Source: an optimization exercise on an open RTL-to-GDS flow (aim: small area and a short achievable clock period). Production flows keep margins and buffers that such runs may drop. In this exercise RTL edits were held to simulation tests only and were not proved equivalent to the original. Some runs may be left out. An edit can pass the tests and still lose a function that they never use.

==> flow/run.sh <==
#!/bin/bash
# synth_recipe.tcl (not shown) runs the flow's synth.tcl, then flattens the netlist and writes it again
# the make line also repeats each setting of config.mk as NAME=value (left out here)
make -C /OpenROAD-flow-scripts/flow DESIGN_CONFIG=/design/flow/config.mk WORK_HOME=/design/flow/orfs CLKGATE_MAP_FILE= SYNTH_SCRIPT=/design/flow/synth_recipe.tcl finish
==> flow/design.v <==
module axis_cordic #
(
  parameter FREQ_WIDTH = 32, 
  parameter IN_WIDTH   = 18,  
  parameter EXTRA_BITS = 5   
)
(
  input wire aresetn,
  input wire aclk,
  input signed [FREQ_WIDTH-1:0] frequency,
  input signed [IN_WIDTH-1:0] in_data,
  output wire [47:0] m_axis_tdata,
  output wire m_axis_tvalid 
);
localparam WR =  IN_WIDTH + EXTRA_BITS + 1;  
localparam OUT_WIDTH = WR;                   
localparam WZ =  IN_WIDTH + EXTRA_BITS - 1;  
localparam STG = IN_WIDTH + EXTRA_BITS - 2;  
localparam WO = OUT_WIDTH;
localparam WF = 32;  
localparam WP = WF;  
localparam WT = 32;
wire signed [WT-1:0] atan_table [1:WT-1];
assign atan_table[01] = 32'b00100101110010000000101000111011;  
assign atan_table[02] = 32'b00010011111101100111000010110111;  
assign atan_table[03] = 32'b00001010001000100010001110101000;  
assign atan_table[04] = 32'b00000101000101100001101010000110;  
assign atan_table[05] = 32'b00000010100010111010111111000011;  
assign atan_table[06] = 32'b00000001010001011110110000111101;  
assign atan_table[07] = 32'b00000000101000101111100010101010;  
assign atan_table[08] = 32'b00000000010100010111110010100111;  
assign atan_table[09] = 32'b00000000001010001011111001011101;  
assign atan_table[10] = 32'b00000000000101000101111100110000;  
assign atan_table[11] = 32'b00000000000010100010111110011000;  
assign atan_table[12] = 32'b00000000000001010001011111001100;  
assign atan_table[13] = 32'b00000000000000101000101111100110;  
assign atan_table[14] = 32'b00000000000000010100010111110011;  
assign atan_table[15] = 32'b00000000000000001010001011111010;  
assign atan_table[16] = 32'b00000000000000000101000101111101;  
assign atan_table[17] = 32'b00000000000000000010100010111110;  
assign atan_table[18] = 32'b00000000000000000001010001011111;  
assign atan_table[19] = 32'b00000000000000000000101000110000;  
assign atan_table[20] = 32'b00000000000000000000010100011000;  
assign atan_table[21] = 32'b00000000000000000000001010001100;  
assign atan_table[22] = 32'b00000000000000000000000101000110;  
assign atan_table[23] = 32'b00000000000000000000000010100011;  
assign atan_table[24] = 32'b00000000000000000000000001010001;  
assign atan_table[25] = 32'b00000000000000000000000000101001;  
assign atan_table[26] = 32'b00000000000000000000000000010100;  
assign atan_table[27] = 32'b00000000000000000000000000001010;  
assign atan_table[28] = 32'b00000000000000000000000000000101;  
assign atan_table[29] = 32'b00000000000000000000000000000011;  
assign atan_table[30] = 32'b00000000000000000000000000000001;  
assign atan_table[31] = 32'b00000000000000000000000000000001;  
reg [WP-1:0] phase;
reg signed [WR-1:0] X [0:STG-1];
reg signed [WR-1:0] Y [0:STG-1];
reg signed [WZ-1:0] Z [0:STG-1];
wire signed [WR-1:0] in_data_ext = {in_data[IN_WIDTH-1], in_data, {EXTRA_BITS{1'b0}}};
wire [1:0] quadrant = phase[WP-1:WP-2];
always @(posedge aclk)
begin
  if (!aresetn) begin 
		X[0] <= 0;
		Y[0] <= 0; 
		Z[0] <= 0;
		end 
  else 
  begin
	  case (quadrant)
		 0: begin X[0] <=  in_data_ext;   Y[0] <=  in_data_ext; end
		 1: begin X[0] <= -in_data_ext;   Y[0] <=  in_data_ext; end
		 2: begin X[0] <= -in_data_ext;   Y[0] <= -in_data_ext; end
		 3: begin X[0] <=  in_data_ext;   Y[0] <= -in_data_ext; end
	  endcase
	  Z[0] <= {~phase[WP-3], ~phase[WP-3], phase[WP-4:WP-WZ-1]};
  end 
  if 
	(!aresetn) phase <= 0;
  else
	phase <= phase + frequency;
end
genvar n;
generate
  for (n=0; n<=(STG-2); n=n+1)
    begin : stages
    wire signed [WR-1:0] X_shr = {{(n+1){X[n][WR-1]}}, X[n][WR-1:n+1]};
    wire signed [WR-1:0] Y_shr = {{(n+1){Y[n][WR-1]}}, Y[n][WR-1:n+1]};
    wire [WZ-2-n:0] atan = atan_table[n+1][WT-2-n:WT-WZ] + atan_table[n+1][WT-WZ-1];
    wire Z_sign = Z[n][WZ-1-n];
	 always @(posedge aclk)
	 begin
      X[n+1] <= !aresetn ? 0 : (Z_sign ? X[n] + Y_shr + Y[n][n] : X[n] - Y_shr - Y[n][n]);
      Y[n+1] <= !aresetn ? 0 : (Z_sign ? Y[n] - X_shr - X[n][n] : Y[n] + X_shr + X[n][n]);
      if (n < STG-2)
        begin : angles
        Z[n+1][WZ-2-n:0] <= !aresetn ? 0 : (Z_sign ? Z[n][WZ-2-n:0] + atan : Z[n][WZ-2-n:0] - atan);
        end
      end
    end
endgenerate
generate
  if (OUT_WIDTH == WR)
    begin
    assign m_axis_tdata[23:0] = X[STG-1];
    assign m_axis_tdata[47:24] = Y[STG-1];
    end
  else
    begin
    reg signed [WO-1:0] rounded_I;
    reg signed [WO-1:0] rounded_Q;
    always @(posedge aclk)
	 if (!aresetn)
		 begin 
			rounded_I <= 0;
			rounded_Q <= 0;
		 end 
	 else 
      begin
      rounded_I <= X[STG-1][WR-1 : WR-WO] + X[STG-1][WR-1-WO];
      rounded_Q <= Y[STG-1][WR-1 : WR-WO] + Y[STG-1][WR-1-WO];
      end
    assign m_axis_tdata[23:0] = rounded_I;
    assign m_axis_tdata[47:24] = rounded_Q;
    end
endgenerate
assign m_axis_tvalid = 1;                        
endmodule
==> flow/config.mk <==
export PLATFORM = sky130hd
export DESIGN_NAME = axis_cordic
export DESIGN_NICKNAME = axis_cordic
export VERILOG_FILES = /design/flow/design.v
export SDC_FILE = /design/flow/constraint.sdc
export NUM_CORES = 4
export LEC_CHECK = 0
export CAP_MARGIN = 20
export CORE_MARGIN = 2
export CORE_UTILIZATION = 40
export SLEW_MARGIN = 20
==> flow/constraint.sdc <==
create_clock -name core_clock -period 5.0 [get_ports {aclk}]
set_input_delay 1.0000 -clock core_clock [delete_from_list [all_inputs] [get_ports {aclk}]]
set_output_delay 1.0000 -clock core_clock [all_outputs]
set_load 0.01 [all_outputs]
==> flow_summary_export.csv, run 1 <==
group,metric,value,unit
timing,period_share,84.4,%
cts,cts_made_buffers,168,
setup_path,path_cells,"ha_1, inv_1, ha_1, and2_1, nand3_1, a2111oi_0, nor4bb_1, nor3_1, nor3_1, o211a_1, a211oi_1, mux2i_1",
cts,clkSinkCount,1262,
cts,hold_buffers,0,
synthesis,ys_warn_count,4,
timing,rsz0062_at_grt,"no",
drt,antenna_left,0,
timing,max-slew-margin-rel,25.3,%
synthesis,synthCells,19100,
final_layout,nets,22200,
timing,max_freq,237,MHz
die,num_io_pins,101,
setup_path,critPathLaunchType,"register",
place,hpwl,329000,um
timing,fin_crit,4.22,ns
final_layout,drive_above_1_share,3.26,%
timing,drv_slew,0,
synthesis,yosys.area.top_type_share,23.6,%
cts,cts.reportedPaths.clkPinSlew,0.06,ns
worst_hold_path,hold_class,"register to register",
final_layout,synthToLayoutAreaGrowth,8.47,%
synthesis,syn_area,0.147,mm^2
global_route,antenna_found_initial,17,
synthesis,ys_async_sr_fraction,0,%
timing,setup_viol,0,
die,die_w,611,um
status,run_status,"finished clean",
die,die-area,0.374,mm^2
die,initial_core_util,40.3,%
synthesis,synthTopCellsByArea,"ha_1, dfxtp_1, inv_1",
setup_path,crit_path_end_kind,"register",
cts,clockBufferDepth,4,
worst_hold_path,hp-start,"phase[29]",
synthesis,synth_top_flop_cell,"dfxtp_1",
timing,skew,0.0976,ns
setup_path,required,5.88,ns
cts,ctsResizeCount,0,
drt,top_layer_used,"met4",
timing,finalSetupTns,0,ns
final_layout,final_common_cell,"inv_1",
drt,initialDrtViolationCount,7740,
die,rows,222,
global_route,grt_pass1_wl,649000,um
final_layout,n_fill_cell,37100,
synthesis,synth.avg_cell_area,7.70,um^2
timing,hold-worst-slack,0.429,ns
drt,first_pass_iters,8,
die,die_h,611,um
place,place.gp.congestion,0.910,
setup_path,r2r_start,"X[13][23]",
setup_path,critPathSlowestCell,"a2111oi_0",
drt,via_per_inst,5.34,
cts,cts_setup_buffers,0,
synthesis,yosysTopAreaCell,"ha_1",
drt,met1Wirelength,190000,um
place,numPortBuffers,99,
cts,cts_tree,"done",
synthesis,synth_edf_count,0,
synthesis,ys_types,109,
timing,hold_viol_final,0,
global_route,gr-total-overflow,0,
synthesis,syn_nets,22100,
setup_path,cp-startpoint,"X[13][23]",
final_layout,final_cell_mix,"inv_1, ha_1, nor2_1",
setup_path,slowest_delay,0.88,ns
job,drv_cap,0,
global_route,grt_pass1_vias,122000,
drt,wl_met2,193000,um
setup_path,cp.arrival,5.10,ns
cts,clock-root-buffer,"clkbuf_16",
cts,worstSkewPairLatency,0.95,ns
synthesis,yosysSeqAreaShare,17.1,%
global_route,grt_max_degree,106,
drt,post-route-drc-count,0,
cts,cts_max_level,4,
synthesis,synth_seq_cells,1262,
setup_path,path_max_fanout,13,
timing,tightest_slew,1.11,ns
setup_path,criticalPathCategory,"register to register",
drt,dr_wl_met3,15100,um
run 1: registers in the layout, summed over array words and instances, names as in the netlist:
name,count
phase,32
Z,247
Y,492
X,491
run 1: area by class of cell:
type	instances	area (um^2)	area share, %
clock buffer	202	4550	2.85
tap	4816	6030	3.77
clock inverter	99	1280	0.803
antenna	2	5.00	0.00313
timing repair buffer	210	1970	1.23
sequential	1262	25300	15.8
multi-input combinational	14600	110000	68.6
inverter	2966	11100	6.96
run 1: cells by family (layout without fill, tap and decap cells):
family	Yosys count	in the layout	share of synthesized area (%)
compound gates	5040	5040	22.3
xor+xnor	1606	1606	9.54
fa+ha+maj	2958	2958	25.9
buf+inv	3333	3477	8.49
flops	1262	1262	17.1
mux	156	156	1.07
other cells	1	3	0.00254
simple gates	4792	4792	15.6
run 1: critical path, delay by kind of cell, from the launching register on:
kind,cells,cell delay (ns)
buffers and inverters,1,0.10
AOI/OAI and AO/OA,3,1.38
adders and majority gates,2,0.68
and+or+nand+nor,5,1.04
DFF,1,0.76
muxes,1,0.21
run 1: Yosys cell counts (128+ instances only):
cell      count
nand3_1     297
o21ai_0     822
ha_1       2781
dfxtp_1    1262
or3_1       216
inv_1      2956
o31ai_1     128
o21bai_1    292
o21a_1      204
clkbuf_1    299
fa_1        159
nand2b_1    295
mux2i_1     137
xor2_1      383
a21o_1      359
a31oi_1     159
a211oi_1    490
a21oi_1    1576
nor3_1      454
nand2_1     745
nor2_1     1855
xnor2_1    1223
nor2b_1     203
run 1: layer usage:
metal  up-vias  track usage [%]
li1      66100                -
met1     59800             27.7
met2      2266             37.0
met3       466             1.74
met4         0             5.43
met5         -                0
run 1: per-stage QoR:
stage	instance area, um^2	util, %	instances	setup slack (ns)
6_report	160000	43.7	24100	0.778
5_1_grt	160000	43.7	24100	0.611
4_1_cts	160000	43.7	24100	0.918
3_5_place_dp	154000	42.1	23800	0.773
3_3_place_gp	154000	42.1	23800	0.690
2_1_floorplan	147000	-	19100	1.08
run 1: worst paths after layout:
kind / end / slack [ns] / cells after the start
max reg2reg: Y[14][23] / 0.78 / 12
min reg2reg: Z[0][20] / 0.43 / 1
max: Y[14][23] / 0.78 / 12
min: Z[0][20] / 0.43 / 1
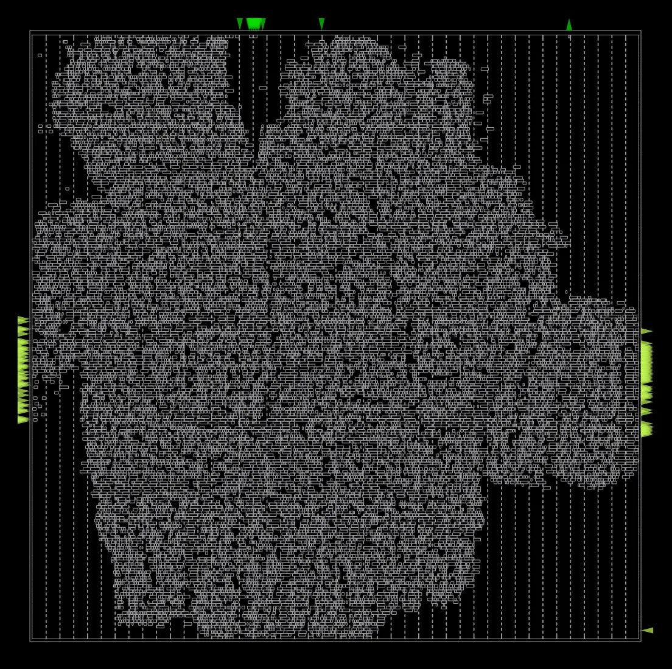
**Above:** run 1 (placement view).
Seq/total area: 15.8%
CORE AREA: 0.366 mm^2
Post-Layout Cell Count: 24,100
post-layout util: 43.7%

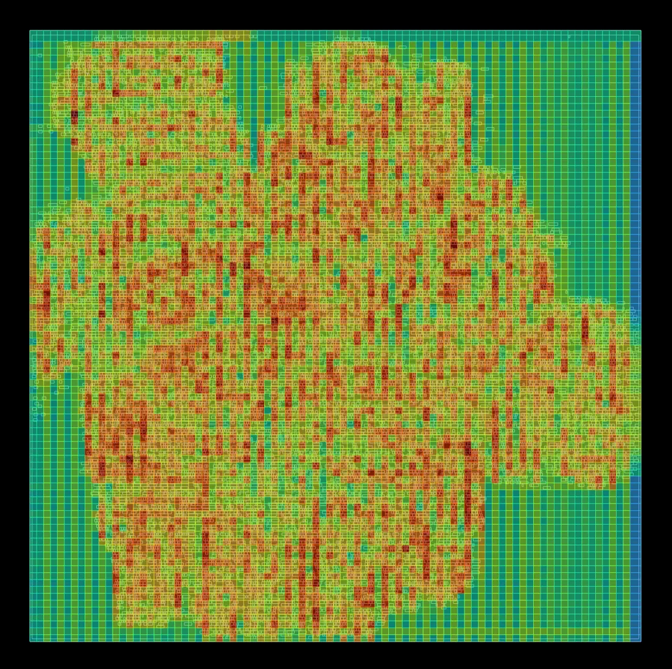
**Above:** run 1 (track usage over the die).
Global Route Usage Sum: 21.1%
routed wire length per instance: 17.0 um

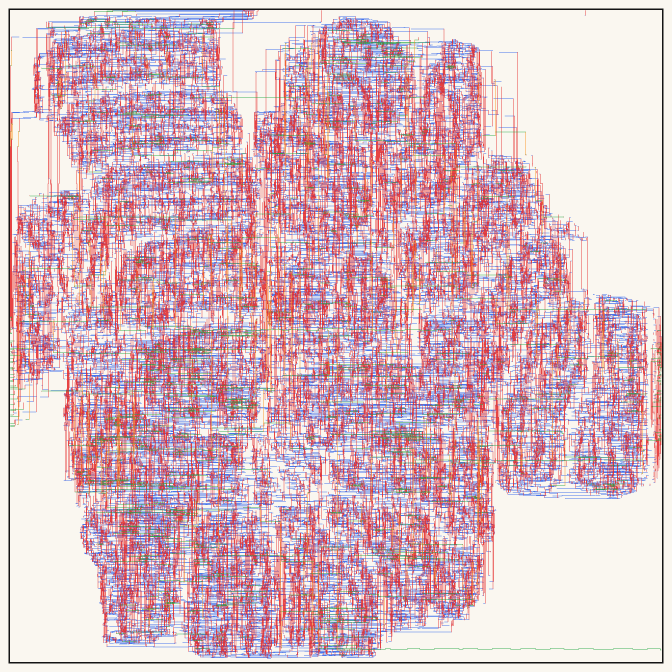
**Above:** run 1 (signal wires by layer).
layer	color	wire length
met4	orange	10,400 um
met2	red	193 mm
met1	blue	190 mm
met3	green	15,100 um
vias post-DR: 129,000
Routed WL: 409,000 um

--- run 2 (changed files replaced; the others as in run 1) ---
==> flow/design.v <==
module axis_cordic #
(
  parameter FREQ_WIDTH = 32,
  parameter IN_WIDTH   = 18,  
  parameter EXTRA_BITS = 5   
)
(
  input wire aresetn,
  input wire aclk,
  input signed [FREQ_WIDTH-1:0] frequency,
  input signed [IN_WIDTH-1:0] in_data,
  output wire [47:0] m_axis_tdata,
  output wire m_axis_tvalid
);
localparam WR =  IN_WIDTH + EXTRA_BITS + 1;  
localparam WZ =  IN_WIDTH + EXTRA_BITS - 1;  
localparam STG = IN_WIDTH + EXTRA_BITS - 2;  
localparam WP = 32;                          
localparam WT = 32;
wire signed [WT-1:0] atan_table [1:WT-1];
assign atan_table[01] = 32'b00100101110010000000101000111011;  
assign atan_table[02] = 32'b00010011111101100111000010110111;  
assign atan_table[03] = 32'b00001010001000100010001110101000;  
assign atan_table[04] = 32'b00000101000101100001101010000110;  
assign atan_table[05] = 32'b00000010100010111010111111000011;  
assign atan_table[06] = 32'b00000001010001011110110000111101;  
assign atan_table[07] = 32'b00000000101000101111100010101010;  
assign atan_table[08] = 32'b00000000010100010111110010100111;  
assign atan_table[09] = 32'b00000000001010001011111001011101;  
assign atan_table[10] = 32'b00000000000101000101111100110000;  
assign atan_table[11] = 32'b00000000000010100010111110011000;  
assign atan_table[12] = 32'b00000000000001010001011111001100;  
assign atan_table[13] = 32'b00000000000000101000101111100110;  
assign atan_table[14] = 32'b00000000000000010100010111110011;  
assign atan_table[15] = 32'b00000000000000001010001011111010;  
assign atan_table[16] = 32'b00000000000000000101000101111101;  
assign atan_table[17] = 32'b00000000000000000010100010111110;  
assign atan_table[18] = 32'b00000000000000000001010001011111;  
assign atan_table[19] = 32'b00000000000000000000101000110000;  
assign atan_table[20] = 32'b00000000000000000000010100011000;  
assign atan_table[21] = 32'b00000000000000000000001010001100;  
assign atan_table[22] = 32'b00000000000000000000000101000110;  
assign atan_table[23] = 32'b00000000000000000000000010100011;  
assign atan_table[24] = 32'b00000000000000000000000001010001;  
assign atan_table[25] = 32'b00000000000000000000000000101001;  
assign atan_table[26] = 32'b00000000000000000000000000010100;  
assign atan_table[27] = 32'b00000000000000000000000000001010;  
assign atan_table[28] = 32'b00000000000000000000000000000101;  
assign atan_table[29] = 32'b00000000000000000000000000000011;  
assign atan_table[30] = 32'b00000000000000000000000000000001;  
assign atan_table[31] = 32'b00000000000000000000000000000001;  
reg [WP-1:0] freq_r;         
reg [WP-1:0] phase;          
reg          rst_d;          
reg [IN_WIDTH-1:0] d_r;      
reg [4:0]    cnt;            
wire         live = (cnt == STG);
always @(posedge aclk)
begin
  freq_r <= frequency;
  rst_d  <= !aresetn;
  d_r    <= in_data;
  phase  <= rst_d ? {WP{1'b0}} : phase + freq_r;
  cnt    <= !aresetn ? 5'd0 : (live ? cnt : cnt + 5'd1);
end
reg signed [WR-1:0] X [1:STG-1];
reg signed [WR-1:0] Y [1:STG-1];
reg        [WZ-1:0] Z [1:STG-2];
wire ax_neg = phase[WP-1] ^ phase[WP-2];
wire ay_neg = phase[WP-1];
wire sg_neg = phase[WP-3];            
wire big_x  = ~(ax_neg ^ ay_neg ^ sg_neg);
wire big_y  = ~big_x;
wire [19:0] d_ext = {{2{d_r[IN_WIDTH-1]}}, d_r};
wire [19:0] d4    = {d_r, 2'b00};
wire [19:0] x1a = big_x ? (d4 ^ {20{ax_neg}}) : 20'd0;
wire [19:0] x1b = d_ext ^ {20{big_x ^ ax_neg}};
wire        x1c = big_x | ax_neg;
wire [19:0] y1a = big_y ? (d4 ^ {20{ay_neg}}) : 20'd0;
wire [19:0] y1b = d_ext ^ {20{big_y ^ ay_neg}};
wire        y1c = big_y | ay_neg;
wire [20:0] x1s = {x1a, 1'b1} + {x1b, x1c};
wire [20:0] y1s = {y1a, 1'b1} + {y1b, y1c};
wire        zs0  = ~phase[WP-3];
wire [WZ-2:0] z0 = {~phase[WP-3], phase[WP-4:WP-WZ-1]};
wire [WZ-2:0] at0 = atan_table[1][WT-2:WT-WZ] + atan_table[1][WT-WZ-1];
wire [WZ-1:0] z1s = {z0, 1'b1} + {at0 ^ {(WZ-1){~zs0}}, ~zs0};
always @(posedge aclk)
begin
  X[1] <= {x1s[20:1], 4'b0000};
  Y[1] <= {y1s[20:1], 4'b0000};
  Z[1][WZ-2:0] <= z1s[WZ-1:1];
end
genvar n;
generate
  for (n=1; n<=(STG-2); n=n+1)
    begin : stages
    wire signed [WR-1:0] X_shr = {{(n+1){X[n][WR-1]}}, X[n][WR-1:n+1]};
    wire signed [WR-1:0] Y_shr = {{(n+1){Y[n][WR-1]}}, Y[n][WR-1:n+1]};
    wire Z_sign = Z[n][WZ-1-n];
    wire m = ~Z_sign;
    wire [WR:0] xs = {X[n], 1'b1} + {Y_shr ^ {WR{m}}, Y[n][n] ^ m};
    wire [WR:0] ys = {Y[n], 1'b1} + {X_shr ^ {WR{Z_sign}}, X[n][n] ^ Z_sign};
    always @(posedge aclk)
    begin
      X[n+1] <= xs[WR:1];
      Y[n+1] <= ys[WR:1];
    end
    if (n < STG-2)
      begin : angles
      wire [WZ-2-n:0] atan = atan_table[n+1][WT-2-n:WT-WZ] + atan_table[n+1][WT-WZ-1];
      wire [WZ-1-n:0] zs = {Z[n][WZ-2-n:0], 1'b1} + {atan ^ {(WZ-1-n){m}}, m};
      always @(posedge aclk)
        Z[n+1][WZ-2-n:0] <= zs[WZ-1-n:1];
      end
    end
endgenerate
assign m_axis_tdata[23:0]  = X[STG-1] & {WR{live}};
assign m_axis_tdata[47:24] = Y[STG-1] & {WR{live}};
assign m_axis_tvalid = 1;                        
endmodule
==> flow_summary_export.csv, run 2 <==
group,metric,value,unit
cts,cts_tree,"done",
synthesis,synth_common_cells,"dfxtp_1, ha_1, xnor2_1",
setup_path,crit_path_end_kind,"register",
synthesis,ys_async_sr_fraction,0,%
final_layout,multi_input_area,0.0591,mm^2
timing,finalSetupTns,0,ns
die,initial_core_util,40.3,%
cts,cts_setup_buffers,0,
final_layout,reg.largest.list,"X: 474 flops, Y: 474 flops, Z: 226 flops",
synthesis,yosysSeqAreaShare,29.2,%
drt,first_pass_iters,8,
setup_path,path_max_fanout,17,
timing,rsz0062_at_grt,"no",
timing,max-slew-margin-rel,36.6,%
cts,worstSkewPairLatency,0.79,ns
drt,via_per_inst,5.37,
timing,drv_slew,0,
die,die_w,469,um
drt,initialDrtViolationCount,4105,
synthesis,synth_seq_cells,1262,
final_layout,fin_area,0.0960,mm^2
final_layout,synthToLayoutAreaGrowth,11.0,%
cts,cts.reportedPaths.clkPinSlew,0.06,ns
timing,hold_viol_final,0,
global_route,antenna_found_initial,3,
synthesis,synth.most_common_cell,"dfxtp_1",
timing,setup_viol,0,
synthesis,ys_warn_count,4,
job,drv_cap,0,
synthesis,synth_edf_count,0,
global_route,grt_max_degree,58,
drt,vias,69200,
place,numPortBuffers,99,
timing,max_freq,250,MHz
timing,period_share,79.9,%
final_layout,final_cell_mix,"dfxtp_1, ha_1, xnor2_1",
final_layout,seqCellArea,0.0253,mm^2
final_layout,final_util,44.7,%
final_layout,n_fill_cell,20800,
timing,fin_crit,4.00,ns
die,die-area,0.220,mm^2
cts,cts_max_level,4,
setup_path,critPathLaunchType,"register",
synthesis,yosysTopAreaCell,"dfxtp_1",
synthesis,yosys.area.top_type_share,29.2,%
synthesis,ys_types,104,
synthesis,synth.avg_cell_area,8.86,um^2
place,place.gp.congestion,0.882,
drt,post-route-drc-count,0,
cts,clockBufferDepth,3,
cts,clock-root-buffer,"clkbuf_16",
final_layout,insertedDiodeCount,0,
drt,post_drt_wl_per_cell,16.2,um
cts,ctsResizeCount,0,
cts,hold_buffers,0,
synthesis,syn_area,0.0865,mm^2
cts,clkSinkCount,1262,
setup_path,criticalPathCategory,"register to register",
die,num_io_pins,101,
synthesis,synth_top_flop_cell,"dfxtp_1",
status,run_status,"finished clean",
cts,cts_made_buffers,145,
place,placed_cell_area,0.0909,mm^2
global_route,gr-total-overflow,0,
timing,tightest_slew,0.944,ns
global_route,grt_pass1_vias,66000,
drt,antenna_left,0,
drt,routed_wl,209000,um
global_route,grt_usage,18.5,%
die,die_h,469,um
timing,skew,0.0246,ns
final_layout,nets,11200,
setup_path,required,5.66,ns
global_route,grt_pass1_wl,337000,um
setup_path,cp.arrival,4.66,ns
synthesis,synthCells,9764,
final_layout,final_common_cell,"dfxtp_1",
synthesis,synthTopCellsByArea,"dfxtp_1, ha_1, xnor2_1",
synthesis,syn_nets,11000,
final_layout,drive_above_1_share,4.30,%
worst_hold_path,hold_class,"register to register",
place,hpwl,167000,um
[run 2: cell count changes after synthesis, sizes merged, moves of 238 or more]
cell,delta
inv,-2537
ha,-1614
nor2,-1175
a21oi,-672
a211oi,-405
o21ai,-351
nor3,-275
nand2,-238
[run 2: layer usage]
metal,wire [um],GRT usage (%),share of wire [%],up-vias
met5,0,0,0,-
met1,104000,26.1,50,32400
met3,8090,2.25,3.9,262
met2,92900,29.9,44,1212
li1,-,-,-,35400
met4,3940,4.18,1.9,0
[run 2: path summary, 6_finish.rpt]
path             from        end  slack, ns  cells after the start
max          Z[13][8]  X[14][22]       1.00                     12
min            cnt[4]     cnt[4]       0.51                      2
max reg2reg  Z[13][8]  X[14][22]       1.00                     12
min reg2reg    cnt[4]     cnt[4]       0.51                      2
[run 2: stage by stage]
stage               cells  hold slack (ns)  setup WS (ns)
global route        12900            0.551          0.600
CTS                 12900            0.518           1.00
floorplan            9764            0.414          0.818
global placement    12600            0.490           1.05
finish              12900            0.512           1.00
detailed placement  12600            0.503           1.01
[run 2: cell families after synthesis]
| group | share of synthesized area (%) |
|---|---|
| AO/OA/AOI/OAI | 20.8 |
| other | 0.00434 |
| flip-flops | 29.2 |
| multiplexers | 0.165 |
| adder cells (fa/ha/maj) | 17.9 |
| AND/OR/NAND/NOR | 13.2 |
| buffers and inverters | 2.52 |
| XOR/XNOR | 16.1 |
[run 2: cell type report]
type                            count  share of cell area, %
Multi-Input combinational cell   7937                   61.5
Timing Repair Buffer              162                   1.55
Inverter                          422                   1.65
Clock inverter                     67                  0.907
Clock buffer                      199                   4.31
Sequential cell                  1262                   26.3
Tap cell                         2838                   3.70
[run 2: critical path: stages, from the launching register on]
cell and delay, ns:
dfxtp_1 0.86, buf_4 0.39, xnor2_1 0.16, ha_1 0.30, and2_1 0.21, and3_1 0.20, a32oi_1 0.17, a31oi_1 0.17
a21oi_1 0.40, a21oi_1 0.16, a21boi_0 0.49, o31ai_1 0.17, xor2_1 0.17
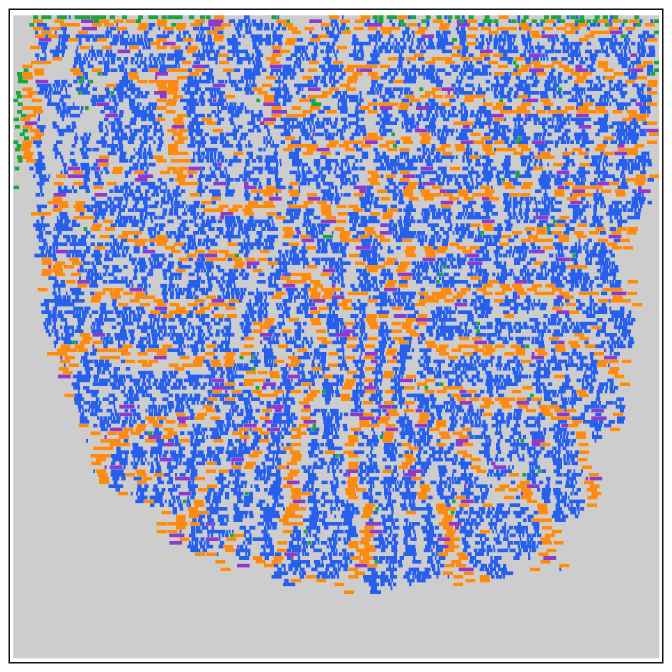
**Above:** run 2 (placement by cell class).
Fill, decap, tap and diode cells in gray.
class	color	cells	share of their area
clock drivers and dummy loads	purple	266	5.4%
flops	orange	1,262	27%
other buffers and delay cells	green	162	1.6%
all other logic	blue	8,359	66%
Std-Cell Rows: 170
CORE AREA: 0.215 mm^2

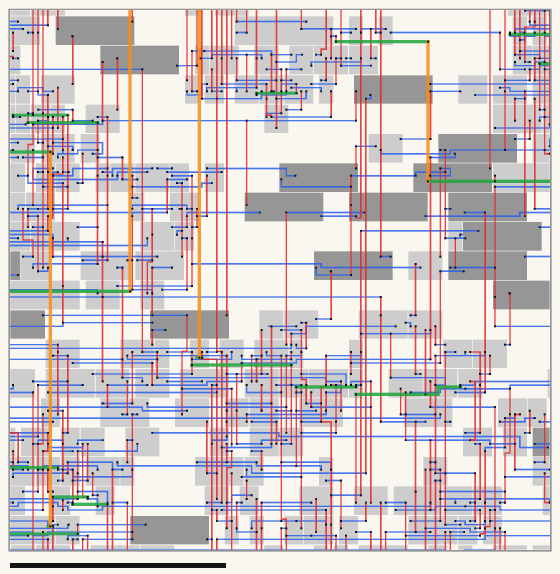
**Above:** run 2 (close-up of the layout).
Scale bar: 20 um. Region (327, 92) to (377, 142) um. Cells in gray, sequential cells in the stronger gray; small squares are vias.
layer	color
met4	orange
met3	green
met2	red
met1	blue
cells with their middle in the window	148
sequential cells in the window	15
netlist names of flops here include	Y (9), X (6)
most frequent	dfxtp_1 (15), xnor2_1 (15), nor2_1 (14)

--- run 3 (changed files replaced; the others as in run 2) ---
removed: flow/run.sh
==> flow/design.v <==
module axis_cordic #
(
  parameter FREQ_WIDTH = 32,
  parameter IN_WIDTH   = 18,  
  parameter EXTRA_BITS = 5   
)
(
  input wire aresetn,
  input wire aclk,
  input signed [FREQ_WIDTH-1:0] frequency,
  input signed [IN_WIDTH-1:0] in_data,
  output wire [47:0] m_axis_tdata,
  output wire m_axis_tvalid
);
reg [31:0] freq_r;           
reg [31:0] phase;            
reg        rst_d;            
reg [17:0] d_r;              
reg [4:0]  cnt;              
wire       live = (cnt == 5'd21);
wire [31:0] phase_sum;
cordic_add #(.W(32), .ARCH(0)) acc (.a(phase), .b(freq_r), .ci(1'b0), .s(phase_sum), .co());
always @(posedge aclk)
begin
  freq_r <= frequency;
  rst_d  <= !aresetn;
  d_r    <= in_data;
  phase  <= rst_d ? 32'd0 : phase_sum;
  cnt    <= !aresetn ? 5'd0 : (live ? cnt : cnt + 5'd1);
end
wire [2:0] q_nx = rst_d ? 3'd0 : phase_sum[31:29];
reg ax_neg, ay_neg, big_x;
always @(posedge aclk)
begin
  ax_neg <= q_nx[2] ^ q_nx[1];        
  ay_neg <= q_nx[2];                  
  big_x  <= ~(q_nx[1] ^ q_nx[0]);     
end
wire big_y = ~big_x;
wire [19:0] d_ext = {{2{d_r[17]}}, d_r};
wire [19:0] d4    = {d_r, 2'b00};
wire [19:0] x1s, y1s;
cordic_add #(.W(20), .ARCH(0)) x1add (.a(big_x ? (d4 ^ {20{ax_neg}}) : 20'd0),
  .b(d_ext ^ {20{big_x ^ ax_neg}}), .ci(big_x | ax_neg), .s(x1s), .co());
cordic_add #(.W(20), .ARCH(0)) y1add (.a(big_y ? (d4 ^ {20{ay_neg}}) : 20'd0),
  .b(d_ext ^ {20{big_y ^ ay_neg}}), .ci(big_y | ay_neg), .s(y1s), .co());
reg [19:0] X1, Y1;           
always @(posedge aclk)
begin
  X1 <= x1s;
  Y1 <= y1s;
end
wire [0:0] zs0 = ~phase[29];    
wire [20:0] zn1;
cordic_sxadd #(.W(21), .LO(20), .ARCH(0)) zadd1 (.a({~phase[29], phase[28:9]}), .b(20'd619011 ^ {20{~zs0}}), .bs(~zs0), .ci(~zs0), .s(zn1));
reg [20:0] Z1;
always @(posedge aclk) Z1 <= zn1;
wire [0:0] zs1 = Z1[20];    
wire [19:0] zn2;
cordic_sxadd #(.W(20), .LO(19), .ARCH(0)) zadd2 (.a(Z1[19:0]), .b(19'd327068 ^ {19{~zs1}}), .bs(~zs1), .ci(~zs1), .s(zn2));
reg [19:0] Z2;
always @(posedge aclk) Z2 <= zn2;
wire [0:0] zs2 = Z2[19];    
wire [18:0] zn3;
cordic_sxadd #(.W(19), .LO(18), .ARCH(0)) zadd3 (.a(Z2[18:0]), .b(18'd166025 ^ {18{~zs2}}), .bs(~zs2), .ci(~zs2), .s(zn3));
reg [18:0] Z3;
always @(posedge aclk) Z3 <= zn3;
wire [0:0] zs3 = Z3[18];    
wire [17:0] zn4;
cordic_sxadd #(.W(18), .LO(17), .ARCH(0)) zadd4 (.a(Z3[17:0]), .b(17'd83335 ^ {17{~zs3}}), .bs(~zs3), .ci(~zs3), .s(zn4));
reg [17:0] Z4;
always @(posedge aclk) Z4 <= zn4;
wire [0:0] zs4 = Z4[17];    
wire [16:0] zn5;
cordic_sxadd #(.W(17), .LO(16), .ARCH(0)) zadd5 (.a(Z4[16:0]), .b(16'd41708 ^ {16{~zs4}}), .bs(~zs4), .ci(~zs4), .s(zn5));
reg [16:0] Z5;
always @(posedge aclk) Z5 <= zn5;
wire [0:0] zs5 = Z5[16];    
wire [15:0] zn6;
cordic_sxadd #(.W(16), .LO(15), .ARCH(0)) zadd6 (.a(Z5[15:0]), .b(15'd20859 ^ {15{~zs5}}), .bs(~zs5), .ci(~zs5), .s(zn6));
reg [15:0] Z6;
always @(posedge aclk) Z6 <= zn6;
wire [0:0] zs6 = Z6[15];    
wire [14:0] zn7;
cordic_sxadd #(.W(15), .LO(14), .ARCH(0)) zadd7 (.a(Z6[14:0]), .b(14'd10430 ^ {14{~zs6}}), .bs(~zs6), .ci(~zs6), .s(zn7));
reg [14:0] Z7;
always @(posedge aclk) Z7 <= zn7;
wire [0:0] zs7 = Z7[14];    
wire [13:0] zn8;
cordic_sxadd #(.W(14), .LO(13), .ARCH(0)) zadd8 (.a(Z7[13:0]), .b(13'd5215 ^ {13{~zs7}}), .bs(~zs7), .ci(~zs7), .s(zn8));
reg [13:0] Z8;
always @(posedge aclk) Z8 <= zn8;
wire [0:0] zs8 = Z8[13];    
wire [12:0] zn9;
cordic_sxadd #(.W(13), .LO(12), .ARCH(0)) zadd9 (.a(Z8[12:0]), .b(12'd2608 ^ {12{~zs8}}), .bs(~zs8), .ci(~zs8), .s(zn9));
reg [12:0] Z9;
always @(posedge aclk) Z9 <= zn9;
wire [0:0] zs9 = Z9[12];    
wire [11:0] zn10;
cordic_sxadd #(.W(12), .LO(11), .ARCH(0)) zadd10 (.a(Z9[11:0]), .b(11'd1304 ^ {11{~zs9}}), .bs(~zs9), .ci(~zs9), .s(zn10));
reg [11:0] Z10;
always @(posedge aclk) Z10 <= zn10;
wire [0:0] zs10 = Z10[11];    
wire [10:0] zn11;
cordic_sxadd #(.W(11), .LO(10), .ARCH(0)) zadd11 (.a(Z10[10:0]), .b(10'd652 ^ {10{~zs10}}), .bs(~zs10), .ci(~zs10), .s(zn11));
reg [10:0] Z11;
always @(posedge aclk) Z11 <= zn11;
wire [0:0] zs11 = Z11[10];    
wire [9:0] zn12;
cordic_sxadd #(.W(10), .LO(9), .ARCH(0)) zadd12 (.a(Z11[9:0]), .b(9'd326 ^ {9{~zs11}}), .bs(~zs11), .ci(~zs11), .s(zn12));
reg [9:0] Z12;
always @(posedge aclk) Z12 <= zn12;
wire [0:0] zs12 = Z12[9];    
wire [8:0] zn13;
cordic_sxadd #(.W(9), .LO(8), .ARCH(0)) zadd13 (.a(Z12[8:0]), .b(8'd163 ^ {8{~zs12}}), .bs(~zs12), .ci(~zs12), .s(zn13));
reg [8:0] Z13;
always @(posedge aclk) Z13 <= zn13;
wire [0:0] zs13 = Z13[8];    
wire [7:0] zn14;
cordic_sxadd #(.W(8), .LO(7), .ARCH(0)) zadd14 (.a(Z13[7:0]), .b(7'd81 ^ {7{~zs13}}), .bs(~zs13), .ci(~zs13), .s(zn14));
reg [7:0] Z14;
always @(posedge aclk) Z14 <= zn14;
wire [0:0] zs14 = Z14[7];    
wire [6:0] zn15;
cordic_sxadd #(.W(7), .LO(6), .ARCH(0)) zadd15 (.a(Z14[6:0]), .b(6'd41 ^ {6{~zs14}}), .bs(~zs14), .ci(~zs14), .s(zn15));
reg [6:0] Z15;
always @(posedge aclk) Z15 <= zn15;
wire [0:0] zs15 = Z15[6];    
wire [5:0] zn16;
cordic_sxadd #(.W(6), .LO(5), .ARCH(0)) zadd16 (.a(Z15[5:0]), .b(5'd20 ^ {5{~zs15}}), .bs(~zs15), .ci(~zs15), .s(zn16));
reg [5:0] Z16;
always @(posedge aclk) Z16 <= zn16;
wire [0:0] zs16 = Z16[5];    
wire [4:0] zn17;
cordic_sxadd #(.W(5), .LO(4), .ARCH(0)) zadd17 (.a(Z16[4:0]), .b(4'd10 ^ {4{~zs16}}), .bs(~zs16), .ci(~zs16), .s(zn17));
reg [4:0] Z17;
always @(posedge aclk) Z17 <= zn17;
wire [0:0] zs17 = Z17[4];    
wire [3:0] zn18;
cordic_sxadd #(.W(4), .LO(3), .ARCH(0)) zadd18 (.a(Z17[3:0]), .b(3'd5 ^ {3{~zs17}}), .bs(~zs17), .ci(~zs17), .s(zn18));
reg [3:0] Z18;
always @(posedge aclk) Z18 <= zn18;
wire [0:0] zs18 = Z18[3];    
wire [2:0] zn19;
cordic_sxadd #(.W(3), .LO(2), .ARCH(0)) zadd19 (.a(Z18[2:0]), .b(2'd3 ^ {2{~zs18}}), .bs(~zs18), .ci(~zs18), .s(zn19));
reg [2:0] Z19;
always @(posedge aclk) Z19 <= zn19;
wire [23:0] Xf1 = {X1, 4'b0000};
wire [23:0] Yf1 = {Y1, 4'b0000};
wire m1 = ~Z1[20];
wire [21:0] xs2, ys2;
cordic_sxadd #(.W(22), .LO(20), .ARCH(0)) xadd2 (.a({X1, 2'b00}), .b(Y1 ^ {20{m1}}), .bs(Y1[19] ^ m1), .ci(m1), .s(xs2));
cordic_sxadd #(.W(22), .LO(20), .ARCH(0)) yadd2 (.a({Y1, 2'b00}), .b(X1 ^ {20{~m1}}), .bs(X1[19] ^ ~m1), .ci(~m1), .s(ys2));
reg [21:0] X2, Y2;
always @(posedge aclk) begin X2 <= xs2; Y2 <= ys2; end
wire [23:0] Xf2 = {X2, 2'b00};
wire [23:0] Yf2 = {Y2, 2'b00};
wire m2 = ~Z2[19];
wire [23:0] xs3, ys3;
cordic_sxadd #(.W(24), .LO(20), .ARCH(0)) xadd3 (.a(Xf2), .b(Yf2[22:3] ^ {20{m2}}), .bs(Yf2[23] ^ m2), .ci(Yf2[2] ^ m2), .s(xs3));
cordic_sxadd #(.W(24), .LO(20), .ARCH(0)) yadd3 (.a(Yf2), .b(Xf2[22:3] ^ {20{~m2}}), .bs(Xf2[23] ^ ~m2), .ci(Xf2[2] ^ ~m2), .s(ys3));
reg [23:0] X3, Y3;
always @(posedge aclk) begin X3 <= xs3; Y3 <= ys3; end
wire [23:0] Xf3 = X3;
wire [23:0] Yf3 = Y3;
wire m3 = ~Z3[18];
wire [23:0] xs4, ys4;
cordic_sxadd #(.W(24), .LO(19), .ARCH(0)) xadd4 (.a(Xf3), .b(Yf3[22:4] ^ {19{m3}}), .bs(Yf3[23] ^ m3), .ci(Yf3[3] ^ m3), .s(xs4));
cordic_sxadd #(.W(24), .LO(19), .ARCH(0)) yadd4 (.a(Yf3), .b(Xf3[22:4] ^ {19{~m3}}), .bs(Xf3[23] ^ ~m3), .ci(Xf3[3] ^ ~m3), .s(ys4));
reg [23:0] X4, Y4;
always @(posedge aclk) begin X4 <= xs4; Y4 <= ys4; end
wire [23:0] Xf4 = X4;
wire [23:0] Yf4 = Y4;
wire m4 = ~Z4[17];
wire [23:0] xs5, ys5;
cordic_sxadd #(.W(24), .LO(18), .ARCH(0)) xadd5 (.a(Xf4), .b(Yf4[22:5] ^ {18{m4}}), .bs(Yf4[23] ^ m4), .ci(Yf4[4] ^ m4), .s(xs5));
cordic_sxadd #(.W(24), .LO(18), .ARCH(0)) yadd5 (.a(Yf4), .b(Xf4[22:5] ^ {18{~m4}}), .bs(Xf4[23] ^ ~m4), .ci(Xf4[4] ^ ~m4), .s(ys5));
reg [23:0] X5, Y5;
always @(posedge aclk) begin X5 <= xs5; Y5 <= ys5; end
wire [23:0] Xf5 = X5;
wire [23:0] Yf5 = Y5;
wire m5 = ~Z5[16];
wire [23:0] xs6, ys6;
cordic_sxadd #(.W(24), .LO(17), .ARCH(0)) xadd6 (.a(Xf5), .b(Yf5[22:6] ^ {17{m5}}), .bs(Yf5[23] ^ m5), .ci(Yf5[5] ^ m5), .s(xs6));
cordic_sxadd #(.W(24), .LO(17), .ARCH(0)) yadd6 (.a(Yf5), .b(Xf5[22:6] ^ {17{~m5}}), .bs(Xf5[23] ^ ~m5), .ci(Xf5[5] ^ ~m5), .s(ys6));
reg [23:0] X6, Y6;
always @(posedge aclk) begin X6 <= xs6; Y6 <= ys6; end
wire [23:0] Xf6 = X6;
wire [23:0] Yf6 = Y6;
wire m6 = ~Z6[15];
wire [23:0] xs7, ys7;
cordic_sxadd #(.W(24), .LO(16), .ARCH(0)) xadd7 (.a(Xf6), .b(Yf6[22:7] ^ {16{m6}}), .bs(Yf6[23] ^ m6), .ci(Yf6[6] ^ m6), .s(xs7));
cordic_sxadd #(.W(24), .LO(16), .ARCH(0)) yadd7 (.a(Yf6), .b(Xf6[22:7] ^ {16{~m6}}), .bs(Xf6[23] ^ ~m6), .ci(Xf6[6] ^ ~m6), .s(ys7));
reg [23:0] X7, Y7;
always @(posedge aclk) begin X7 <= xs7; Y7 <= ys7; end
wire [23:0] Xf7 = X7;
wire [23:0] Yf7 = Y7;
wire m7 = ~Z7[14];
wire [23:0] xs8, ys8;
cordic_sxadd #(.W(24), .LO(15), .ARCH(0)) xadd8 (.a(Xf7), .b(Yf7[22:8] ^ {15{m7}}), .bs(Yf7[23] ^ m7), .ci(Yf7[7] ^ m7), .s(xs8));
cordic_sxadd #(.W(24), .LO(15), .ARCH(0)) yadd8 (.a(Yf7), .b(Xf7[22:8] ^ {15{~m7}}), .bs(Xf7[23] ^ ~m7), .ci(Xf7[7] ^ ~m7), .s(ys8));
reg [23:0] X8, Y8;
always @(posedge aclk) begin X8 <= xs8; Y8 <= ys8; end
wire [23:0] Xf8 = X8;
wire [23:0] Yf8 = Y8;
wire m8 = ~Z8[13];
wire [23:0] xs9, ys9;
cordic_sxadd #(.W(24), .LO(14), .ARCH(0)) xadd9 (.a(Xf8), .b(Yf8[22:9] ^ {14{m8}}), .bs(Yf8[23] ^ m8), .ci(Yf8[8] ^ m8), .s(xs9));
cordic_sxadd #(.W(24), .LO(14), .ARCH(0)) yadd9 (.a(Yf8), .b(Xf8[22:9] ^ {14{~m8}}), .bs(Xf8[23] ^ ~m8), .ci(Xf8[8] ^ ~m8), .s(ys9));
reg [23:0] X9, Y9;
always @(posedge aclk) begin X9 <= xs9; Y9 <= ys9; end
wire [23:0] Xf9 = X9;
wire [23:0] Yf9 = Y9;
wire m9 = ~Z9[12];
wire [23:0] xs10, ys10;
cordic_sxadd #(.W(24), .LO(13), .ARCH(0)) xadd10 (.a(Xf9), .b(Yf9[22:10] ^ {13{m9}}), .bs(Yf9[23] ^ m9), .ci(Yf9[9] ^ m9), .s(xs10));
cordic_sxadd #(.W(24), .LO(13), .ARCH(0)) yadd10 (.a(Yf9), .b(Xf9[22:10] ^ {13{~m9}}), .bs(Xf9[23] ^ ~m9), .ci(Xf9[9] ^ ~m9), .s(ys10));
reg [23:0] X10, Y10;
always @(posedge aclk) begin X10 <= xs10; Y10 <= ys10; end
wire [23:0] Xf10 = X10;
wire [23:0] Yf10 = Y10;
wire m10 = ~Z10[11];
wire [23:0] xs11, ys11;
cordic_sxadd #(.W(24), .LO(12), .ARCH(0)) xadd11 (.a(Xf10), .b(Yf10[22:11] ^ {12{m10}}), .bs(Yf10[23] ^ m10), .ci(Yf10[10] ^ m10), .s(xs11));
cordic_sxadd #(.W(24), .LO(12), .ARCH(0)) yadd11 (.a(Yf10), .b(Xf10[22:11] ^ {12{~m10}}), .bs(Xf10[23] ^ ~m10), .ci(Xf10[10] ^ ~m10), .s(ys11));
reg [23:0] X11, Y11;
always @(posedge aclk) begin X11 <= xs11; Y11 <= ys11; end
wire [23:0] Xf11 = X11;
wire [23:0] Yf11 = Y11;
wire m11 = ~Z11[10];
wire [23:0] xs12, ys12;
cordic_sxadd #(.W(24), .LO(11), .ARCH(0)) xadd12 (.a(Xf11), .b(Yf11[22:12] ^ {11{m11}}), .bs(Yf11[23] ^ m11), .ci(Yf11[11] ^ m11), .s(xs12));
cordic_sxadd #(.W(24), .LO(11), .ARCH(0)) yadd12 (.a(Yf11), .b(Xf11[22:12] ^ {11{~m11}}), .bs(Xf11[23] ^ ~m11), .ci(Xf11[11] ^ ~m11), .s(ys12));
reg [23:0] X12, Y12;
always @(posedge aclk) begin X12 <= xs12; Y12 <= ys12; end
wire [23:0] Xf12 = X12;
wire [23:0] Yf12 = Y12;
wire m12 = ~Z12[9];
wire [23:0] xs13, ys13;
cordic_sxadd #(.W(24), .LO(10), .ARCH(0)) xadd13 (.a(Xf12), .b(Yf12[22:13] ^ {10{m12}}), .bs(Yf12[23] ^ m12), .ci(Yf12[12] ^ m12), .s(xs13));
cordic_sxadd #(.W(24), .LO(10), .ARCH(0)) yadd13 (.a(Yf12), .b(Xf12[22:13] ^ {10{~m12}}), .bs(Xf12[23] ^ ~m12), .ci(Xf12[12] ^ ~m12), .s(ys13));
reg [23:0] X13, Y13;
always @(posedge aclk) begin X13 <= xs13; Y13 <= ys13; end
wire [23:0] Xf13 = X13;
wire [23:0] Yf13 = Y13;
wire m13 = ~Z13[8];
wire [23:0] xs14, ys14;
cordic_sxadd #(.W(24), .LO(9), .ARCH(0)) xadd14 (.a(Xf13), .b(Yf13[22:14] ^ {9{m13}}), .bs(Yf13[23] ^ m13), .ci(Yf13[13] ^ m13), .s(xs14));
cordic_sxadd #(.W(24), .LO(9), .ARCH(0)) yadd14 (.a(Yf13), .b(Xf13[22:14] ^ {9{~m13}}), .bs(Xf13[23] ^ ~m13), .ci(Xf13[13] ^ ~m13), .s(ys14));
reg [23:0] X14, Y14;
always @(posedge aclk) begin X14 <= xs14; Y14 <= ys14; end
wire [23:0] Xf14 = X14;
wire [23:0] Yf14 = Y14;
wire m14 = ~Z14[7];
wire [23:0] xs15, ys15;
cordic_sxadd #(.W(24), .LO(8), .ARCH(0)) xadd15 (.a(Xf14), .b(Yf14[22:15] ^ {8{m14}}), .bs(Yf14[23] ^ m14), .ci(Yf14[14] ^ m14), .s(xs15));
cordic_sxadd #(.W(24), .LO(8), .ARCH(0)) yadd15 (.a(Yf14), .b(Xf14[22:15] ^ {8{~m14}}), .bs(Xf14[23] ^ ~m14), .ci(Xf14[14] ^ ~m14), .s(ys15));
reg [23:0] X15, Y15;
always @(posedge aclk) begin X15 <= xs15; Y15 <= ys15; end
wire [23:0] Xf15 = X15;
wire [23:0] Yf15 = Y15;
wire m15 = ~Z15[6];
wire [23:0] xs16, ys16;
cordic_sxadd #(.W(24), .LO(7), .ARCH(0)) xadd16 (.a(Xf15), .b(Yf15[22:16] ^ {7{m15}}), .bs(Yf15[23] ^ m15), .ci(Yf15[15] ^ m15), .s(xs16));
cordic_sxadd #(.W(24), .LO(7), .ARCH(0)) yadd16 (.a(Yf15), .b(Xf15[22:16] ^ {7{~m15}}), .bs(Xf15[23] ^ ~m15), .ci(Xf15[15] ^ ~m15), .s(ys16));
reg [23:0] X16, Y16;
always @(posedge aclk) begin X16 <= xs16; Y16 <= ys16; end
wire [23:0] Xf16 = X16;
wire [23:0] Yf16 = Y16;
wire m16 = ~Z16[5];
wire [23:0] xs17, ys17;
cordic_sxadd #(.W(24), .LO(6), .ARCH(0)) xadd17 (.a(Xf16), .b(Yf16[22:17] ^ {6{m16}}), .bs(Yf16[23] ^ m16), .ci(Yf16[16] ^ m16), .s(xs17));
cordic_sxadd #(.W(24), .LO(6), .ARCH(0)) yadd17 (.a(Yf16), .b(Xf16[22:17] ^ {6{~m16}}), .bs(Xf16[23] ^ ~m16), .ci(Xf16[16] ^ ~m16), .s(ys17));
reg [23:0] X17, Y17;
always @(posedge aclk) begin X17 <= xs17; Y17 <= ys17; end
wire [23:0] Xf17 = X17;
wire [23:0] Yf17 = Y17;
wire m17 = ~Z17[4];
wire [23:0] xs18, ys18;
cordic_sxadd #(.W(24), .LO(5), .ARCH(0)) xadd18 (.a(Xf17), .b(Yf17[22:18] ^ {5{m17}}), .bs(Yf17[23] ^ m17), .ci(Yf17[17] ^ m17), .s(xs18));
cordic_sxadd #(.W(24), .LO(5), .ARCH(0)) yadd18 (.a(Yf17), .b(Xf17[22:18] ^ {5{~m17}}), .bs(Xf17[23] ^ ~m17), .ci(Xf17[17] ^ ~m17), .s(ys18));
reg [23:0] X18, Y18;
always @(posedge aclk) begin X18 <= xs18; Y18 <= ys18; end
wire [23:0] Xf18 = X18;
wire [23:0] Yf18 = Y18;
wire m18 = ~Z18[3];
wire [23:0] xs19, ys19;
cordic_sxadd #(.W(24), .LO(4), .ARCH(0)) xadd19 (.a(Xf18), .b(Yf18[22:19] ^ {4{m18}}), .bs(Yf18[23] ^ m18), .ci(Yf18[18] ^ m18), .s(xs19));
cordic_sxadd #(.W(24), .LO(4), .ARCH(0)) yadd19 (.a(Yf18), .b(Xf18[22:19] ^ {4{~m18}}), .bs(Xf18[23] ^ ~m18), .ci(Xf18[18] ^ ~m18), .s(ys19));
reg [23:0] X19, Y19;
always @(posedge aclk) begin X19 <= xs19; Y19 <= ys19; end
wire [23:0] Xf19 = X19;
wire [23:0] Yf19 = Y19;
wire m19 = ~Z19[2];
wire [23:0] xs20, ys20;
cordic_sxadd #(.W(24), .LO(3), .ARCH(0)) xadd20 (.a(Xf19), .b(Yf19[22:20] ^ {3{m19}}), .bs(Yf19[23] ^ m19), .ci(Yf19[19] ^ m19), .s(xs20));
cordic_sxadd #(.W(24), .LO(3), .ARCH(0)) yadd20 (.a(Yf19), .b(Xf19[22:20] ^ {3{~m19}}), .bs(Xf19[23] ^ ~m19), .ci(Xf19[19] ^ ~m19), .s(ys20));
reg [23:0] X20, Y20;
always @(posedge aclk) begin X20 <= xs20; Y20 <= ys20; end
wire [23:0] Xf20 = X20;
wire [23:0] Yf20 = Y20;
assign m_axis_tdata[23:0]  = X20 & {24{live}};
assign m_axis_tdata[47:24] = Y20 & {24{live}};
assign m_axis_tvalid = 1;                        
endmodule
module cordic_add #
(
  parameter W    = 8,
  parameter ARCH = 0
)
(
  input  wire [W-1:0] a,
  input  wire [W-1:0] b,
  input  wire         ci,
  output wire [W-1:0] s,
  output wire         co
);
function [W-1:0] carries;
  input [W-1:0] gi;
  input [W-1:0] pi;
  input         cin;
  reg   [W-1:0] g, p;
  integer l, i;
  begin
    g = gi;
    p = pi;
    g[0] = g[0] | (p[0] & cin);
    for (l = 0; (1 << l) < W; l = l + 1)
      for (i = W - 1; i >= 0; i = i - 1)
        if (ARCH == 0 && ((i >> l) & 1)) begin
          g[i] = g[i] | (p[i] & g[((i >> l) << l) - 1]);
          p[i] = p[i] & p[((i >> l) << l) - 1];
        end
        else if (ARCH == 1 && i >= (1 << l)) begin
          g[i] = g[i] | (p[i] & g[i - (1 << l)]);
          p[i] = p[i] & p[i - (1 << l)];
        end
    carries = g;
  end
endfunction
generate
  if (ARCH == 2) begin : plain
    wire [W:0] t = {1'b0, a} + {1'b0, b} + {{W{1'b0}}, ci};
    assign s  = t[W-1:0];
    assign co = t[W];
  end
  else begin : prefix
    wire [W-1:0] h = a ^ b;
    wire [W-1:0] g = carries(a & b, h, ci);
    assign s  = h ^ {g[W-2:0], ci};
    assign co = g[W-1];
  end
endgenerate
endmodule
module cordic_pand #
(
  parameter W = 8
)
(
  input  wire [W-1:0] x,
  output wire [W:0]   y
);
function [W-1:0] pand;
  input [W-1:0] x;
  reg   [W-1:0] q;
  integer l, i;
  begin
    q = x;
    for (l = 0; (1 << l) < W; l = l + 1)
      for (i = W - 1; i >= 0; i = i - 1)
        if ((i >> l) & 1)
          q[i] = q[i] & q[((i >> l) << l) - 1];
    pand = q;
  end
endfunction
assign y = {pand(x), 1'b1};
endmodule
module cordic_sxadd #
(
  parameter W    = 24,
  parameter LO   = 8,
  parameter ARCH = 0
)
(
  input  wire [W-1:0]  a,
  input  wire [LO-1:0] b,
  input  wire          bs,
  input  wire          ci,
  output wire [W-1:0]  s
);
localparam H = W - LO;
wire cl;
wire [H:0] ones, zeros;
wire [H-1:0] ah = a[W-1:LO];
cordic_add #(.W(LO), .ARCH(ARCH)) low (.a(a[LO-1:0]), .b(b), .ci(ci), .s(s[LO-1:0]), .co(cl));
cordic_pand #(.W(H)) po (.x(ah), .y(ones));
cordic_pand #(.W(H)) pz (.x(~ah), .y(zeros));
wire [H-1:0] a1 = bs ? ah : ah ^ ones[H-1:0];
wire [H-1:0] a0 = bs ? ah ^ zeros[H-1:0] : ah;
assign s[W-1:LO] = cl ? a1 : a0;
endmodule
==> flow/flow/run.sh <==
#!/bin/bash
# Own layout flow: the standard layout (standard.sh), with the synthesis step
# run by flow/synth.tcl (see there). Each tool's output goes to a log file here.
set -euo pipefail
here=$(pwd)
export FLOW_ABC_SCRIPT=$here/flow/abc.script
# standard.sh with the synthesis script swapped
sed "s#SYNTH_SCRIPT=[^ ]*#SYNTH_SCRIPT=$here/flow/synth.tcl#" standard.sh > own_standard.sh
grep -q "SYNTH_SCRIPT=$here/flow/synth.tcl" own_standard.sh
bash own_standard.sh finish > flow_make.log 2>&1
test -s out/final.def
==> flow/flow/abc.script <==
strash
dch
map
topo
buffer -c
upsize -c
dnsize -c
==> flow/flow/synth.tcl <==
proc synth {args} { yosys synth -nofsm -noshare {*}$args }
# The standard synthesis (synth_recipe.tcl) with two changes to the combinational
# mapping only: no full/half-adder extraction, and flow/abc.script as the ABC
# script. Registers, their names and cell types are the standard synthesis's.
set ::env(ADDER_MAP_FILE) ""
trace add variable ::abc_args write {apply {{n1 n2 op} {
  set i [lsearch $::abc_args -script]
  if {$i >= 0} { lset ::abc_args [expr {$i + 1}] $::env(FLOW_ABC_SCRIPT) }
}}}
source $::env(SCRIPTS_DIR)/synth.tcl
# left out here: clear keep_hierarchy, flatten, clean up, hide names made inside functions, write 1_2_yosys.v
==> flow/standard.sh <==
#!/bin/bash
# synth_recipe.tcl (not shown) runs the flow's synth.tcl, then flattens the netlist and writes it again
# the make line also repeats each setting of config.mk as NAME=value (left out here)
make -C /OpenROAD-flow-scripts/flow DESIGN_CONFIG=/design/flow/config.mk WORK_HOME=/design/flow/orfs CLKGATE_MAP_FILE= SYNTH_SCRIPT=/design/flow/synth_recipe.tcl "${@:-finish}"
==> flow_summary_export.csv, run 3 <==
group,metric,value,unit
drt,antenna_left,0,
global_route,grt_usage,19.7,%
cts,hold_buffers,0,
synthesis,ys_async_sr_fraction,0,%
place,hpwl,174000,um
cts,cts.reportedPaths.clkPinSlew,0.06,ns
synthesis,yosys.area.top_type_share,29.0,%
setup_path,path_max_fanout,49,
die,die_w,471,um
final_layout,reg.largest.list,"freq_r: 32 flops, phase: 32 flops",
place,place.gp.congestion,0.872,
die,core_region_area,0.217,mm^2
synthesis,synth_common_cells,"nand2_1, nor2_1, inv_1",
drt,initialDrtViolationCount,5110,
timing,setup_viol,0,
synthesis,synth_edf_count,0,
die,die-area,0.222,mm^2
setup_path,critPathLaunchType,"register",
final_layout,synthToLayoutAreaGrowth,8.97,%
setup_path,crit_path_end_kind,"output port",
die,die_h,471,um
cts,clockBufferDepth,3,
setup_path,path_cells,"inv_1, nand3_1, nor2_1, inv_1, buf_4, nor2_1, clkdlybuf4s50_1",
global_route,grt_max_degree,52,
cts,clkSinkCount,1265,
worst_hold_path,hold_class,"register to register",
setup_path,crit_buf_inv,4,
timing,max-slew-margin-rel,29.0,%
synthesis,synth_seq_cells,1265,
timing,max_freq,288,MHz
drt,post-route-drc-count,0,
drt,vias,80800,
timing,period_share,69.3,%
global_route,gr-total-overflow,0,
global_route,grt_use_met1,26.2,%
global_route,grt_pass1_wl,369000,um
synthesis,yosysSeqAreaShare,29.0,%
global_route,busiest_layer,"met2",
die,rows,171,
final_layout,final_cell_mix,"nand2_1, nor2_1, inv_1",
global_route,grt_pass1_vias,73700,
setup_path,path_delay_family,"buffers and inverters",
status,run_status,"finished clean",
drt,routed_wl,225000,um
synthesis,syn_nets,13200,
setup_path,cp-startpoint,"cnt[3]",
setup_path,required,4.00,ns
timing,rsz0062_at_grt,"no",
synthesis,synth_top_flop_cell,"dfxtp_1",
drt,first_pass_iters,8,
place,numPortBuffers,99,
synthesis,synth.most_common_cell,"nand2_1",
job,drv_cap,0,
global_route,grt_util_met3,2.23,%
worst_hold_path,hp-start,"Z10[1]",
final_layout,nets,13100,
final_layout,drive_above_1_share,5.30,%
timing,hold_viol_final,0,
setup_path,critPathSlowestCell,"clkdlybuf4s50_1",
setup_path,cp.arrival,2.47,ns
timing,hold-worst-slack,0.322,ns
synthesis,syn_area,0.0874,mm^2
drt,via_per_inst,5.03,
synthesis,synth.avg_cell_area,6.63,um^2
setup_path,r2r_start,"Z14[7]",
cts,clock-root-buffer,"clkbuf_16",
final_layout,final_common_cell,"nand2_1",
cts,cts_setup_buffers,0,
die,num_io_pins,101,
synthesis,yosysTopAreaCell,"dfxtp_1",
timing,fin_crit,3.47,ns
cts,cts_max_level,4,
cts,cts_tree,"done",
global_route,antenna_found_initial,2,
synthesis,synthCells,13200,
cts,cts_made_buffers,151,
setup_path,criticalPathCategory,"register to output port",
die,initial_core_util,40.2,%
global_route,met2_usage,34.0,%
final_layout,n_fill_cell,22700,
drt,post_drt_wl_per_cell,14.0,um
[run 3: per-layer routing]
metal  vias up  wire length, um
li1      42800                -
met1     36300           107000
met5         -                0
met4         0             4630
met2      1353           105000
met3       270             8340
[run 3: cell families after synthesis]
| family | after synthesis | synth area share [%] |
|---|---|---|
| fa+ha+maj | 19 | 0.228 |
| other cells | 1 | 0.00429 |
| xor+xnor | 1408 | 14.5 |
| buf+inv | 1908 | 9.22 |
| simple gates | 5843 | 28.5 |
| compound gates | 2732 | 18.6 |
| flops | 1265 | 29.0 |
[run 3: path summary, 6_finish.rpt]
kind                            to  slack, ns  depth (start not counted)
setup / recovery  m_axis_tdata[46]       1.53                          7
hold / removal              Z11[1]       0.32                          0
setup reg to reg           X15[14]       1.60                         10
hold reg to reg             Z11[1]       0.32                          0
[run 3: layout make-up]
cell class | instances | area, um^2 | share of cell area, %
timing repair buffer | 159 | 1460 | 1.54
multi-input combinational | 10000 | 54000 | 56.7
inverter | 1503 | 5640 | 5.93
clock inverter | 72 | 901 | 0.946
sequential | 1265 | 25300 | 26.6
antenna | 1 | 2.50 | 0.00263
tap | 2854 | 3570 | 3.75
clock buffer | 201 | 4270 | 4.48
[run 3: metrics by stage]
| stage | instance area (um^2) | setup WS [ns] | std cells |
|---|---|---|---|
| after floorplan | 87400 | 2.79 | 13200 |
| after global placement | 90000 | 1.75 | 15800 |
| after detailed placement | 90000 | 1.67 | 15800 |
| after CTS | 95200 | 1.44 | 16100 |
| after global routing | 95200 | 1.22 | 16100 |
| final | 95200 | 1.53 | 16100 |
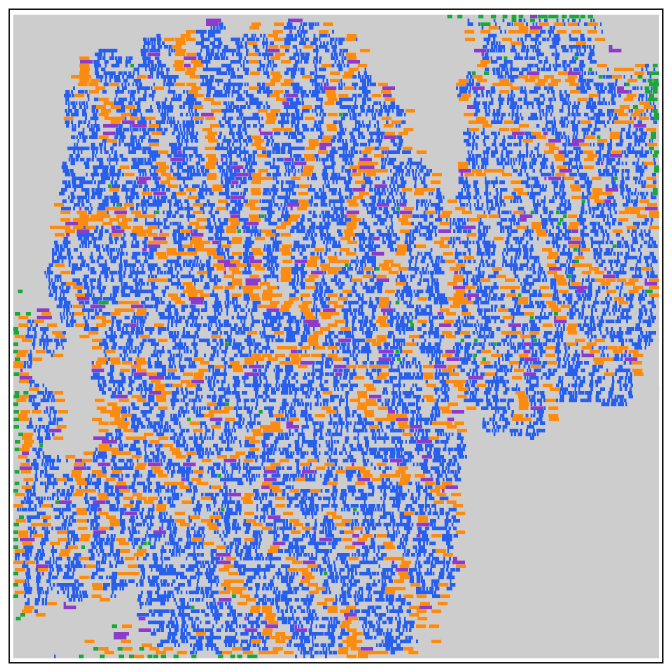
**Above:** run 3 (placement by cell class).
Fill, decap, tap and diode cells in gray.
class	color	cells	share of their area
all other logic	blue	11,506	65%
flops	orange	1,265	28%
other buffers and delay cells	green	159	1.6%
clock drivers and dummy loads	purple	273	5.6%
Seq/total area: 26.6%
post-layout util: 43.8%

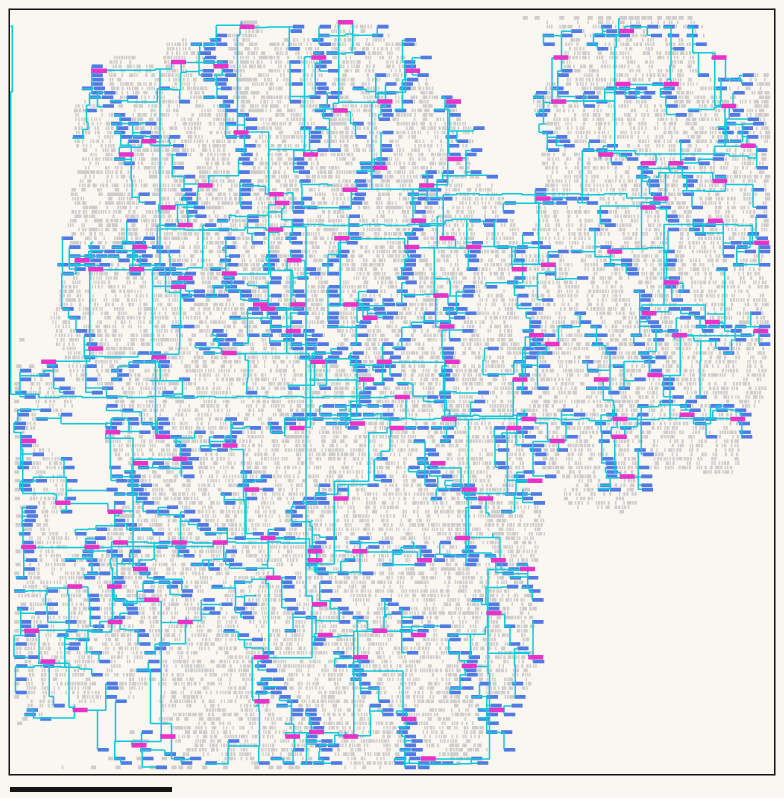
**Above:** run 3 (clock wires, drivers and flops).
Scale bar: 100 um.
[flip-flops] blue | count: 1,265
[cells driving clock nets] magenta | count: 151
[clock wires] cyan | length: 18,300 um
flops lie	spread over the die
routed clock nets	152
Clock Latency Late Sink: 0.80 ns
setup skew after layout: 0.0586 ns

--- run 4 (changed files replaced; the others as in run 3) ---
==> flow/design.v <==
module axis_cordic #
(
  parameter FREQ_WIDTH = 32,
  parameter IN_WIDTH   = 18,  
  parameter EXTRA_BITS = 5   
)
(
  input wire aresetn,
  input wire aclk,
  input signed [FREQ_WIDTH-1:0] frequency,
  input signed [IN_WIDTH-1:0] in_data,
  output wire [47:0] m_axis_tdata,
  output wire m_axis_tvalid
);
reg [31:0] freq_r;           
reg [31:0] phase;            
reg        rst_d;            
reg [17:0] d_r;              
reg [4:0]  cnt;              
reg        live;             
wire       keep = aresetn & live;    
wire [31:0] phase_sum;
cordic_add #(.W(32), .ARCH(0)) acc (.a(phase), .b(freq_r), .ci(1'b0), .s(phase_sum), .co());
always @(posedge aclk)
begin
  freq_r <= frequency;
  rst_d  <= !aresetn;
  d_r    <= in_data;
  phase  <= rst_d ? 32'd0 : phase_sum;
  cnt    <= !aresetn ? 5'd0 : (cnt == 5'd21 ? cnt : cnt + 5'd1);
  live   <= aresetn & (cnt >= 5'd19);
end
wire [2:0] q_nx = rst_d ? 3'd0 : phase_sum[31:29];
reg ax_neg, ay_neg, big_x;
always @(posedge aclk)
begin
  ax_neg <= q_nx[2] ^ q_nx[1];        
  ay_neg <= q_nx[2];                  
  big_x  <= ~(q_nx[1] ^ q_nx[0]);     
end
wire big_y = ~big_x;
wire [19:0] d_ext = {{2{d_r[17]}}, d_r};
wire [19:0] d4    = {d_r, 2'b00};
wire [19:0] x1s, y1s;
cordic_add #(.W(20), .ARCH(0)) x1add (.a(big_x ? (d4 ^ {20{ax_neg}}) : 20'd0),
  .b(d_ext ^ {20{big_x ^ ax_neg}}), .ci(big_x | ax_neg), .s(x1s), .co());
cordic_add #(.W(20), .ARCH(0)) y1add (.a(big_y ? (d4 ^ {20{ay_neg}}) : 20'd0),
  .b(d_ext ^ {20{big_y ^ ay_neg}}), .ci(big_y | ay_neg), .s(y1s), .co());
reg [19:0] X1, Y1;           
always @(posedge aclk)
begin
  X1 <= x1s;
  Y1 <= y1s;
end
wire [0:0] zs0 = ~phase[29];    
wire [20:0] zn1;
cordic_sxadd #(.W(21), .LO(20), .ARCH(0)) zadd1 (.a({~phase[29], phase[28:9]}), .b(20'd619011 ^ {20{~zs0}}), .bs(~zs0), .ci(~zs0), .s(zn1));
reg [20:0] Z1;
reg xm1;    
always @(posedge aclk) begin Z1 <= zn1; xm1 <= ~zn1[20]; end
wire [0:0] zs1 = Z1[20];    
wire [19:0] zn2;
cordic_sxadd #(.W(20), .LO(19), .ARCH(0)) zadd2 (.a(Z1[19:0]), .b(19'd327068 ^ {19{~zs1}}), .bs(~zs1), .ci(~zs1), .s(zn2));
reg [19:0] Z2;
reg xm2;    
always @(posedge aclk) begin Z2 <= zn2; xm2 <= ~zn2[19]; end
wire [0:0] zs2 = Z2[19];    
wire [18:0] zn3;
cordic_sxadd #(.W(19), .LO(18), .ARCH(0)) zadd3 (.a(Z2[18:0]), .b(18'd166025 ^ {18{~zs2}}), .bs(~zs2), .ci(~zs2), .s(zn3));
reg [18:0] Z3;
reg xm3;    
always @(posedge aclk) begin Z3 <= zn3; xm3 <= ~zn3[18]; end
wire [0:0] zs3 = Z3[18];    
wire [17:0] zn4;
cordic_sxadd #(.W(18), .LO(17), .ARCH(0)) zadd4 (.a(Z3[17:0]), .b(17'd83335 ^ {17{~zs3}}), .bs(~zs3), .ci(~zs3), .s(zn4));
reg [17:0] Z4;
reg xm4;    
always @(posedge aclk) begin Z4 <= zn4; xm4 <= ~zn4[17]; end
wire [0:0] zs4 = Z4[17];    
wire [16:0] zn5;
cordic_sxadd #(.W(17), .LO(16), .ARCH(0)) zadd5 (.a(Z4[16:0]), .b(16'd41708 ^ {16{~zs4}}), .bs(~zs4), .ci(~zs4), .s(zn5));
reg [16:0] Z5;
reg xm5;    
always @(posedge aclk) begin Z5 <= zn5; xm5 <= ~zn5[16]; end
wire [0:0] zs5 = Z5[16];    
wire [15:0] zn6;
cordic_sxadd #(.W(16), .LO(15), .ARCH(0)) zadd6 (.a(Z5[15:0]), .b(15'd20859 ^ {15{~zs5}}), .bs(~zs5), .ci(~zs5), .s(zn6));
reg [15:0] Z6;
reg xm6;    
always @(posedge aclk) begin Z6 <= zn6; xm6 <= ~zn6[15]; end
wire [0:0] zs6 = Z6[15];    
wire [14:0] zn7;
cordic_sxadd #(.W(15), .LO(14), .ARCH(0)) zadd7 (.a(Z6[14:0]), .b(14'd10430 ^ {14{~zs6}}), .bs(~zs6), .ci(~zs6), .s(zn7));
reg [14:0] Z7;
reg xm7;    
always @(posedge aclk) begin Z7 <= zn7; xm7 <= ~zn7[14]; end
wire [0:0] zs7 = Z7[14];    
wire [13:0] zn8;
cordic_sxadd #(.W(14), .LO(13), .ARCH(0)) zadd8 (.a(Z7[13:0]), .b(13'd5215 ^ {13{~zs7}}), .bs(~zs7), .ci(~zs7), .s(zn8));
reg [13:0] Z8;
reg xm8;    
always @(posedge aclk) begin Z8 <= zn8; xm8 <= ~zn8[13]; end
wire [0:0] zs8 = Z8[13];    
wire [12:0] zn9;
cordic_sxadd #(.W(13), .LO(12), .ARCH(0)) zadd9 (.a(Z8[12:0]), .b(12'd2608 ^ {12{~zs8}}), .bs(~zs8), .ci(~zs8), .s(zn9));
reg [12:0] Z9;
reg xm9;    
always @(posedge aclk) begin Z9 <= zn9; xm9 <= ~zn9[12]; end
wire [0:0] zs9 = Z9[12];    
wire [11:0] zn10;
cordic_sxadd #(.W(12), .LO(11), .ARCH(0)) zadd10 (.a(Z9[11:0]), .b(11'd1304 ^ {11{~zs9}}), .bs(~zs9), .ci(~zs9), .s(zn10));
reg [11:0] Z10;
reg xm10;    
always @(posedge aclk) begin Z10 <= zn10; xm10 <= ~zn10[11]; end
wire [0:0] zs10 = Z10[11];    
wire [10:0] zn11;
cordic_sxadd #(.W(11), .LO(10), .ARCH(0)) zadd11 (.a(Z10[10:0]), .b(10'd652 ^ {10{~zs10}}), .bs(~zs10), .ci(~zs10), .s(zn11));
reg [10:0] Z11;
reg xm11;    
always @(posedge aclk) begin Z11 <= zn11; xm11 <= ~zn11[10]; end
wire [0:0] zs11 = Z11[10];    
wire [9:0] zn12;
cordic_sxadd #(.W(10), .LO(9), .ARCH(0)) zadd12 (.a(Z11[9:0]), .b(9'd326 ^ {9{~zs11}}), .bs(~zs11), .ci(~zs11), .s(zn12));
reg [9:0] Z12;
reg xm12;    
always @(posedge aclk) begin Z12 <= zn12; xm12 <= ~zn12[9]; end
wire [0:0] zs12 = Z12[9];    
wire [8:0] zn13;
cordic_sxadd #(.W(9), .LO(8), .ARCH(0)) zadd13 (.a(Z12[8:0]), .b(8'd163 ^ {8{~zs12}}), .bs(~zs12), .ci(~zs12), .s(zn13));
reg [8:0] Z13;
reg xm13;    
always @(posedge aclk) begin Z13 <= zn13; xm13 <= ~zn13[8]; end
wire [0:0] zs13 = Z13[8];    
wire [7:0] zn14;
cordic_sxadd #(.W(8), .LO(7), .ARCH(0)) zadd14 (.a(Z13[7:0]), .b(7'd81 ^ {7{~zs13}}), .bs(~zs13), .ci(~zs13), .s(zn14));
reg [7:0] Z14;
reg xm14;    
always @(posedge aclk) begin Z14 <= zn14; xm14 <= ~zn14[7]; end
wire [0:0] zs14 = Z14[7];    
wire [6:0] zn15;
cordic_sxadd #(.W(7), .LO(6), .ARCH(0)) zadd15 (.a(Z14[6:0]), .b(6'd41 ^ {6{~zs14}}), .bs(~zs14), .ci(~zs14), .s(zn15));
reg [6:0] Z15;
reg xm15;    
always @(posedge aclk) begin Z15 <= zn15; xm15 <= ~zn15[6]; end
wire [0:0] zs15 = Z15[6];    
wire [5:0] zn16;
cordic_sxadd #(.W(6), .LO(5), .ARCH(0)) zadd16 (.a(Z15[5:0]), .b(5'd20 ^ {5{~zs15}}), .bs(~zs15), .ci(~zs15), .s(zn16));
reg [5:0] Z16;
reg xm16;    
always @(posedge aclk) begin Z16 <= zn16; xm16 <= ~zn16[5]; end
wire [0:0] zs16 = Z16[5];    
wire [4:0] zn17;
cordic_sxadd #(.W(5), .LO(4), .ARCH(0)) zadd17 (.a(Z16[4:0]), .b(4'd10 ^ {4{~zs16}}), .bs(~zs16), .ci(~zs16), .s(zn17));
reg [4:0] Z17;
reg xm17;    
always @(posedge aclk) begin Z17 <= zn17; xm17 <= ~zn17[4]; end
wire [0:0] zs17 = Z17[4];    
wire [3:0] zn18;
cordic_sxadd #(.W(4), .LO(3), .ARCH(0)) zadd18 (.a(Z17[3:0]), .b(3'd5 ^ {3{~zs17}}), .bs(~zs17), .ci(~zs17), .s(zn18));
reg [3:0] Z18;
reg xm18;    
always @(posedge aclk) begin Z18 <= zn18; xm18 <= ~zn18[3]; end
wire [0:0] zs18 = Z18[3];    
wire [2:0] zn19;
cordic_sxadd #(.W(3), .LO(2), .ARCH(0)) zadd19 (.a(Z18[2:0]), .b(2'd3 ^ {2{~zs18}}), .bs(~zs18), .ci(~zs18), .s(zn19));
reg [2:0] Z19;
reg xm19;    
always @(posedge aclk) begin Z19 <= zn19; xm19 <= ~zn19[2]; end
wire [23:0] Xf1 = {X1, 4'b0000};
wire [23:0] Yf1 = {Y1, 4'b0000};
wire m1 = xm1;
wire [21:0] xs2, ys2;
cordic_sxadd #(.W(22), .LO(20), .ARCH(0)) xadd2 (.a({X1, 2'b00}), .b(Y1 ^ {20{m1}}), .bs(Y1[19] ^ m1), .ci(m1), .s(xs2));
cordic_sxadd #(.W(22), .LO(20), .ARCH(0)) yadd2 (.a({Y1, 2'b00}), .b(X1 ^ {20{Z1[20]}}), .bs(X1[19] ^ Z1[20]), .ci(Z1[20]), .s(ys2));
reg [21:0] X2, Y2;
always @(posedge aclk) begin X2 <= xs2; Y2 <= ys2; end
wire [23:0] Xf2 = {X2, 2'b00};
wire [23:0] Yf2 = {Y2, 2'b00};
wire m2 = xm2;
wire [23:0] xs3, ys3;
cordic_sxadd #(.W(24), .LO(20), .ARCH(0)) xadd3 (.a(Xf2), .b(Yf2[22:3] ^ {20{m2}}), .bs(Yf2[23] ^ m2), .ci(Yf2[2] ^ m2), .s(xs3));
cordic_sxadd #(.W(24), .LO(20), .ARCH(0)) yadd3 (.a(Yf2), .b(Xf2[22:3] ^ {20{Z2[19]}}), .bs(Xf2[23] ^ Z2[19]), .ci(Xf2[2] ^ Z2[19]), .s(ys3));
reg [23:0] X3, Y3;
always @(posedge aclk) begin X3 <= xs3; Y3 <= ys3; end
wire [23:0] Xf3 = X3;
wire [23:0] Yf3 = Y3;
wire m3 = xm3;
wire [23:0] xs4, ys4;
cordic_sxadd #(.W(24), .LO(19), .ARCH(0)) xadd4 (.a(Xf3), .b(Yf3[22:4] ^ {19{m3}}), .bs(Yf3[23] ^ m3), .ci(Yf3[3] ^ m3), .s(xs4));
cordic_sxadd #(.W(24), .LO(19), .ARCH(0)) yadd4 (.a(Yf3), .b(Xf3[22:4] ^ {19{Z3[18]}}), .bs(Xf3[23] ^ Z3[18]), .ci(Xf3[3] ^ Z3[18]), .s(ys4));
reg [23:0] X4, Y4;
always @(posedge aclk) begin X4 <= xs4; Y4 <= ys4; end
wire [23:0] Xf4 = X4;
wire [23:0] Yf4 = Y4;
wire m4 = xm4;
wire [23:0] xs5, ys5;
cordic_sxadd #(.W(24), .LO(18), .ARCH(0)) xadd5 (.a(Xf4), .b(Yf4[22:5] ^ {18{m4}}), .bs(Yf4[23] ^ m4), .ci(Yf4[4] ^ m4), .s(xs5));
cordic_sxadd #(.W(24), .LO(18), .ARCH(0)) yadd5 (.a(Yf4), .b(Xf4[22:5] ^ {18{Z4[17]}}), .bs(Xf4[23] ^ Z4[17]), .ci(Xf4[4] ^ Z4[17]), .s(ys5));
reg [23:0] X5, Y5;
always @(posedge aclk) begin X5 <= xs5; Y5 <= ys5; end
wire [23:0] Xf5 = X5;
wire [23:0] Yf5 = Y5;
wire m5 = xm5;
wire [23:0] xs6, ys6;
cordic_sxadd #(.W(24), .LO(17), .ARCH(0)) xadd6 (.a(Xf5), .b(Yf5[22:6] ^ {17{m5}}), .bs(Yf5[23] ^ m5), .ci(Yf5[5] ^ m5), .s(xs6));
cordic_sxadd #(.W(24), .LO(17), .ARCH(0)) yadd6 (.a(Yf5), .b(Xf5[22:6] ^ {17{Z5[16]}}), .bs(Xf5[23] ^ Z5[16]), .ci(Xf5[5] ^ Z5[16]), .s(ys6));
reg [23:0] X6, Y6;
always @(posedge aclk) begin X6 <= xs6; Y6 <= ys6; end
wire [23:0] Xf6 = X6;
wire [23:0] Yf6 = Y6;
wire m6 = xm6;
wire [23:0] xs7, ys7;
cordic_sxadd #(.W(24), .LO(16), .ARCH(0)) xadd7 (.a(Xf6), .b(Yf6[22:7] ^ {16{m6}}), .bs(Yf6[23] ^ m6), .ci(Yf6[6] ^ m6), .s(xs7));
cordic_sxadd #(.W(24), .LO(16), .ARCH(0)) yadd7 (.a(Yf6), .b(Xf6[22:7] ^ {16{Z6[15]}}), .bs(Xf6[23] ^ Z6[15]), .ci(Xf6[6] ^ Z6[15]), .s(ys7));
reg [23:0] X7, Y7;
always @(posedge aclk) begin X7 <= xs7; Y7 <= ys7; end
wire [23:0] Xf7 = X7;
wire [23:0] Yf7 = Y7;
wire m7 = xm7;
wire [23:0] xs8, ys8;
cordic_sxadd #(.W(24), .LO(15), .ARCH(0)) xadd8 (.a(Xf7), .b(Yf7[22:8] ^ {15{m7}}), .bs(Yf7[23] ^ m7), .ci(Yf7[7] ^ m7), .s(xs8));
cordic_sxadd #(.W(24), .LO(15), .ARCH(0)) yadd8 (.a(Yf7), .b(Xf7[22:8] ^ {15{Z7[14]}}), .bs(Xf7[23] ^ Z7[14]), .ci(Xf7[7] ^ Z7[14]), .s(ys8));
reg [23:0] X8, Y8;
always @(posedge aclk) begin X8 <= xs8; Y8 <= ys8; end
wire [23:0] Xf8 = X8;
wire [23:0] Yf8 = Y8;
wire m8 = xm8;
wire [23:0] xs9, ys9;
cordic_sxadd #(.W(24), .LO(14), .ARCH(0)) xadd9 (.a(Xf8), .b(Yf8[22:9] ^ {14{m8}}), .bs(Yf8[23] ^ m8), .ci(Yf8[8] ^ m8), .s(xs9));
cordic_sxadd #(.W(24), .LO(14), .ARCH(0)) yadd9 (.a(Yf8), .b(Xf8[22:9] ^ {14{Z8[13]}}), .bs(Xf8[23] ^ Z8[13]), .ci(Xf8[8] ^ Z8[13]), .s(ys9));
reg [23:0] X9, Y9;
always @(posedge aclk) begin X9 <= xs9; Y9 <= ys9; end
wire [23:0] Xf9 = X9;
wire [23:0] Yf9 = Y9;
wire m9 = xm9;
wire [23:0] xs10, ys10;
cordic_sxadd #(.W(24), .LO(13), .ARCH(0)) xadd10 (.a(Xf9), .b(Yf9[22:10] ^ {13{m9}}), .bs(Yf9[23] ^ m9), .ci(Yf9[9] ^ m9), .s(xs10));
cordic_sxadd #(.W(24), .LO(13), .ARCH(0)) yadd10 (.a(Yf9), .b(Xf9[22:10] ^ {13{Z9[12]}}), .bs(Xf9[23] ^ Z9[12]), .ci(Xf9[9] ^ Z9[12]), .s(ys10));
reg [23:0] X10, Y10;
always @(posedge aclk) begin X10 <= xs10; Y10 <= ys10; end
wire [23:0] Xf10 = X10;
wire [23:0] Yf10 = Y10;
wire m10 = xm10;
wire [23:0] xs11, ys11;
cordic_sxadd #(.W(24), .LO(12), .ARCH(0)) xadd11 (.a(Xf10), .b(Yf10[22:11] ^ {12{m10}}), .bs(Yf10[23] ^ m10), .ci(Yf10[10] ^ m10), .s(xs11));
cordic_sxadd #(.W(24), .LO(12), .ARCH(0)) yadd11 (.a(Yf10), .b(Xf10[22:11] ^ {12{Z10[11]}}), .bs(Xf10[23] ^ Z10[11]), .ci(Xf10[10] ^ Z10[11]), .s(ys11));
reg [23:0] X11, Y11;
always @(posedge aclk) begin X11 <= xs11; Y11 <= ys11; end
wire [23:0] Xf11 = X11;
wire [23:0] Yf11 = Y11;
wire m11 = xm11;
wire [23:0] xs12, ys12;
cordic_sxadd #(.W(24), .LO(11), .ARCH(0)) xadd12 (.a(Xf11), .b(Yf11[22:12] ^ {11{m11}}), .bs(Yf11[23] ^ m11), .ci(Yf11[11] ^ m11), .s(xs12));
cordic_sxadd #(.W(24), .LO(11), .ARCH(0)) yadd12 (.a(Yf11), .b(Xf11[22:12] ^ {11{Z11[10]}}), .bs(Xf11[23] ^ Z11[10]), .ci(Xf11[11] ^ Z11[10]), .s(ys12));
reg [23:0] X12, Y12;
always @(posedge aclk) begin X12 <= xs12; Y12 <= ys12; end
wire [23:0] Xf12 = X12;
wire [23:0] Yf12 = Y12;
wire m12 = xm12;
wire [23:0] xs13, ys13;
cordic_sxadd #(.W(24), .LO(10), .ARCH(0)) xadd13 (.a(Xf12), .b(Yf12[22:13] ^ {10{m12}}), .bs(Yf12[23] ^ m12), .ci(Yf12[12] ^ m12), .s(xs13));
cordic_sxadd #(.W(24), .LO(10), .ARCH(0)) yadd13 (.a(Yf12), .b(Xf12[22:13] ^ {10{Z12[9]}}), .bs(Xf12[23] ^ Z12[9]), .ci(Xf12[12] ^ Z12[9]), .s(ys13));
reg [23:0] X13, Y13;
always @(posedge aclk) begin X13 <= xs13; Y13 <= ys13; end
wire [23:0] Xf13 = X13;
wire [23:0] Yf13 = Y13;
wire m13 = xm13;
wire [23:0] xs14, ys14;
cordic_sxadd #(.W(24), .LO(9), .ARCH(0)) xadd14 (.a(Xf13), .b(Yf13[22:14] ^ {9{m13}}), .bs(Yf13[23] ^ m13), .ci(Yf13[13] ^ m13), .s(xs14));
cordic_sxadd #(.W(24), .LO(9), .ARCH(0)) yadd14 (.a(Yf13), .b(Xf13[22:14] ^ {9{Z13[8]}}), .bs(Xf13[23] ^ Z13[8]), .ci(Xf13[13] ^ Z13[8]), .s(ys14));
reg [23:0] X14, Y14;
always @(posedge aclk) begin X14 <= xs14; Y14 <= ys14; end
wire [23:0] Xf14 = X14;
wire [23:0] Yf14 = Y14;
wire m14 = xm14;
wire [23:0] xs15, ys15;
cordic_sxadd #(.W(24), .LO(8), .ARCH(0)) xadd15 (.a(Xf14), .b(Yf14[22:15] ^ {8{m14}}), .bs(Yf14[23] ^ m14), .ci(Yf14[14] ^ m14), .s(xs15));
cordic_sxadd #(.W(24), .LO(8), .ARCH(0)) yadd15 (.a(Yf14), .b(Xf14[22:15] ^ {8{Z14[7]}}), .bs(Xf14[23] ^ Z14[7]), .ci(Xf14[14] ^ Z14[7]), .s(ys15));
reg [23:0] X15, Y15;
always @(posedge aclk) begin X15 <= xs15; Y15 <= ys15; end
wire [23:0] Xf15 = X15;
wire [23:0] Yf15 = Y15;
wire m15 = xm15;
wire [23:0] xs16, ys16;
cordic_sxadd #(.W(24), .LO(7), .ARCH(0)) xadd16 (.a(Xf15), .b(Yf15[22:16] ^ {7{m15}}), .bs(Yf15[23] ^ m15), .ci(Yf15[15] ^ m15), .s(xs16));
cordic_sxadd #(.W(24), .LO(7), .ARCH(0)) yadd16 (.a(Yf15), .b(Xf15[22:16] ^ {7{Z15[6]}}), .bs(Xf15[23] ^ Z15[6]), .ci(Xf15[15] ^ Z15[6]), .s(ys16));
reg [23:0] X16, Y16;
always @(posedge aclk) begin X16 <= xs16; Y16 <= ys16; end
wire [23:0] Xf16 = X16;
wire [23:0] Yf16 = Y16;
wire m16 = xm16;
wire [23:0] xs17, ys17;
cordic_sxadd #(.W(24), .LO(6), .ARCH(0)) xadd17 (.a(Xf16), .b(Yf16[22:17] ^ {6{m16}}), .bs(Yf16[23] ^ m16), .ci(Yf16[16] ^ m16), .s(xs17));
cordic_sxadd #(.W(24), .LO(6), .ARCH(0)) yadd17 (.a(Yf16), .b(Xf16[22:17] ^ {6{Z16[5]}}), .bs(Xf16[23] ^ Z16[5]), .ci(Xf16[16] ^ Z16[5]), .s(ys17));
reg [23:0] X17, Y17;
always @(posedge aclk) begin X17 <= xs17; Y17 <= ys17; end
wire [23:0] Xf17 = X17;
wire [23:0] Yf17 = Y17;
wire m17 = xm17;
wire [23:0] xs18, ys18;
cordic_sxadd #(.W(24), .LO(5), .ARCH(0)) xadd18 (.a(Xf17), .b(Yf17[22:18] ^ {5{m17}}), .bs(Yf17[23] ^ m17), .ci(Yf17[17] ^ m17), .s(xs18));
cordic_sxadd #(.W(24), .LO(5), .ARCH(0)) yadd18 (.a(Yf17), .b(Xf17[22:18] ^ {5{Z17[4]}}), .bs(Xf17[23] ^ Z17[4]), .ci(Xf17[17] ^ Z17[4]), .s(ys18));
reg [23:0] X18, Y18;
always @(posedge aclk) begin X18 <= xs18; Y18 <= ys18; end
wire [23:0] Xf18 = X18;
wire [23:0] Yf18 = Y18;
wire m18 = xm18;
wire [23:0] xs19, ys19;
cordic_sxadd #(.W(24), .LO(4), .ARCH(0)) xadd19 (.a(Xf18), .b(Yf18[22:19] ^ {4{m18}}), .bs(Yf18[23] ^ m18), .ci(Yf18[18] ^ m18), .s(xs19));
cordic_sxadd #(.W(24), .LO(4), .ARCH(0)) yadd19 (.a(Yf18), .b(Xf18[22:19] ^ {4{Z18[3]}}), .bs(Xf18[23] ^ Z18[3]), .ci(Xf18[18] ^ Z18[3]), .s(ys19));
reg [23:0] X19, Y19;
always @(posedge aclk) begin X19 <= xs19; Y19 <= ys19; end
wire [23:0] Xf19 = X19;
wire [23:0] Yf19 = Y19;
wire m19 = xm19;
wire [23:0] xs20, ys20;
cordic_sxadd #(.W(24), .LO(3), .ARCH(0)) xadd20 (.a(Xf19), .b(Yf19[22:20] ^ {3{m19}}), .bs(Yf19[23] ^ m19), .ci(Yf19[19] ^ m19), .s(xs20));
cordic_sxadd #(.W(24), .LO(3), .ARCH(0)) yadd20 (.a(Yf19), .b(Xf19[22:20] ^ {3{Z19[2]}}), .bs(Xf19[23] ^ Z19[2]), .ci(Xf19[19] ^ Z19[2]), .s(ys20));
reg [23:0] X20, Y20;
always @(posedge aclk) begin X20 <= xs20 & {24{keep}}; Y20 <= ys20 & {24{keep}}; end
wire [23:0] Xf20 = X20;
wire [23:0] Yf20 = Y20;
assign m_axis_tdata[23:0]  = X20;
assign m_axis_tdata[47:24] = Y20;
assign m_axis_tvalid = 1;                        
endmodule
module cordic_add #
(
  parameter W    = 8,
  parameter ARCH = 0
)
(
  input  wire [W-1:0] a,
  input  wire [W-1:0] b,
  input  wire         ci,
  output wire [W-1:0] s,
  output wire         co
);
function [W-1:0] carries;
  input [W-1:0] gi;
  input [W-1:0] pi;
  input         cin;
  reg   [W-1:0] g, p;
  integer l, i;
  begin
    g = gi;
    p = pi;
    g[0] = g[0] | (p[0] & cin);
    for (l = 0; (1 << l) < W; l = l + 1)
      for (i = W - 1; i >= 0; i = i - 1)
        if (ARCH == 0 && ((i >> l) & 1)) begin
          g[i] = g[i] | (p[i] & g[((i >> l) << l) - 1]);
          p[i] = p[i] & p[((i >> l) << l) - 1];
        end
        else if (ARCH == 1 && i >= (1 << l)) begin
          g[i] = g[i] | (p[i] & g[i - (1 << l)]);
          p[i] = p[i] & p[i - (1 << l)];
        end
    carries = g;
  end
endfunction
generate
  if (ARCH == 2) begin : plain
    wire [W:0] t = {1'b0, a} + {1'b0, b} + {{W{1'b0}}, ci};
    assign s  = t[W-1:0];
    assign co = t[W];
  end
  else begin : prefix
    wire [W-1:0] h = a ^ b;
    wire [W-1:0] g = carries(a & b, h, ci);
    assign s  = h ^ {g[W-2:0], ci};
    assign co = g[W-1];
  end
endgenerate
endmodule
module cordic_pand #
(
  parameter W = 8
)
(
  input  wire [W-1:0] x,
  output wire [W:0]   y
);
function [W-1:0] pand;
  input [W-1:0] x;
  reg   [W-1:0] q;
  integer l, i;
  begin
    q = x;
    for (l = 0; (1 << l) < W; l = l + 1)
      for (i = W - 1; i >= 0; i = i - 1)
        if ((i >> l) & 1)
          q[i] = q[i] & q[((i >> l) << l) - 1];
    pand = q;
  end
endfunction
assign y = {pand(x), 1'b1};
endmodule
module cordic_sxadd #
(
  parameter W    = 24,
  parameter LO   = 8,
  parameter ARCH = 0
)
(
  input  wire [W-1:0]  a,
  input  wire [LO-1:0] b,
  input  wire          bs,
  input  wire          ci,
  output wire [W-1:0]  s
);
localparam H = W - LO;
wire cl;
wire [H:0] ones, zeros;
wire [H-1:0] ah = a[W-1:LO];
cordic_add #(.W(LO), .ARCH(ARCH)) low (.a(a[LO-1:0]), .b(b), .ci(ci), .s(s[LO-1:0]), .co(cl));
cordic_pand #(.W(H)) po (.x(ah), .y(ones));
cordic_pand #(.W(H)) pz (.x(~ah), .y(zeros));
wire [H-1:0] a1 = bs ? ah : ah ^ ones[H-1:0];
wire [H-1:0] a0 = bs ? ah ^ zeros[H-1:0] : ah;
assign s[W-1:LO] = cl ? a1 : a0;
endmodule
==> flow/config.mk <==
export PLATFORM = sky130hd
export DESIGN_NAME = axis_cordic
export DESIGN_NICKNAME = axis_cordic
export VERILOG_FILES = /design/flow/design.v
export SDC_FILE = /design/flow/constraint.sdc
export NUM_CORES = 4
export LEC_CHECK = 0
export CAP_MARGIN = 20
export CORE_MARGIN = 2
export CORE_UTILIZATION = 40
export SETUP_SLACK_MARGIN = 2.5
export SLEW_MARGIN = 20
==> flow_summary_export.csv, run 4 <==
group,metric,value,unit
timing,rsz0062_at_grt,"yes",
synthesis,synth.most_common_cell,"nand2_1",
global_route,grt_pass1_vias,73500,
synthesis,yosys.area.top_type_share,29.2,%
cts,clockBufferDepth,3,
synthesis,ys_types,90,
timing,drv_slew,0,
timing,max_freq,405,MHz
drt,antenna_left,0,
timing,fin_crit,2.47,ns
synthesis,yosysTopAreaCell,"dfxtp_1",
place,place.gp.congestion,0.889,
setup_path,r2r_cells,9,
timing,hold-worst-slack,0.322,ns
drt,post-route-drc-count,0,
final_layout,final_cell_mix,"nand2_1, nor2_1, inv_1",
cts,worstSkewPairLatency,0.80,ns
setup_path,crit_path_end_kind,"register",
global_route,grt_pass1_wl,371000,um
timing,tightest_slew,0.899,ns
synthesis,ys_warn_count,41,
die,num_io_pins,101,
place,pre_cts_slack,1.83,ns
synthesis,synth_edf_count,0,
setup_path,r2r_start,"X7[7]",
cts,cts.reportedPaths.clkPinSlew,0.06,ns
synthesis,synthTopCellsByArea,"dfxtp_1, nand2_1, xor2_1",
timing,max-slew-margin-rel,40.0,%
synthesis,synthCells,13400,
synthesis,syn_area,0.0880,mm^2
timing,setup_ws,2.53,ns
die,core_region_area,0.219,mm^2
place,hpwl,173000,um
die,initial_core_util,40.2,%
final_layout,n_fill_cell,22500,
status,run_status,"finished clean",
setup_path,required,5.72,ns
cts,cts_tree,"done",
timing,hold_viol_final,0,
final_layout,drive_above_1_share,8.02,%
global_route,grt_max_degree,62,
synthesis,yosysSeqAreaShare,29.2,%
final_layout,synthToLayoutAreaGrowth,13.1,%
setup_path,cp-startpoint,"X7[7]",
job,drv_cap,0,
setup_path,regToRegSetupSlack,2.53,ns
cts,cts_max_level,4,
timing,period_share,49.4,%
synthesis,syn_nets,13400,
drt,via_per_inst,5.02,
setup_path,cp.arrival,3.19,ns
drt,initialDrtViolationCount,5670,
timing,setup_viol,0,
cts,cts_made_buffers,155,
cts,clock-root-buffer,"clkbuf_16",
timing,skew,0.0369,ns
final_layout,final_common_cell,"nand2_1",
timing,finalSetupTns,0,ns
setup_path,path_max_fanout,6,
synthesis,synth_seq_cells,1285,
die,die_h,473,um
synthesis,synth_common_cells,"nand2_1, nor2_1, inv_1",
global_route,antenna_found_initial,3,
final_layout,reg.largest.list,"freq_r: 32 flops, phase: 32 flops",
setup_path,critPathLaunchType,"register",
final_layout,seqCellArea,0.0259,mm^2
die,die_w,473,um
worst_hold_path,hold_class,"register to register",
setup_path,crit_end,"Y8[9]",
die,die-area,0.224,mm^2
synthesis,synth_top_flop_cell,"dfxtp_1",
drt,first_pass_iters,7,
setup_path,r2r-end,"Y8[9]",
setup_path,criticalPathCategory,"register to register",
place,numPortBuffers,99,
[run 4: critical path: stages (launching register included)]
cell and delay [ns]:
dfxtp_1 0.53, xor2_1 0.27, a21oi_1 0.14, o21ai_1 0.36, a31oi_4 0.21, o21bai_4 0.31
clkbuf_4 0.26, nand2_1 0.08, o2bb2ai_1 0.13, nand2_1 0.10
[run 4: per-layer routing]
metal	part of all wire, %	track usage (%)	wire length [um]
met5	0.10	0	234
met4	2.1	4.58	4760
met3	4.4	2.38	10100
met2	45	33.0	104000
met1	48	27.0	111000
[run 4: how the worst min path moves through the flow]
stage,from,endpoint,cells after the start
final,Z9[1],Z10[1],0
after global routing,Z4[1],Z5[1],0
after CTS,Z10[1],Z11[1],0
after detailed placement,Z10[0],Z11[0],0
after global placement,Z11[0],Z12[0],0
after floorplan,Z11[1],Z12[1],1
[run 4: repair_timing]
item	in CTS	in global routing
endpoints found under the setup margin	679	552
setup buffers	35	131
hold buffers	0	0
cloned	13	9
pin swaps	23	57
gates resized for setup	179	257
[run 4: final cells by class]
cell class | count | share of cell area (%)
repair buffers | 325 | 3.21
inverters | 1488 | 5.70
flip-flops and latches | 1285 | 26.0
repair inverters | 2 | 0.0151
diodes | 1 | 0.00252
clock buffers | 204 | 4.41
multi-input cells | 10200 | 55.9
clock inverters | 83 | 1.20
well taps | 2871 | 3.61
[run 4: cell families (layout without fill, tap and decap cells)]
family	count (synthesis)	count (layout)	share of synthesized area, %
compound gates	2758	2769	18.9
xor+xnor	1281	1281	13.0
fa+ha+maj	10	10	0.114
buf+inv	1904	2102	9.13
flops	1285	1285	29.2
other cells	1	2	0.00426
simple gates	6134	6139	29.7
[run 4: through the flow]
step | instances | area [um^2]
finish | 16500 | 99500
global route | 16500 | 99500
CTS | 16300 | 97100
detailed placement | 16000 | 90600
global placement | 16000 | 90600
floorplan | 13400 | 88000
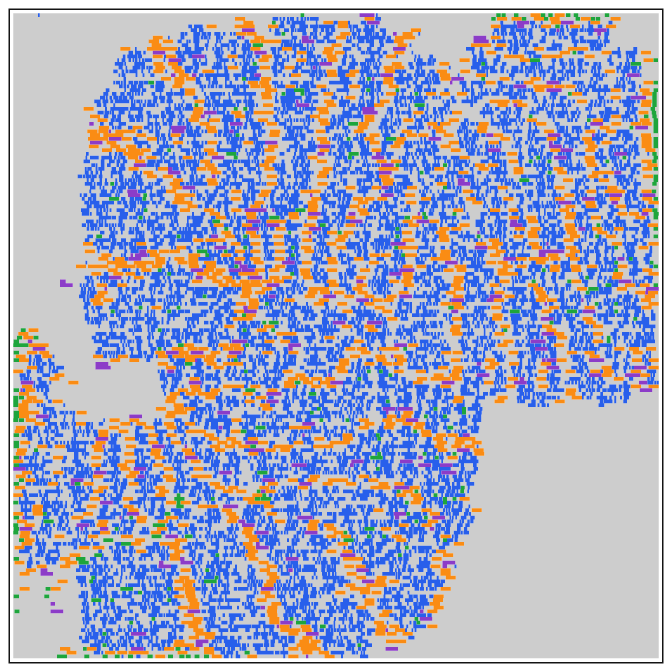
**Above:** run 4 (placement by cell class).
Fill, decap, tap and diode cells in gray.
class	color	cells	share of their area
clock drivers and dummy loads	purple	287	5.8%
other buffers and delay cells	green	325	3.3%
flops	orange	1,285	27%
all other logic	blue	11,690	64%
Std-Cell Rows: 172
post-layout util: 45.4%

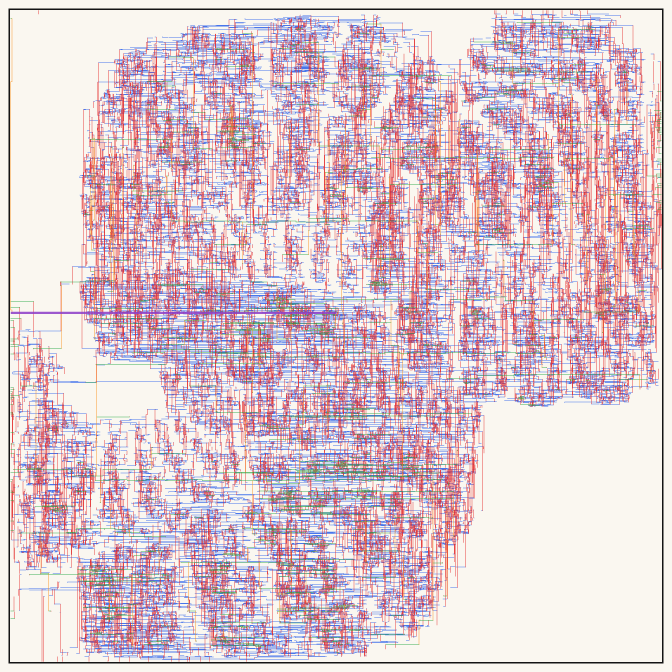
**Above:** run 4 (signal wires by layer).
layer	color	wire length
met2	red	104 mm
met3	green	10,100 um
met4	orange	4,760 um
met5	purple	235 um
met1	blue	111 mm
Routed WL: 230,000 um
vias post-DR: 82,700
routed wire length per instance: 14.0 um
Global Route Usage Sum: 19.7%

==> run 5, diff against run 4 <==
--- a/flow/config.mk
+++ b/flow/config.mk
@@ -10,2 +10,5 @@
 export CORE_UTILIZATION = 40
+export CTS_BUF_LIST = sky130_fd_sc_hd__clkbuf_8
+export CTS_CLUSTER_DIAMETER = 100
+export CTS_CLUSTER_SIZE = 12
 export SETUP_SLACK_MARGIN = 2.5
==> flow_summary_export.csv, run 5 <==
group,metric,value,unit
timing,hold-worst-slack,0.321,ns
final_layout,final_cell_mix,"nand2_1, nor2_1, inv_1",
place,hpwl,173000,um
synthesis,ys_types,90,
die,num_io_pins,101,
setup_path,crit_end,"Y7[23]",
timing,max_freq,414,MHz
cts,cts_tree,"done",
die,initial_core_util,40.2,%
timing,fin_crit,2.41,ns
global_route,grt_pass1_wl,370000,um
cts,cts_made_buffers,121,
cts,clockBufferDepth,3,
final_layout,final_common_cell,"nand2_1",
synthesis,syn_nets,13400,
drt,post_drt_wl_per_cell,14.1,um
setup_path,r2r_start,"Z6[15]",
setup_path,critPathLaunchType,"register",
setup_path,cp-startpoint,"Z6[15]",
setup_path,r2r_cells,9,
setup_path,regToRegSetupSlack,2.59,ns
cts,cts_max_level,3,
global_route,grt_max_degree,62,
synthesis,synth_common_cells,"nand2_1, nor2_1, inv_1",
place,place.gp.congestion,0.889,
setup_path,cp.depth,9,
timing,hold_viol_final,0,
synthesis,yosys.area.top_type_share,29.2,%
timing,max-slew-margin-rel,41.1,%
die,die_h,473,um
drt,vias,82200,
final_layout,synthToLayoutAreaGrowth,9.09,%
final_layout,drive_above_1_share,7.72,%
drt,post-route-drc-count,0,
synthesis,syn_area,0.0880,mm^2
timing,tightest_slew,0.882,ns
synthesis,synthCells,13400,
timing,finalSetupTns,0,ns
drt,first_pass_iters,6,
synthesis,ys_async_sr_fraction,0,%
job,drv_cap,0,
worst_hold_path,hold_class,"register to register",
synthesis,synthTopCellsByArea,"dfxtp_1, nand2_1, xor2_1",
synthesis,yosysTopAreaCell,"dfxtp_1",
die,die-area,0.224,mm^2
die,rows,172,
setup_path,cp.arrival,3.21,ns
setup_path,path_max_fanout,7,
drt,via_per_inst,5.04,
timing,period_share,48.3,%
global_route,antenna_found_initial,3,
setup_path,path_cells,"clkinvlp_4, buf_4, nand2_1, a21oi_2, nor2_1, nand2_1, nor3_4, a21boi_4, o21ai_0",
setup_path,required,5.80,ns
final_layout,fin_area,0.0960,mm^2
setup_path,criticalPathCategory,"register to register",
global_route,gr-total-overflow,0,
drt,antenna_left,0,
setup_path,critPathSlowestCell,"dfxtp_2",
timing,skew,0.0632,ns
place,placed_cell_area,0.0906,mm^2
setup_path,crit_path_end_kind,"register",
status,run_status,"finished clean",
setup_path,path_delay_family,"simple AND/OR/NAND/NOR gates",
cts,hold_buffers,0,
timing,setup_viol,0,
cts,worstSkewPairLatency,0.95,ns
timing,drv_slew,0,
synthesis,synth_edf_count,0,
cts,clock-root-buffer,"clkbuf_8",
[run 5: layout make-up]
class                           count  area (um^2)
Timing Repair Buffer              320         3200
Antenna cell                        4         10.0
Clock buffer                      123         1690
Sequential cell                  1285        25900
Multi-Input combinational cell  10200        55700
Tap cell                         2871         3590
Fill cell                       22800       123000
Inverter                         1488         5670
Clock inverter                     20          219
Timing Repair inverter              2         15.0
[run 5: cell families (layout without fill, tap and decap cells)]
family	after synthesis	in the layout	synth area share (%)
adder cells (fa/ha/maj)	10	10	0.114
AO/OA/AOI/OAI	2758	2772	18.9
buffers and inverters	1904	1953	9.13
AND/OR/NAND/NOR	6134	6140	29.7
other	1	5	0.00426
flip-flops	1285	1285	29.2
XOR/XNOR	1281	1281	13.0
[run 5: worst min path at each step]
stage / depth (start not counted) / from / slack, ns / end
final: 0 / Z4[1] / 0.32 / Z5[1]
after global routing: 0 / Z4[1] / 0.32 / Z5[1]
after CTS: 0 / Z4[1] / 0.32 / Z5[1]
after detailed placement: 0 / Z10[0] / 0.31 / Z11[0]
after global placement: 0 / Z11[0] / 0.31 / Z12[0]
after floorplan: 1 / Z11[1] / 0.38 / Z12[1]
[run 5: layer usage]
layer  part of all wire, %  vias up  routed length (um)  track usage, %
met5                     0        -                   0               0
met4                   2.0        0                4510            4.51
met3                   4.2      240                9580            1.82
met2                    46     1554              105000            33.2
met1                    48    36700              111000            27.0
li1                      -    43700                   -               -
[run 5: what timing repair did]
| action | in CTS | in global routing |
|---|---|---|
| buffers inserted | 37 | 123 |
| gates resized for setup | 385 | 265 |
| endpoints found under the setup margin | 690 | 544 |
| gates cloned | 13 | 14 |
| pin swaps | 21 | 62 |
[run 5: through the flow]
stage / util [%] / cells / worst slack (ns)
after global routing: 43.8 / 16300 / 2.37
final: 43.8 / 16300 / 2.59
after CTS: 42.7 / 16200 / 2.47
after floorplan: - / 13400 / 3.00
after global placement: 41.4 / 16000 / 1.84
after detailed placement: 41.4 / 16000 / 1.83
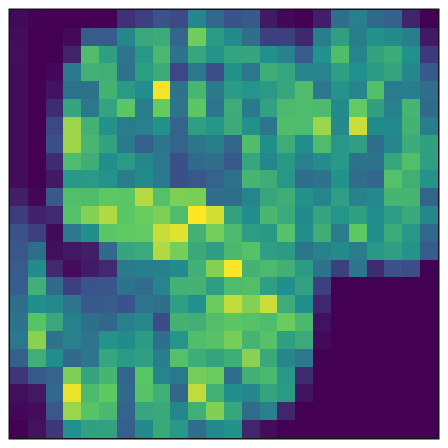
**Above:** run 5 (wiring heat map).
The die is cut into 24 by 24 equal tiles; dark purple is low, yellow is high, scaled to the fullest tile. Values are wire area over tile area, all layers added.
emptiest ninth of the die	lower right
fullest tile	0.40
nearly empty tiles	14%
Global Route Usage Sum: 19.7%
Routed WL: 230,000 um

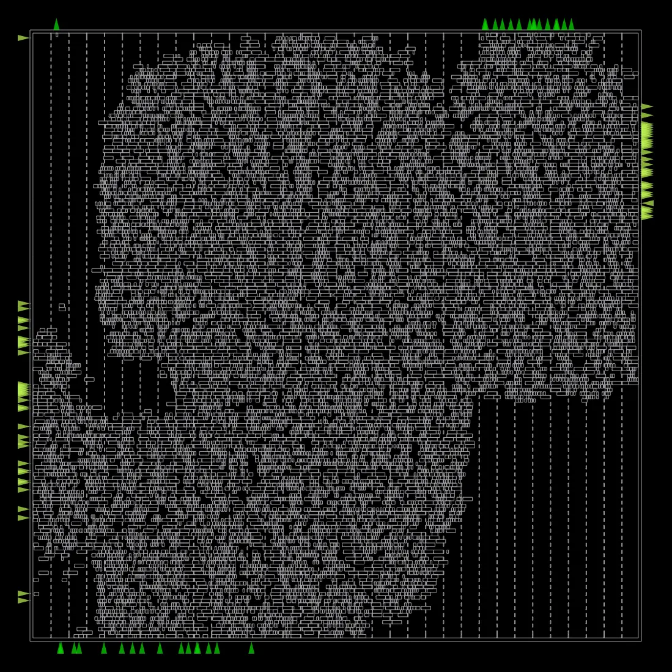
**Above:** run 5 (placement view).
CORE AREA: 0.219 mm^2
post-layout util: 43.8%
Well Taps: 2,871
Fillers: 22,800

==> run 6, diff against run 5 <==
--- a/flow/config.mk
+++ b/flow/config.mk
@@ -9,3 +9,3 @@
 export CORE_MARGIN = 2
-export CORE_UTILIZATION = 40
+export CORE_UTILIZATION = 60
 export CTS_BUF_LIST = sky130_fd_sc_hd__clkbuf_8
@@ -13,2 +13,3 @@
 export CTS_CLUSTER_SIZE = 12
+export PLACE_DENSITY = 0.75
 export SETUP_SLACK_MARGIN = 2.5
==> flow_summary_export.csv, run 6 <==
group,metric,value,unit
synthesis,synth.most_common_cell,"nand2_1",
synthesis,yosysTopAreaCell,"dfxtp_1",
setup_path,cp-startpoint,"xm5",
synthesis,ys_async_sr_fraction,0,%
place,hpwl,187000,um
setup_path,slowest_delay,0.50,ns
timing,max_freq,401,MHz
place,numPortBuffers,99,
timing,period_share,49.9,%
setup_path,crit_path_end_kind,"register",
job,drv_cap,0,
drt,first_pass_iters,7,
final_layout,synthToLayoutAreaGrowth,7.64,%
setup_path,r2r-end,"X6[19]",
final_layout,reg.largest.list,"freq_r: 32 flops, phase: 32 flops",
cts,cts_made_buffers,117,
synthesis,synth_edf_count,0,
cts,cts.reportedPaths.clkPinSlew,0.09,ns
synthesis,synthTopCellsByArea,"dfxtp_1, nand2_1, xor2_1",
place,place.gp.congestion,0.954,
global_route,antenna_found_initial,9,
worst_hold_path,whs_path_depth,0,
cts,clkSinkCount,1285,
timing,skew,0.0475,ns
timing,rsz0062_at_grt,"yes",
setup_path,cp.arrival,3.31,ns
worst_hold_path,hold_class,"register to register",
setup_path,critPathLaunchType,"register",
timing,fin_crit,2.49,ns
place,pre_cts_slack,1.65,ns
worst_hold_path,whs_endpoint,"Z5[1]",
synthesis,synth_common_cells,"nand2_1, nor2_1, inv_1",
die,num_io_pins,101,
cts,clockBufferDepth,3,
drt,via_per_inst,5.69,
die,die_w,387,um
synthesis,yosys.area.top_type_share,29.2,%
synthesis,ys_warn_count,41,
die,initial_core_util,60.4,%
setup_path,crit_end,"X6[19]",
worst_hold_path,hp-start,"Z4[1]",
timing,max-slew-margin-rel,37.5,%
die,core_region_area,0.146,mm^2
final_layout,final_common_cell,"nand2_1",
final_layout,nets,13500,
timing,finalSetupTns,0,ns
setup_path,required,5.82,ns
cts,clock-root-buffer,"clkbuf_8",
final_layout,final_util,65.1,%
timing,hold-worst-slack,0.325,ns
synthesis,syn_area,0.0880,mm^2
drt,antenna_left,0,
timing,setup_ws,2.51,ns
timing,hold_viol_final,0,
drt,vias,87400,
global_route,gr-total-overflow,0,
drt,post-route-drc-count,0,
die,die-area,0.150,mm^2
setup_path,criticalPathCategory,"register to register",
timing,drv_slew,0,
global_route,grt_pass1_wl,392000,um
timing,tightest_slew,0.929,ns
setup_path,critPathSlowestCell,"dfxtp_4",
synthesis,syn_nets,13400,
die,die_h,387,um
cts,worstSkewPairLatency,0.90,ns
setup_path,r2r_cells,10,
final_layout,drive_above_1_share,7.57,%
drt,initialDrtViolationCount,7347,
cts,cts_tree,"done",
timing,setup_viol,0,
setup_path,path_max_fanout,17,
synthesis,synth.avg_cell_area,6.58,um^2
final_layout,final_cell_mix,"nand2_1, nor2_1, inv_1",
setup_path,regToRegSetupSlack,2.51,ns
setup_path,path_cells,"buf_4, nand2_1, nand3_1, nand4_1, nor3_1, and2_1, nand2_2, a21oi_4, o22ai_1, nand2_1",
status,run_status,"finished clean",
synthesis,synth_top_flop_cell,"dfxtp_1",
synthesis,ys_types,90,
cts,cts_max_level,3,
global_route,grt_max_degree,63,
synthesis,synth_seq_cells,1285,
setup_path,r2r_start,"xm5",
synthesis,yosysSeqAreaShare,29.2,%
setup_path,crit_top_cell,"nand2_1",
global_route,grt_pass1_vias,79200,
synthesis,synthCells,13400,
==> run 6: worst max-delay path: cells and delay by family (launching register included) <==
| family | cells | cell delay [ns] |
|---|---|---|
| simple gates | 7 | 1.28 |
| flops | 1 | 0.50 |
| compound gates | 2 | 0.40 |
| buf+inv | 1 | 0.26 |
==> run 6: cells by family (layout without fill, tap and decap cells) <==
| logic type | count (synthesis) | in the layout | synth area share (%) |
|---|---|---|---|
| simple gates | 6134 | 6139 | 29.7 |
| compound gates | 2758 | 2775 | 18.9 |
| buf+inv | 1904 | 1949 | 9.13 |
| flops | 1285 | 1285 | 29.2 |
| xor+xnor | 1281 | 1281 | 13.0 |
| fa+ha+maj | 10 | 10 | 0.114 |
| other cells | 1 | 7 | 0.00426 |
==> run 6: cell type report <==
cell class | count | area (um^2) | area share (%)
Timing Repair Buffer | 333 | 3180 | 3.36
Clock buffer | 118 | 1620 | 1.71
Multi-Input combinational cell | 10200 | 55900 | 59.0
Inverter | 1488 | 5670 | 5.98
Antenna cell | 6 | 15.0 | 0.0159
Timing Repair inverter | 3 | 21.3 | 0.0225
Clock inverter | 7 | 53.8 | 0.0568
Tap cell | 1917 | 2400 | 2.53
Sequential cell | 1285 | 25900 | 27.3
==> run 6: through the flow <==
stage | area (um^2) | cells
after floorplan | 88000 | 13400
after global placement | 89300 | 15000
after detailed placement | 89400 | 15000
after CTS | 92100 | 15200
after global routing | 94700 | 15400
final | 94700 | 15400
==> run 6: what timing repair did <==
action / in CTS / in global routing
cloned: 13 / 15
setup endpoints to repair: 724 / 525
pin swaps: 27 / 53
gates resized for setup: 279 / 288
hold endpoints to repair: 0 / 0
setup buffers: 45 / 136
hold buffers: 0 / 0
==> run 6: routing by layer <==
layer | part of all wire [%] | global-route usage, % | wire, um | vias up
met5 | 0.011 | 0 | 28 | -
met4 | 3.5 | 11.1 | 8810 | 4
met3 | 7.0 | 3.92 | 17400 | 511
met2 | 45 | 52.0 | 114000 | 2957
met1 | 44 | 41.7 | 110000 | 40200
li1 | - | - | - | 43700
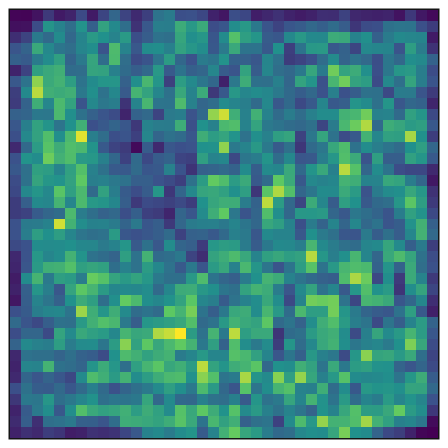
**Above:** run 6 (wiring heat map).
The die is cut into 39 by 39 equal tiles; dark purple is low, yellow is high, scaled to the fullest tile. Values are wire area over tile area, all layers added.
densest ninth of the die	bottom center
fullest tile	0.63
mean over tiles	0.28
tiles over half the peak	34%
routed wire length per instance: 16.3 um
Global Route Usage Sum: 31.3%
Routed WL: 250,000 um

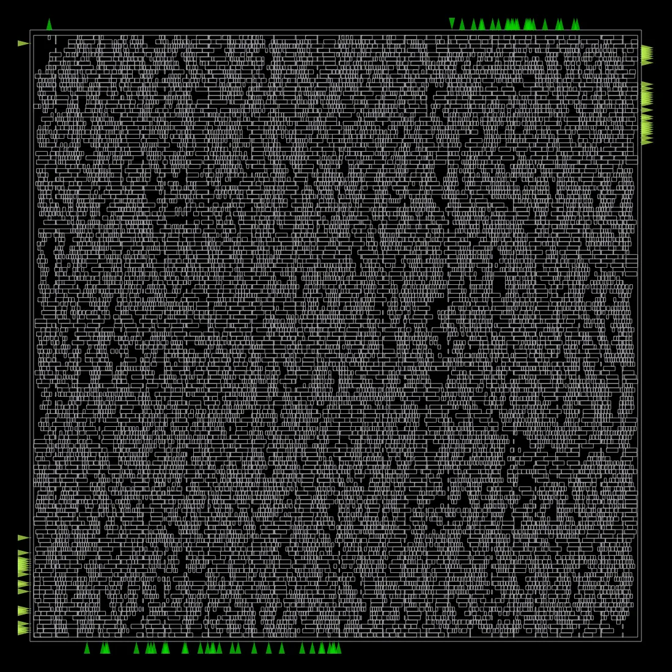
**Above:** run 6 (placement view).
Fillers: 13,300
FFs & Latches: 1,285
Std-Cell Rows: 140


==> notes/layouts.md <==
Pictures saved along the way, in no particular order.

Placement view.
Plate I
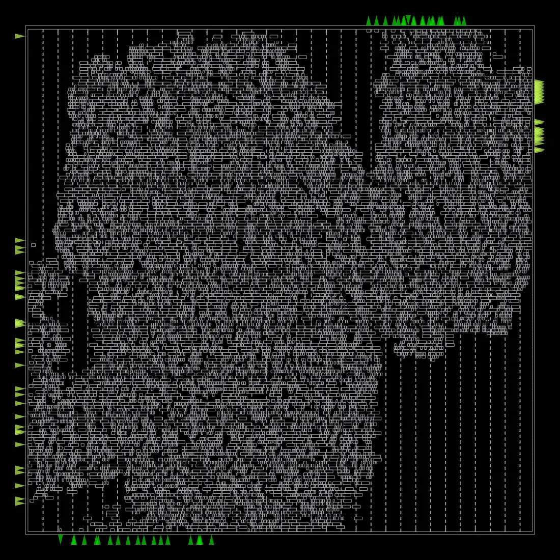
Plate II
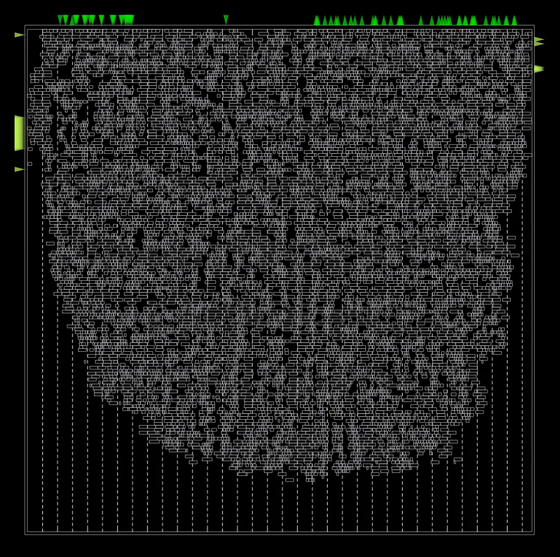
Of these, most cells: Plate I
Plate II -> run 2
Plate I -> run 3


## Gallery

Wiring heat map.
image #1
The die is cut into 24 by 24 equal tiles; dark purple is low, yellow is high, scaled to the fullest tile. Values are wire area over tile area, all layers added.
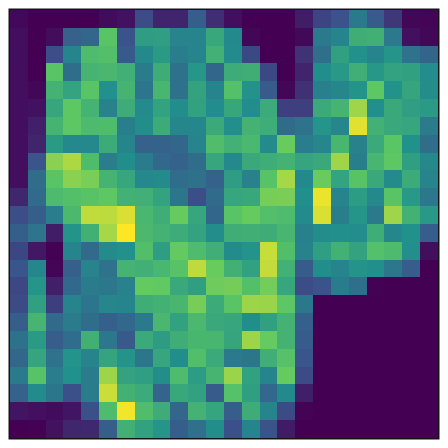
image #2
The die is cut into 23 by 23 equal tiles; dark purple is low, yellow is high, scaled to the fullest tile. Values are wire area over tile area, all layers added.
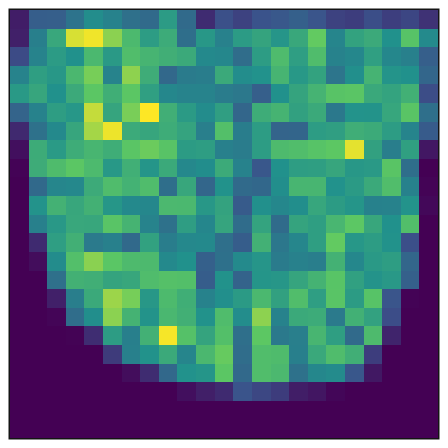
image #3
The die is cut into 31 by 31 equal tiles; dark purple is low, yellow is high, scaled to the fullest tile. Values are wire area over tile area, all layers added.
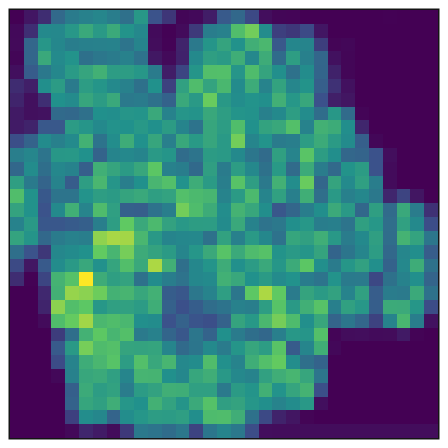
- run 3 = image #1
- run 1 = image #3
- run 2 = image #2

==> port drivers added, routing unchanged <==
The flow's constraints put no driver on any port. The routed layouts listed below were extracted and timed again, unchanged, in two steps.
Step 1 assumes that a clkbuf_16 drives the clock port and a buf_2 every other input.
Step 2 also shifts input and output timing later by t, the mid clock arrival at the registers, as if the neighbouring blocks saw the same clock.
a / b / c = no drivers / after step 1 / after step 2; a / b = the first two.
run | shift t [ns] | slack for setup (ns) | latest minus earliest clock arrival (ns) | worst register clock-pin slew, ns | worst slew at a driven data input, ns
run 1 | 0.998 | 0.778 / 0.778 / 0.770 | 0.131 / 0.132 | 0.07 / 0.07 | 0.20
run 2 | 0.867 | 1.005 / 1.005 / 1.005 | 0.035 / 0.035 | 0.07 / 0.07 | 0.07
run 3 | 0.863 | 1.533 / 1.443 / 1.598 | 0.067 / 0.067 | 0.07 / 0.07 | 0.06
run 4 | 0.865 | 2.528 / 2.520 / 2.198 | 0.039 / 0.039 | 0.07 / 0.07 | 0.05
run 5 | 1.004 | 2.587 / 2.515 / 2.196 | 0.074 / 0.074 | 0.10 / 0.10 | 0.06
run 6 | 0.946 | 2.506 / 2.492 / 2.051 | 0.048 / 0.048 | 0.11 / 0.11 | 0.15
After both steps setup and hold are still met in every run listed. For run 6, which loses most, drivers alone change the setup slack by -0.014 ns; drivers and shift together by -0.455 ns.
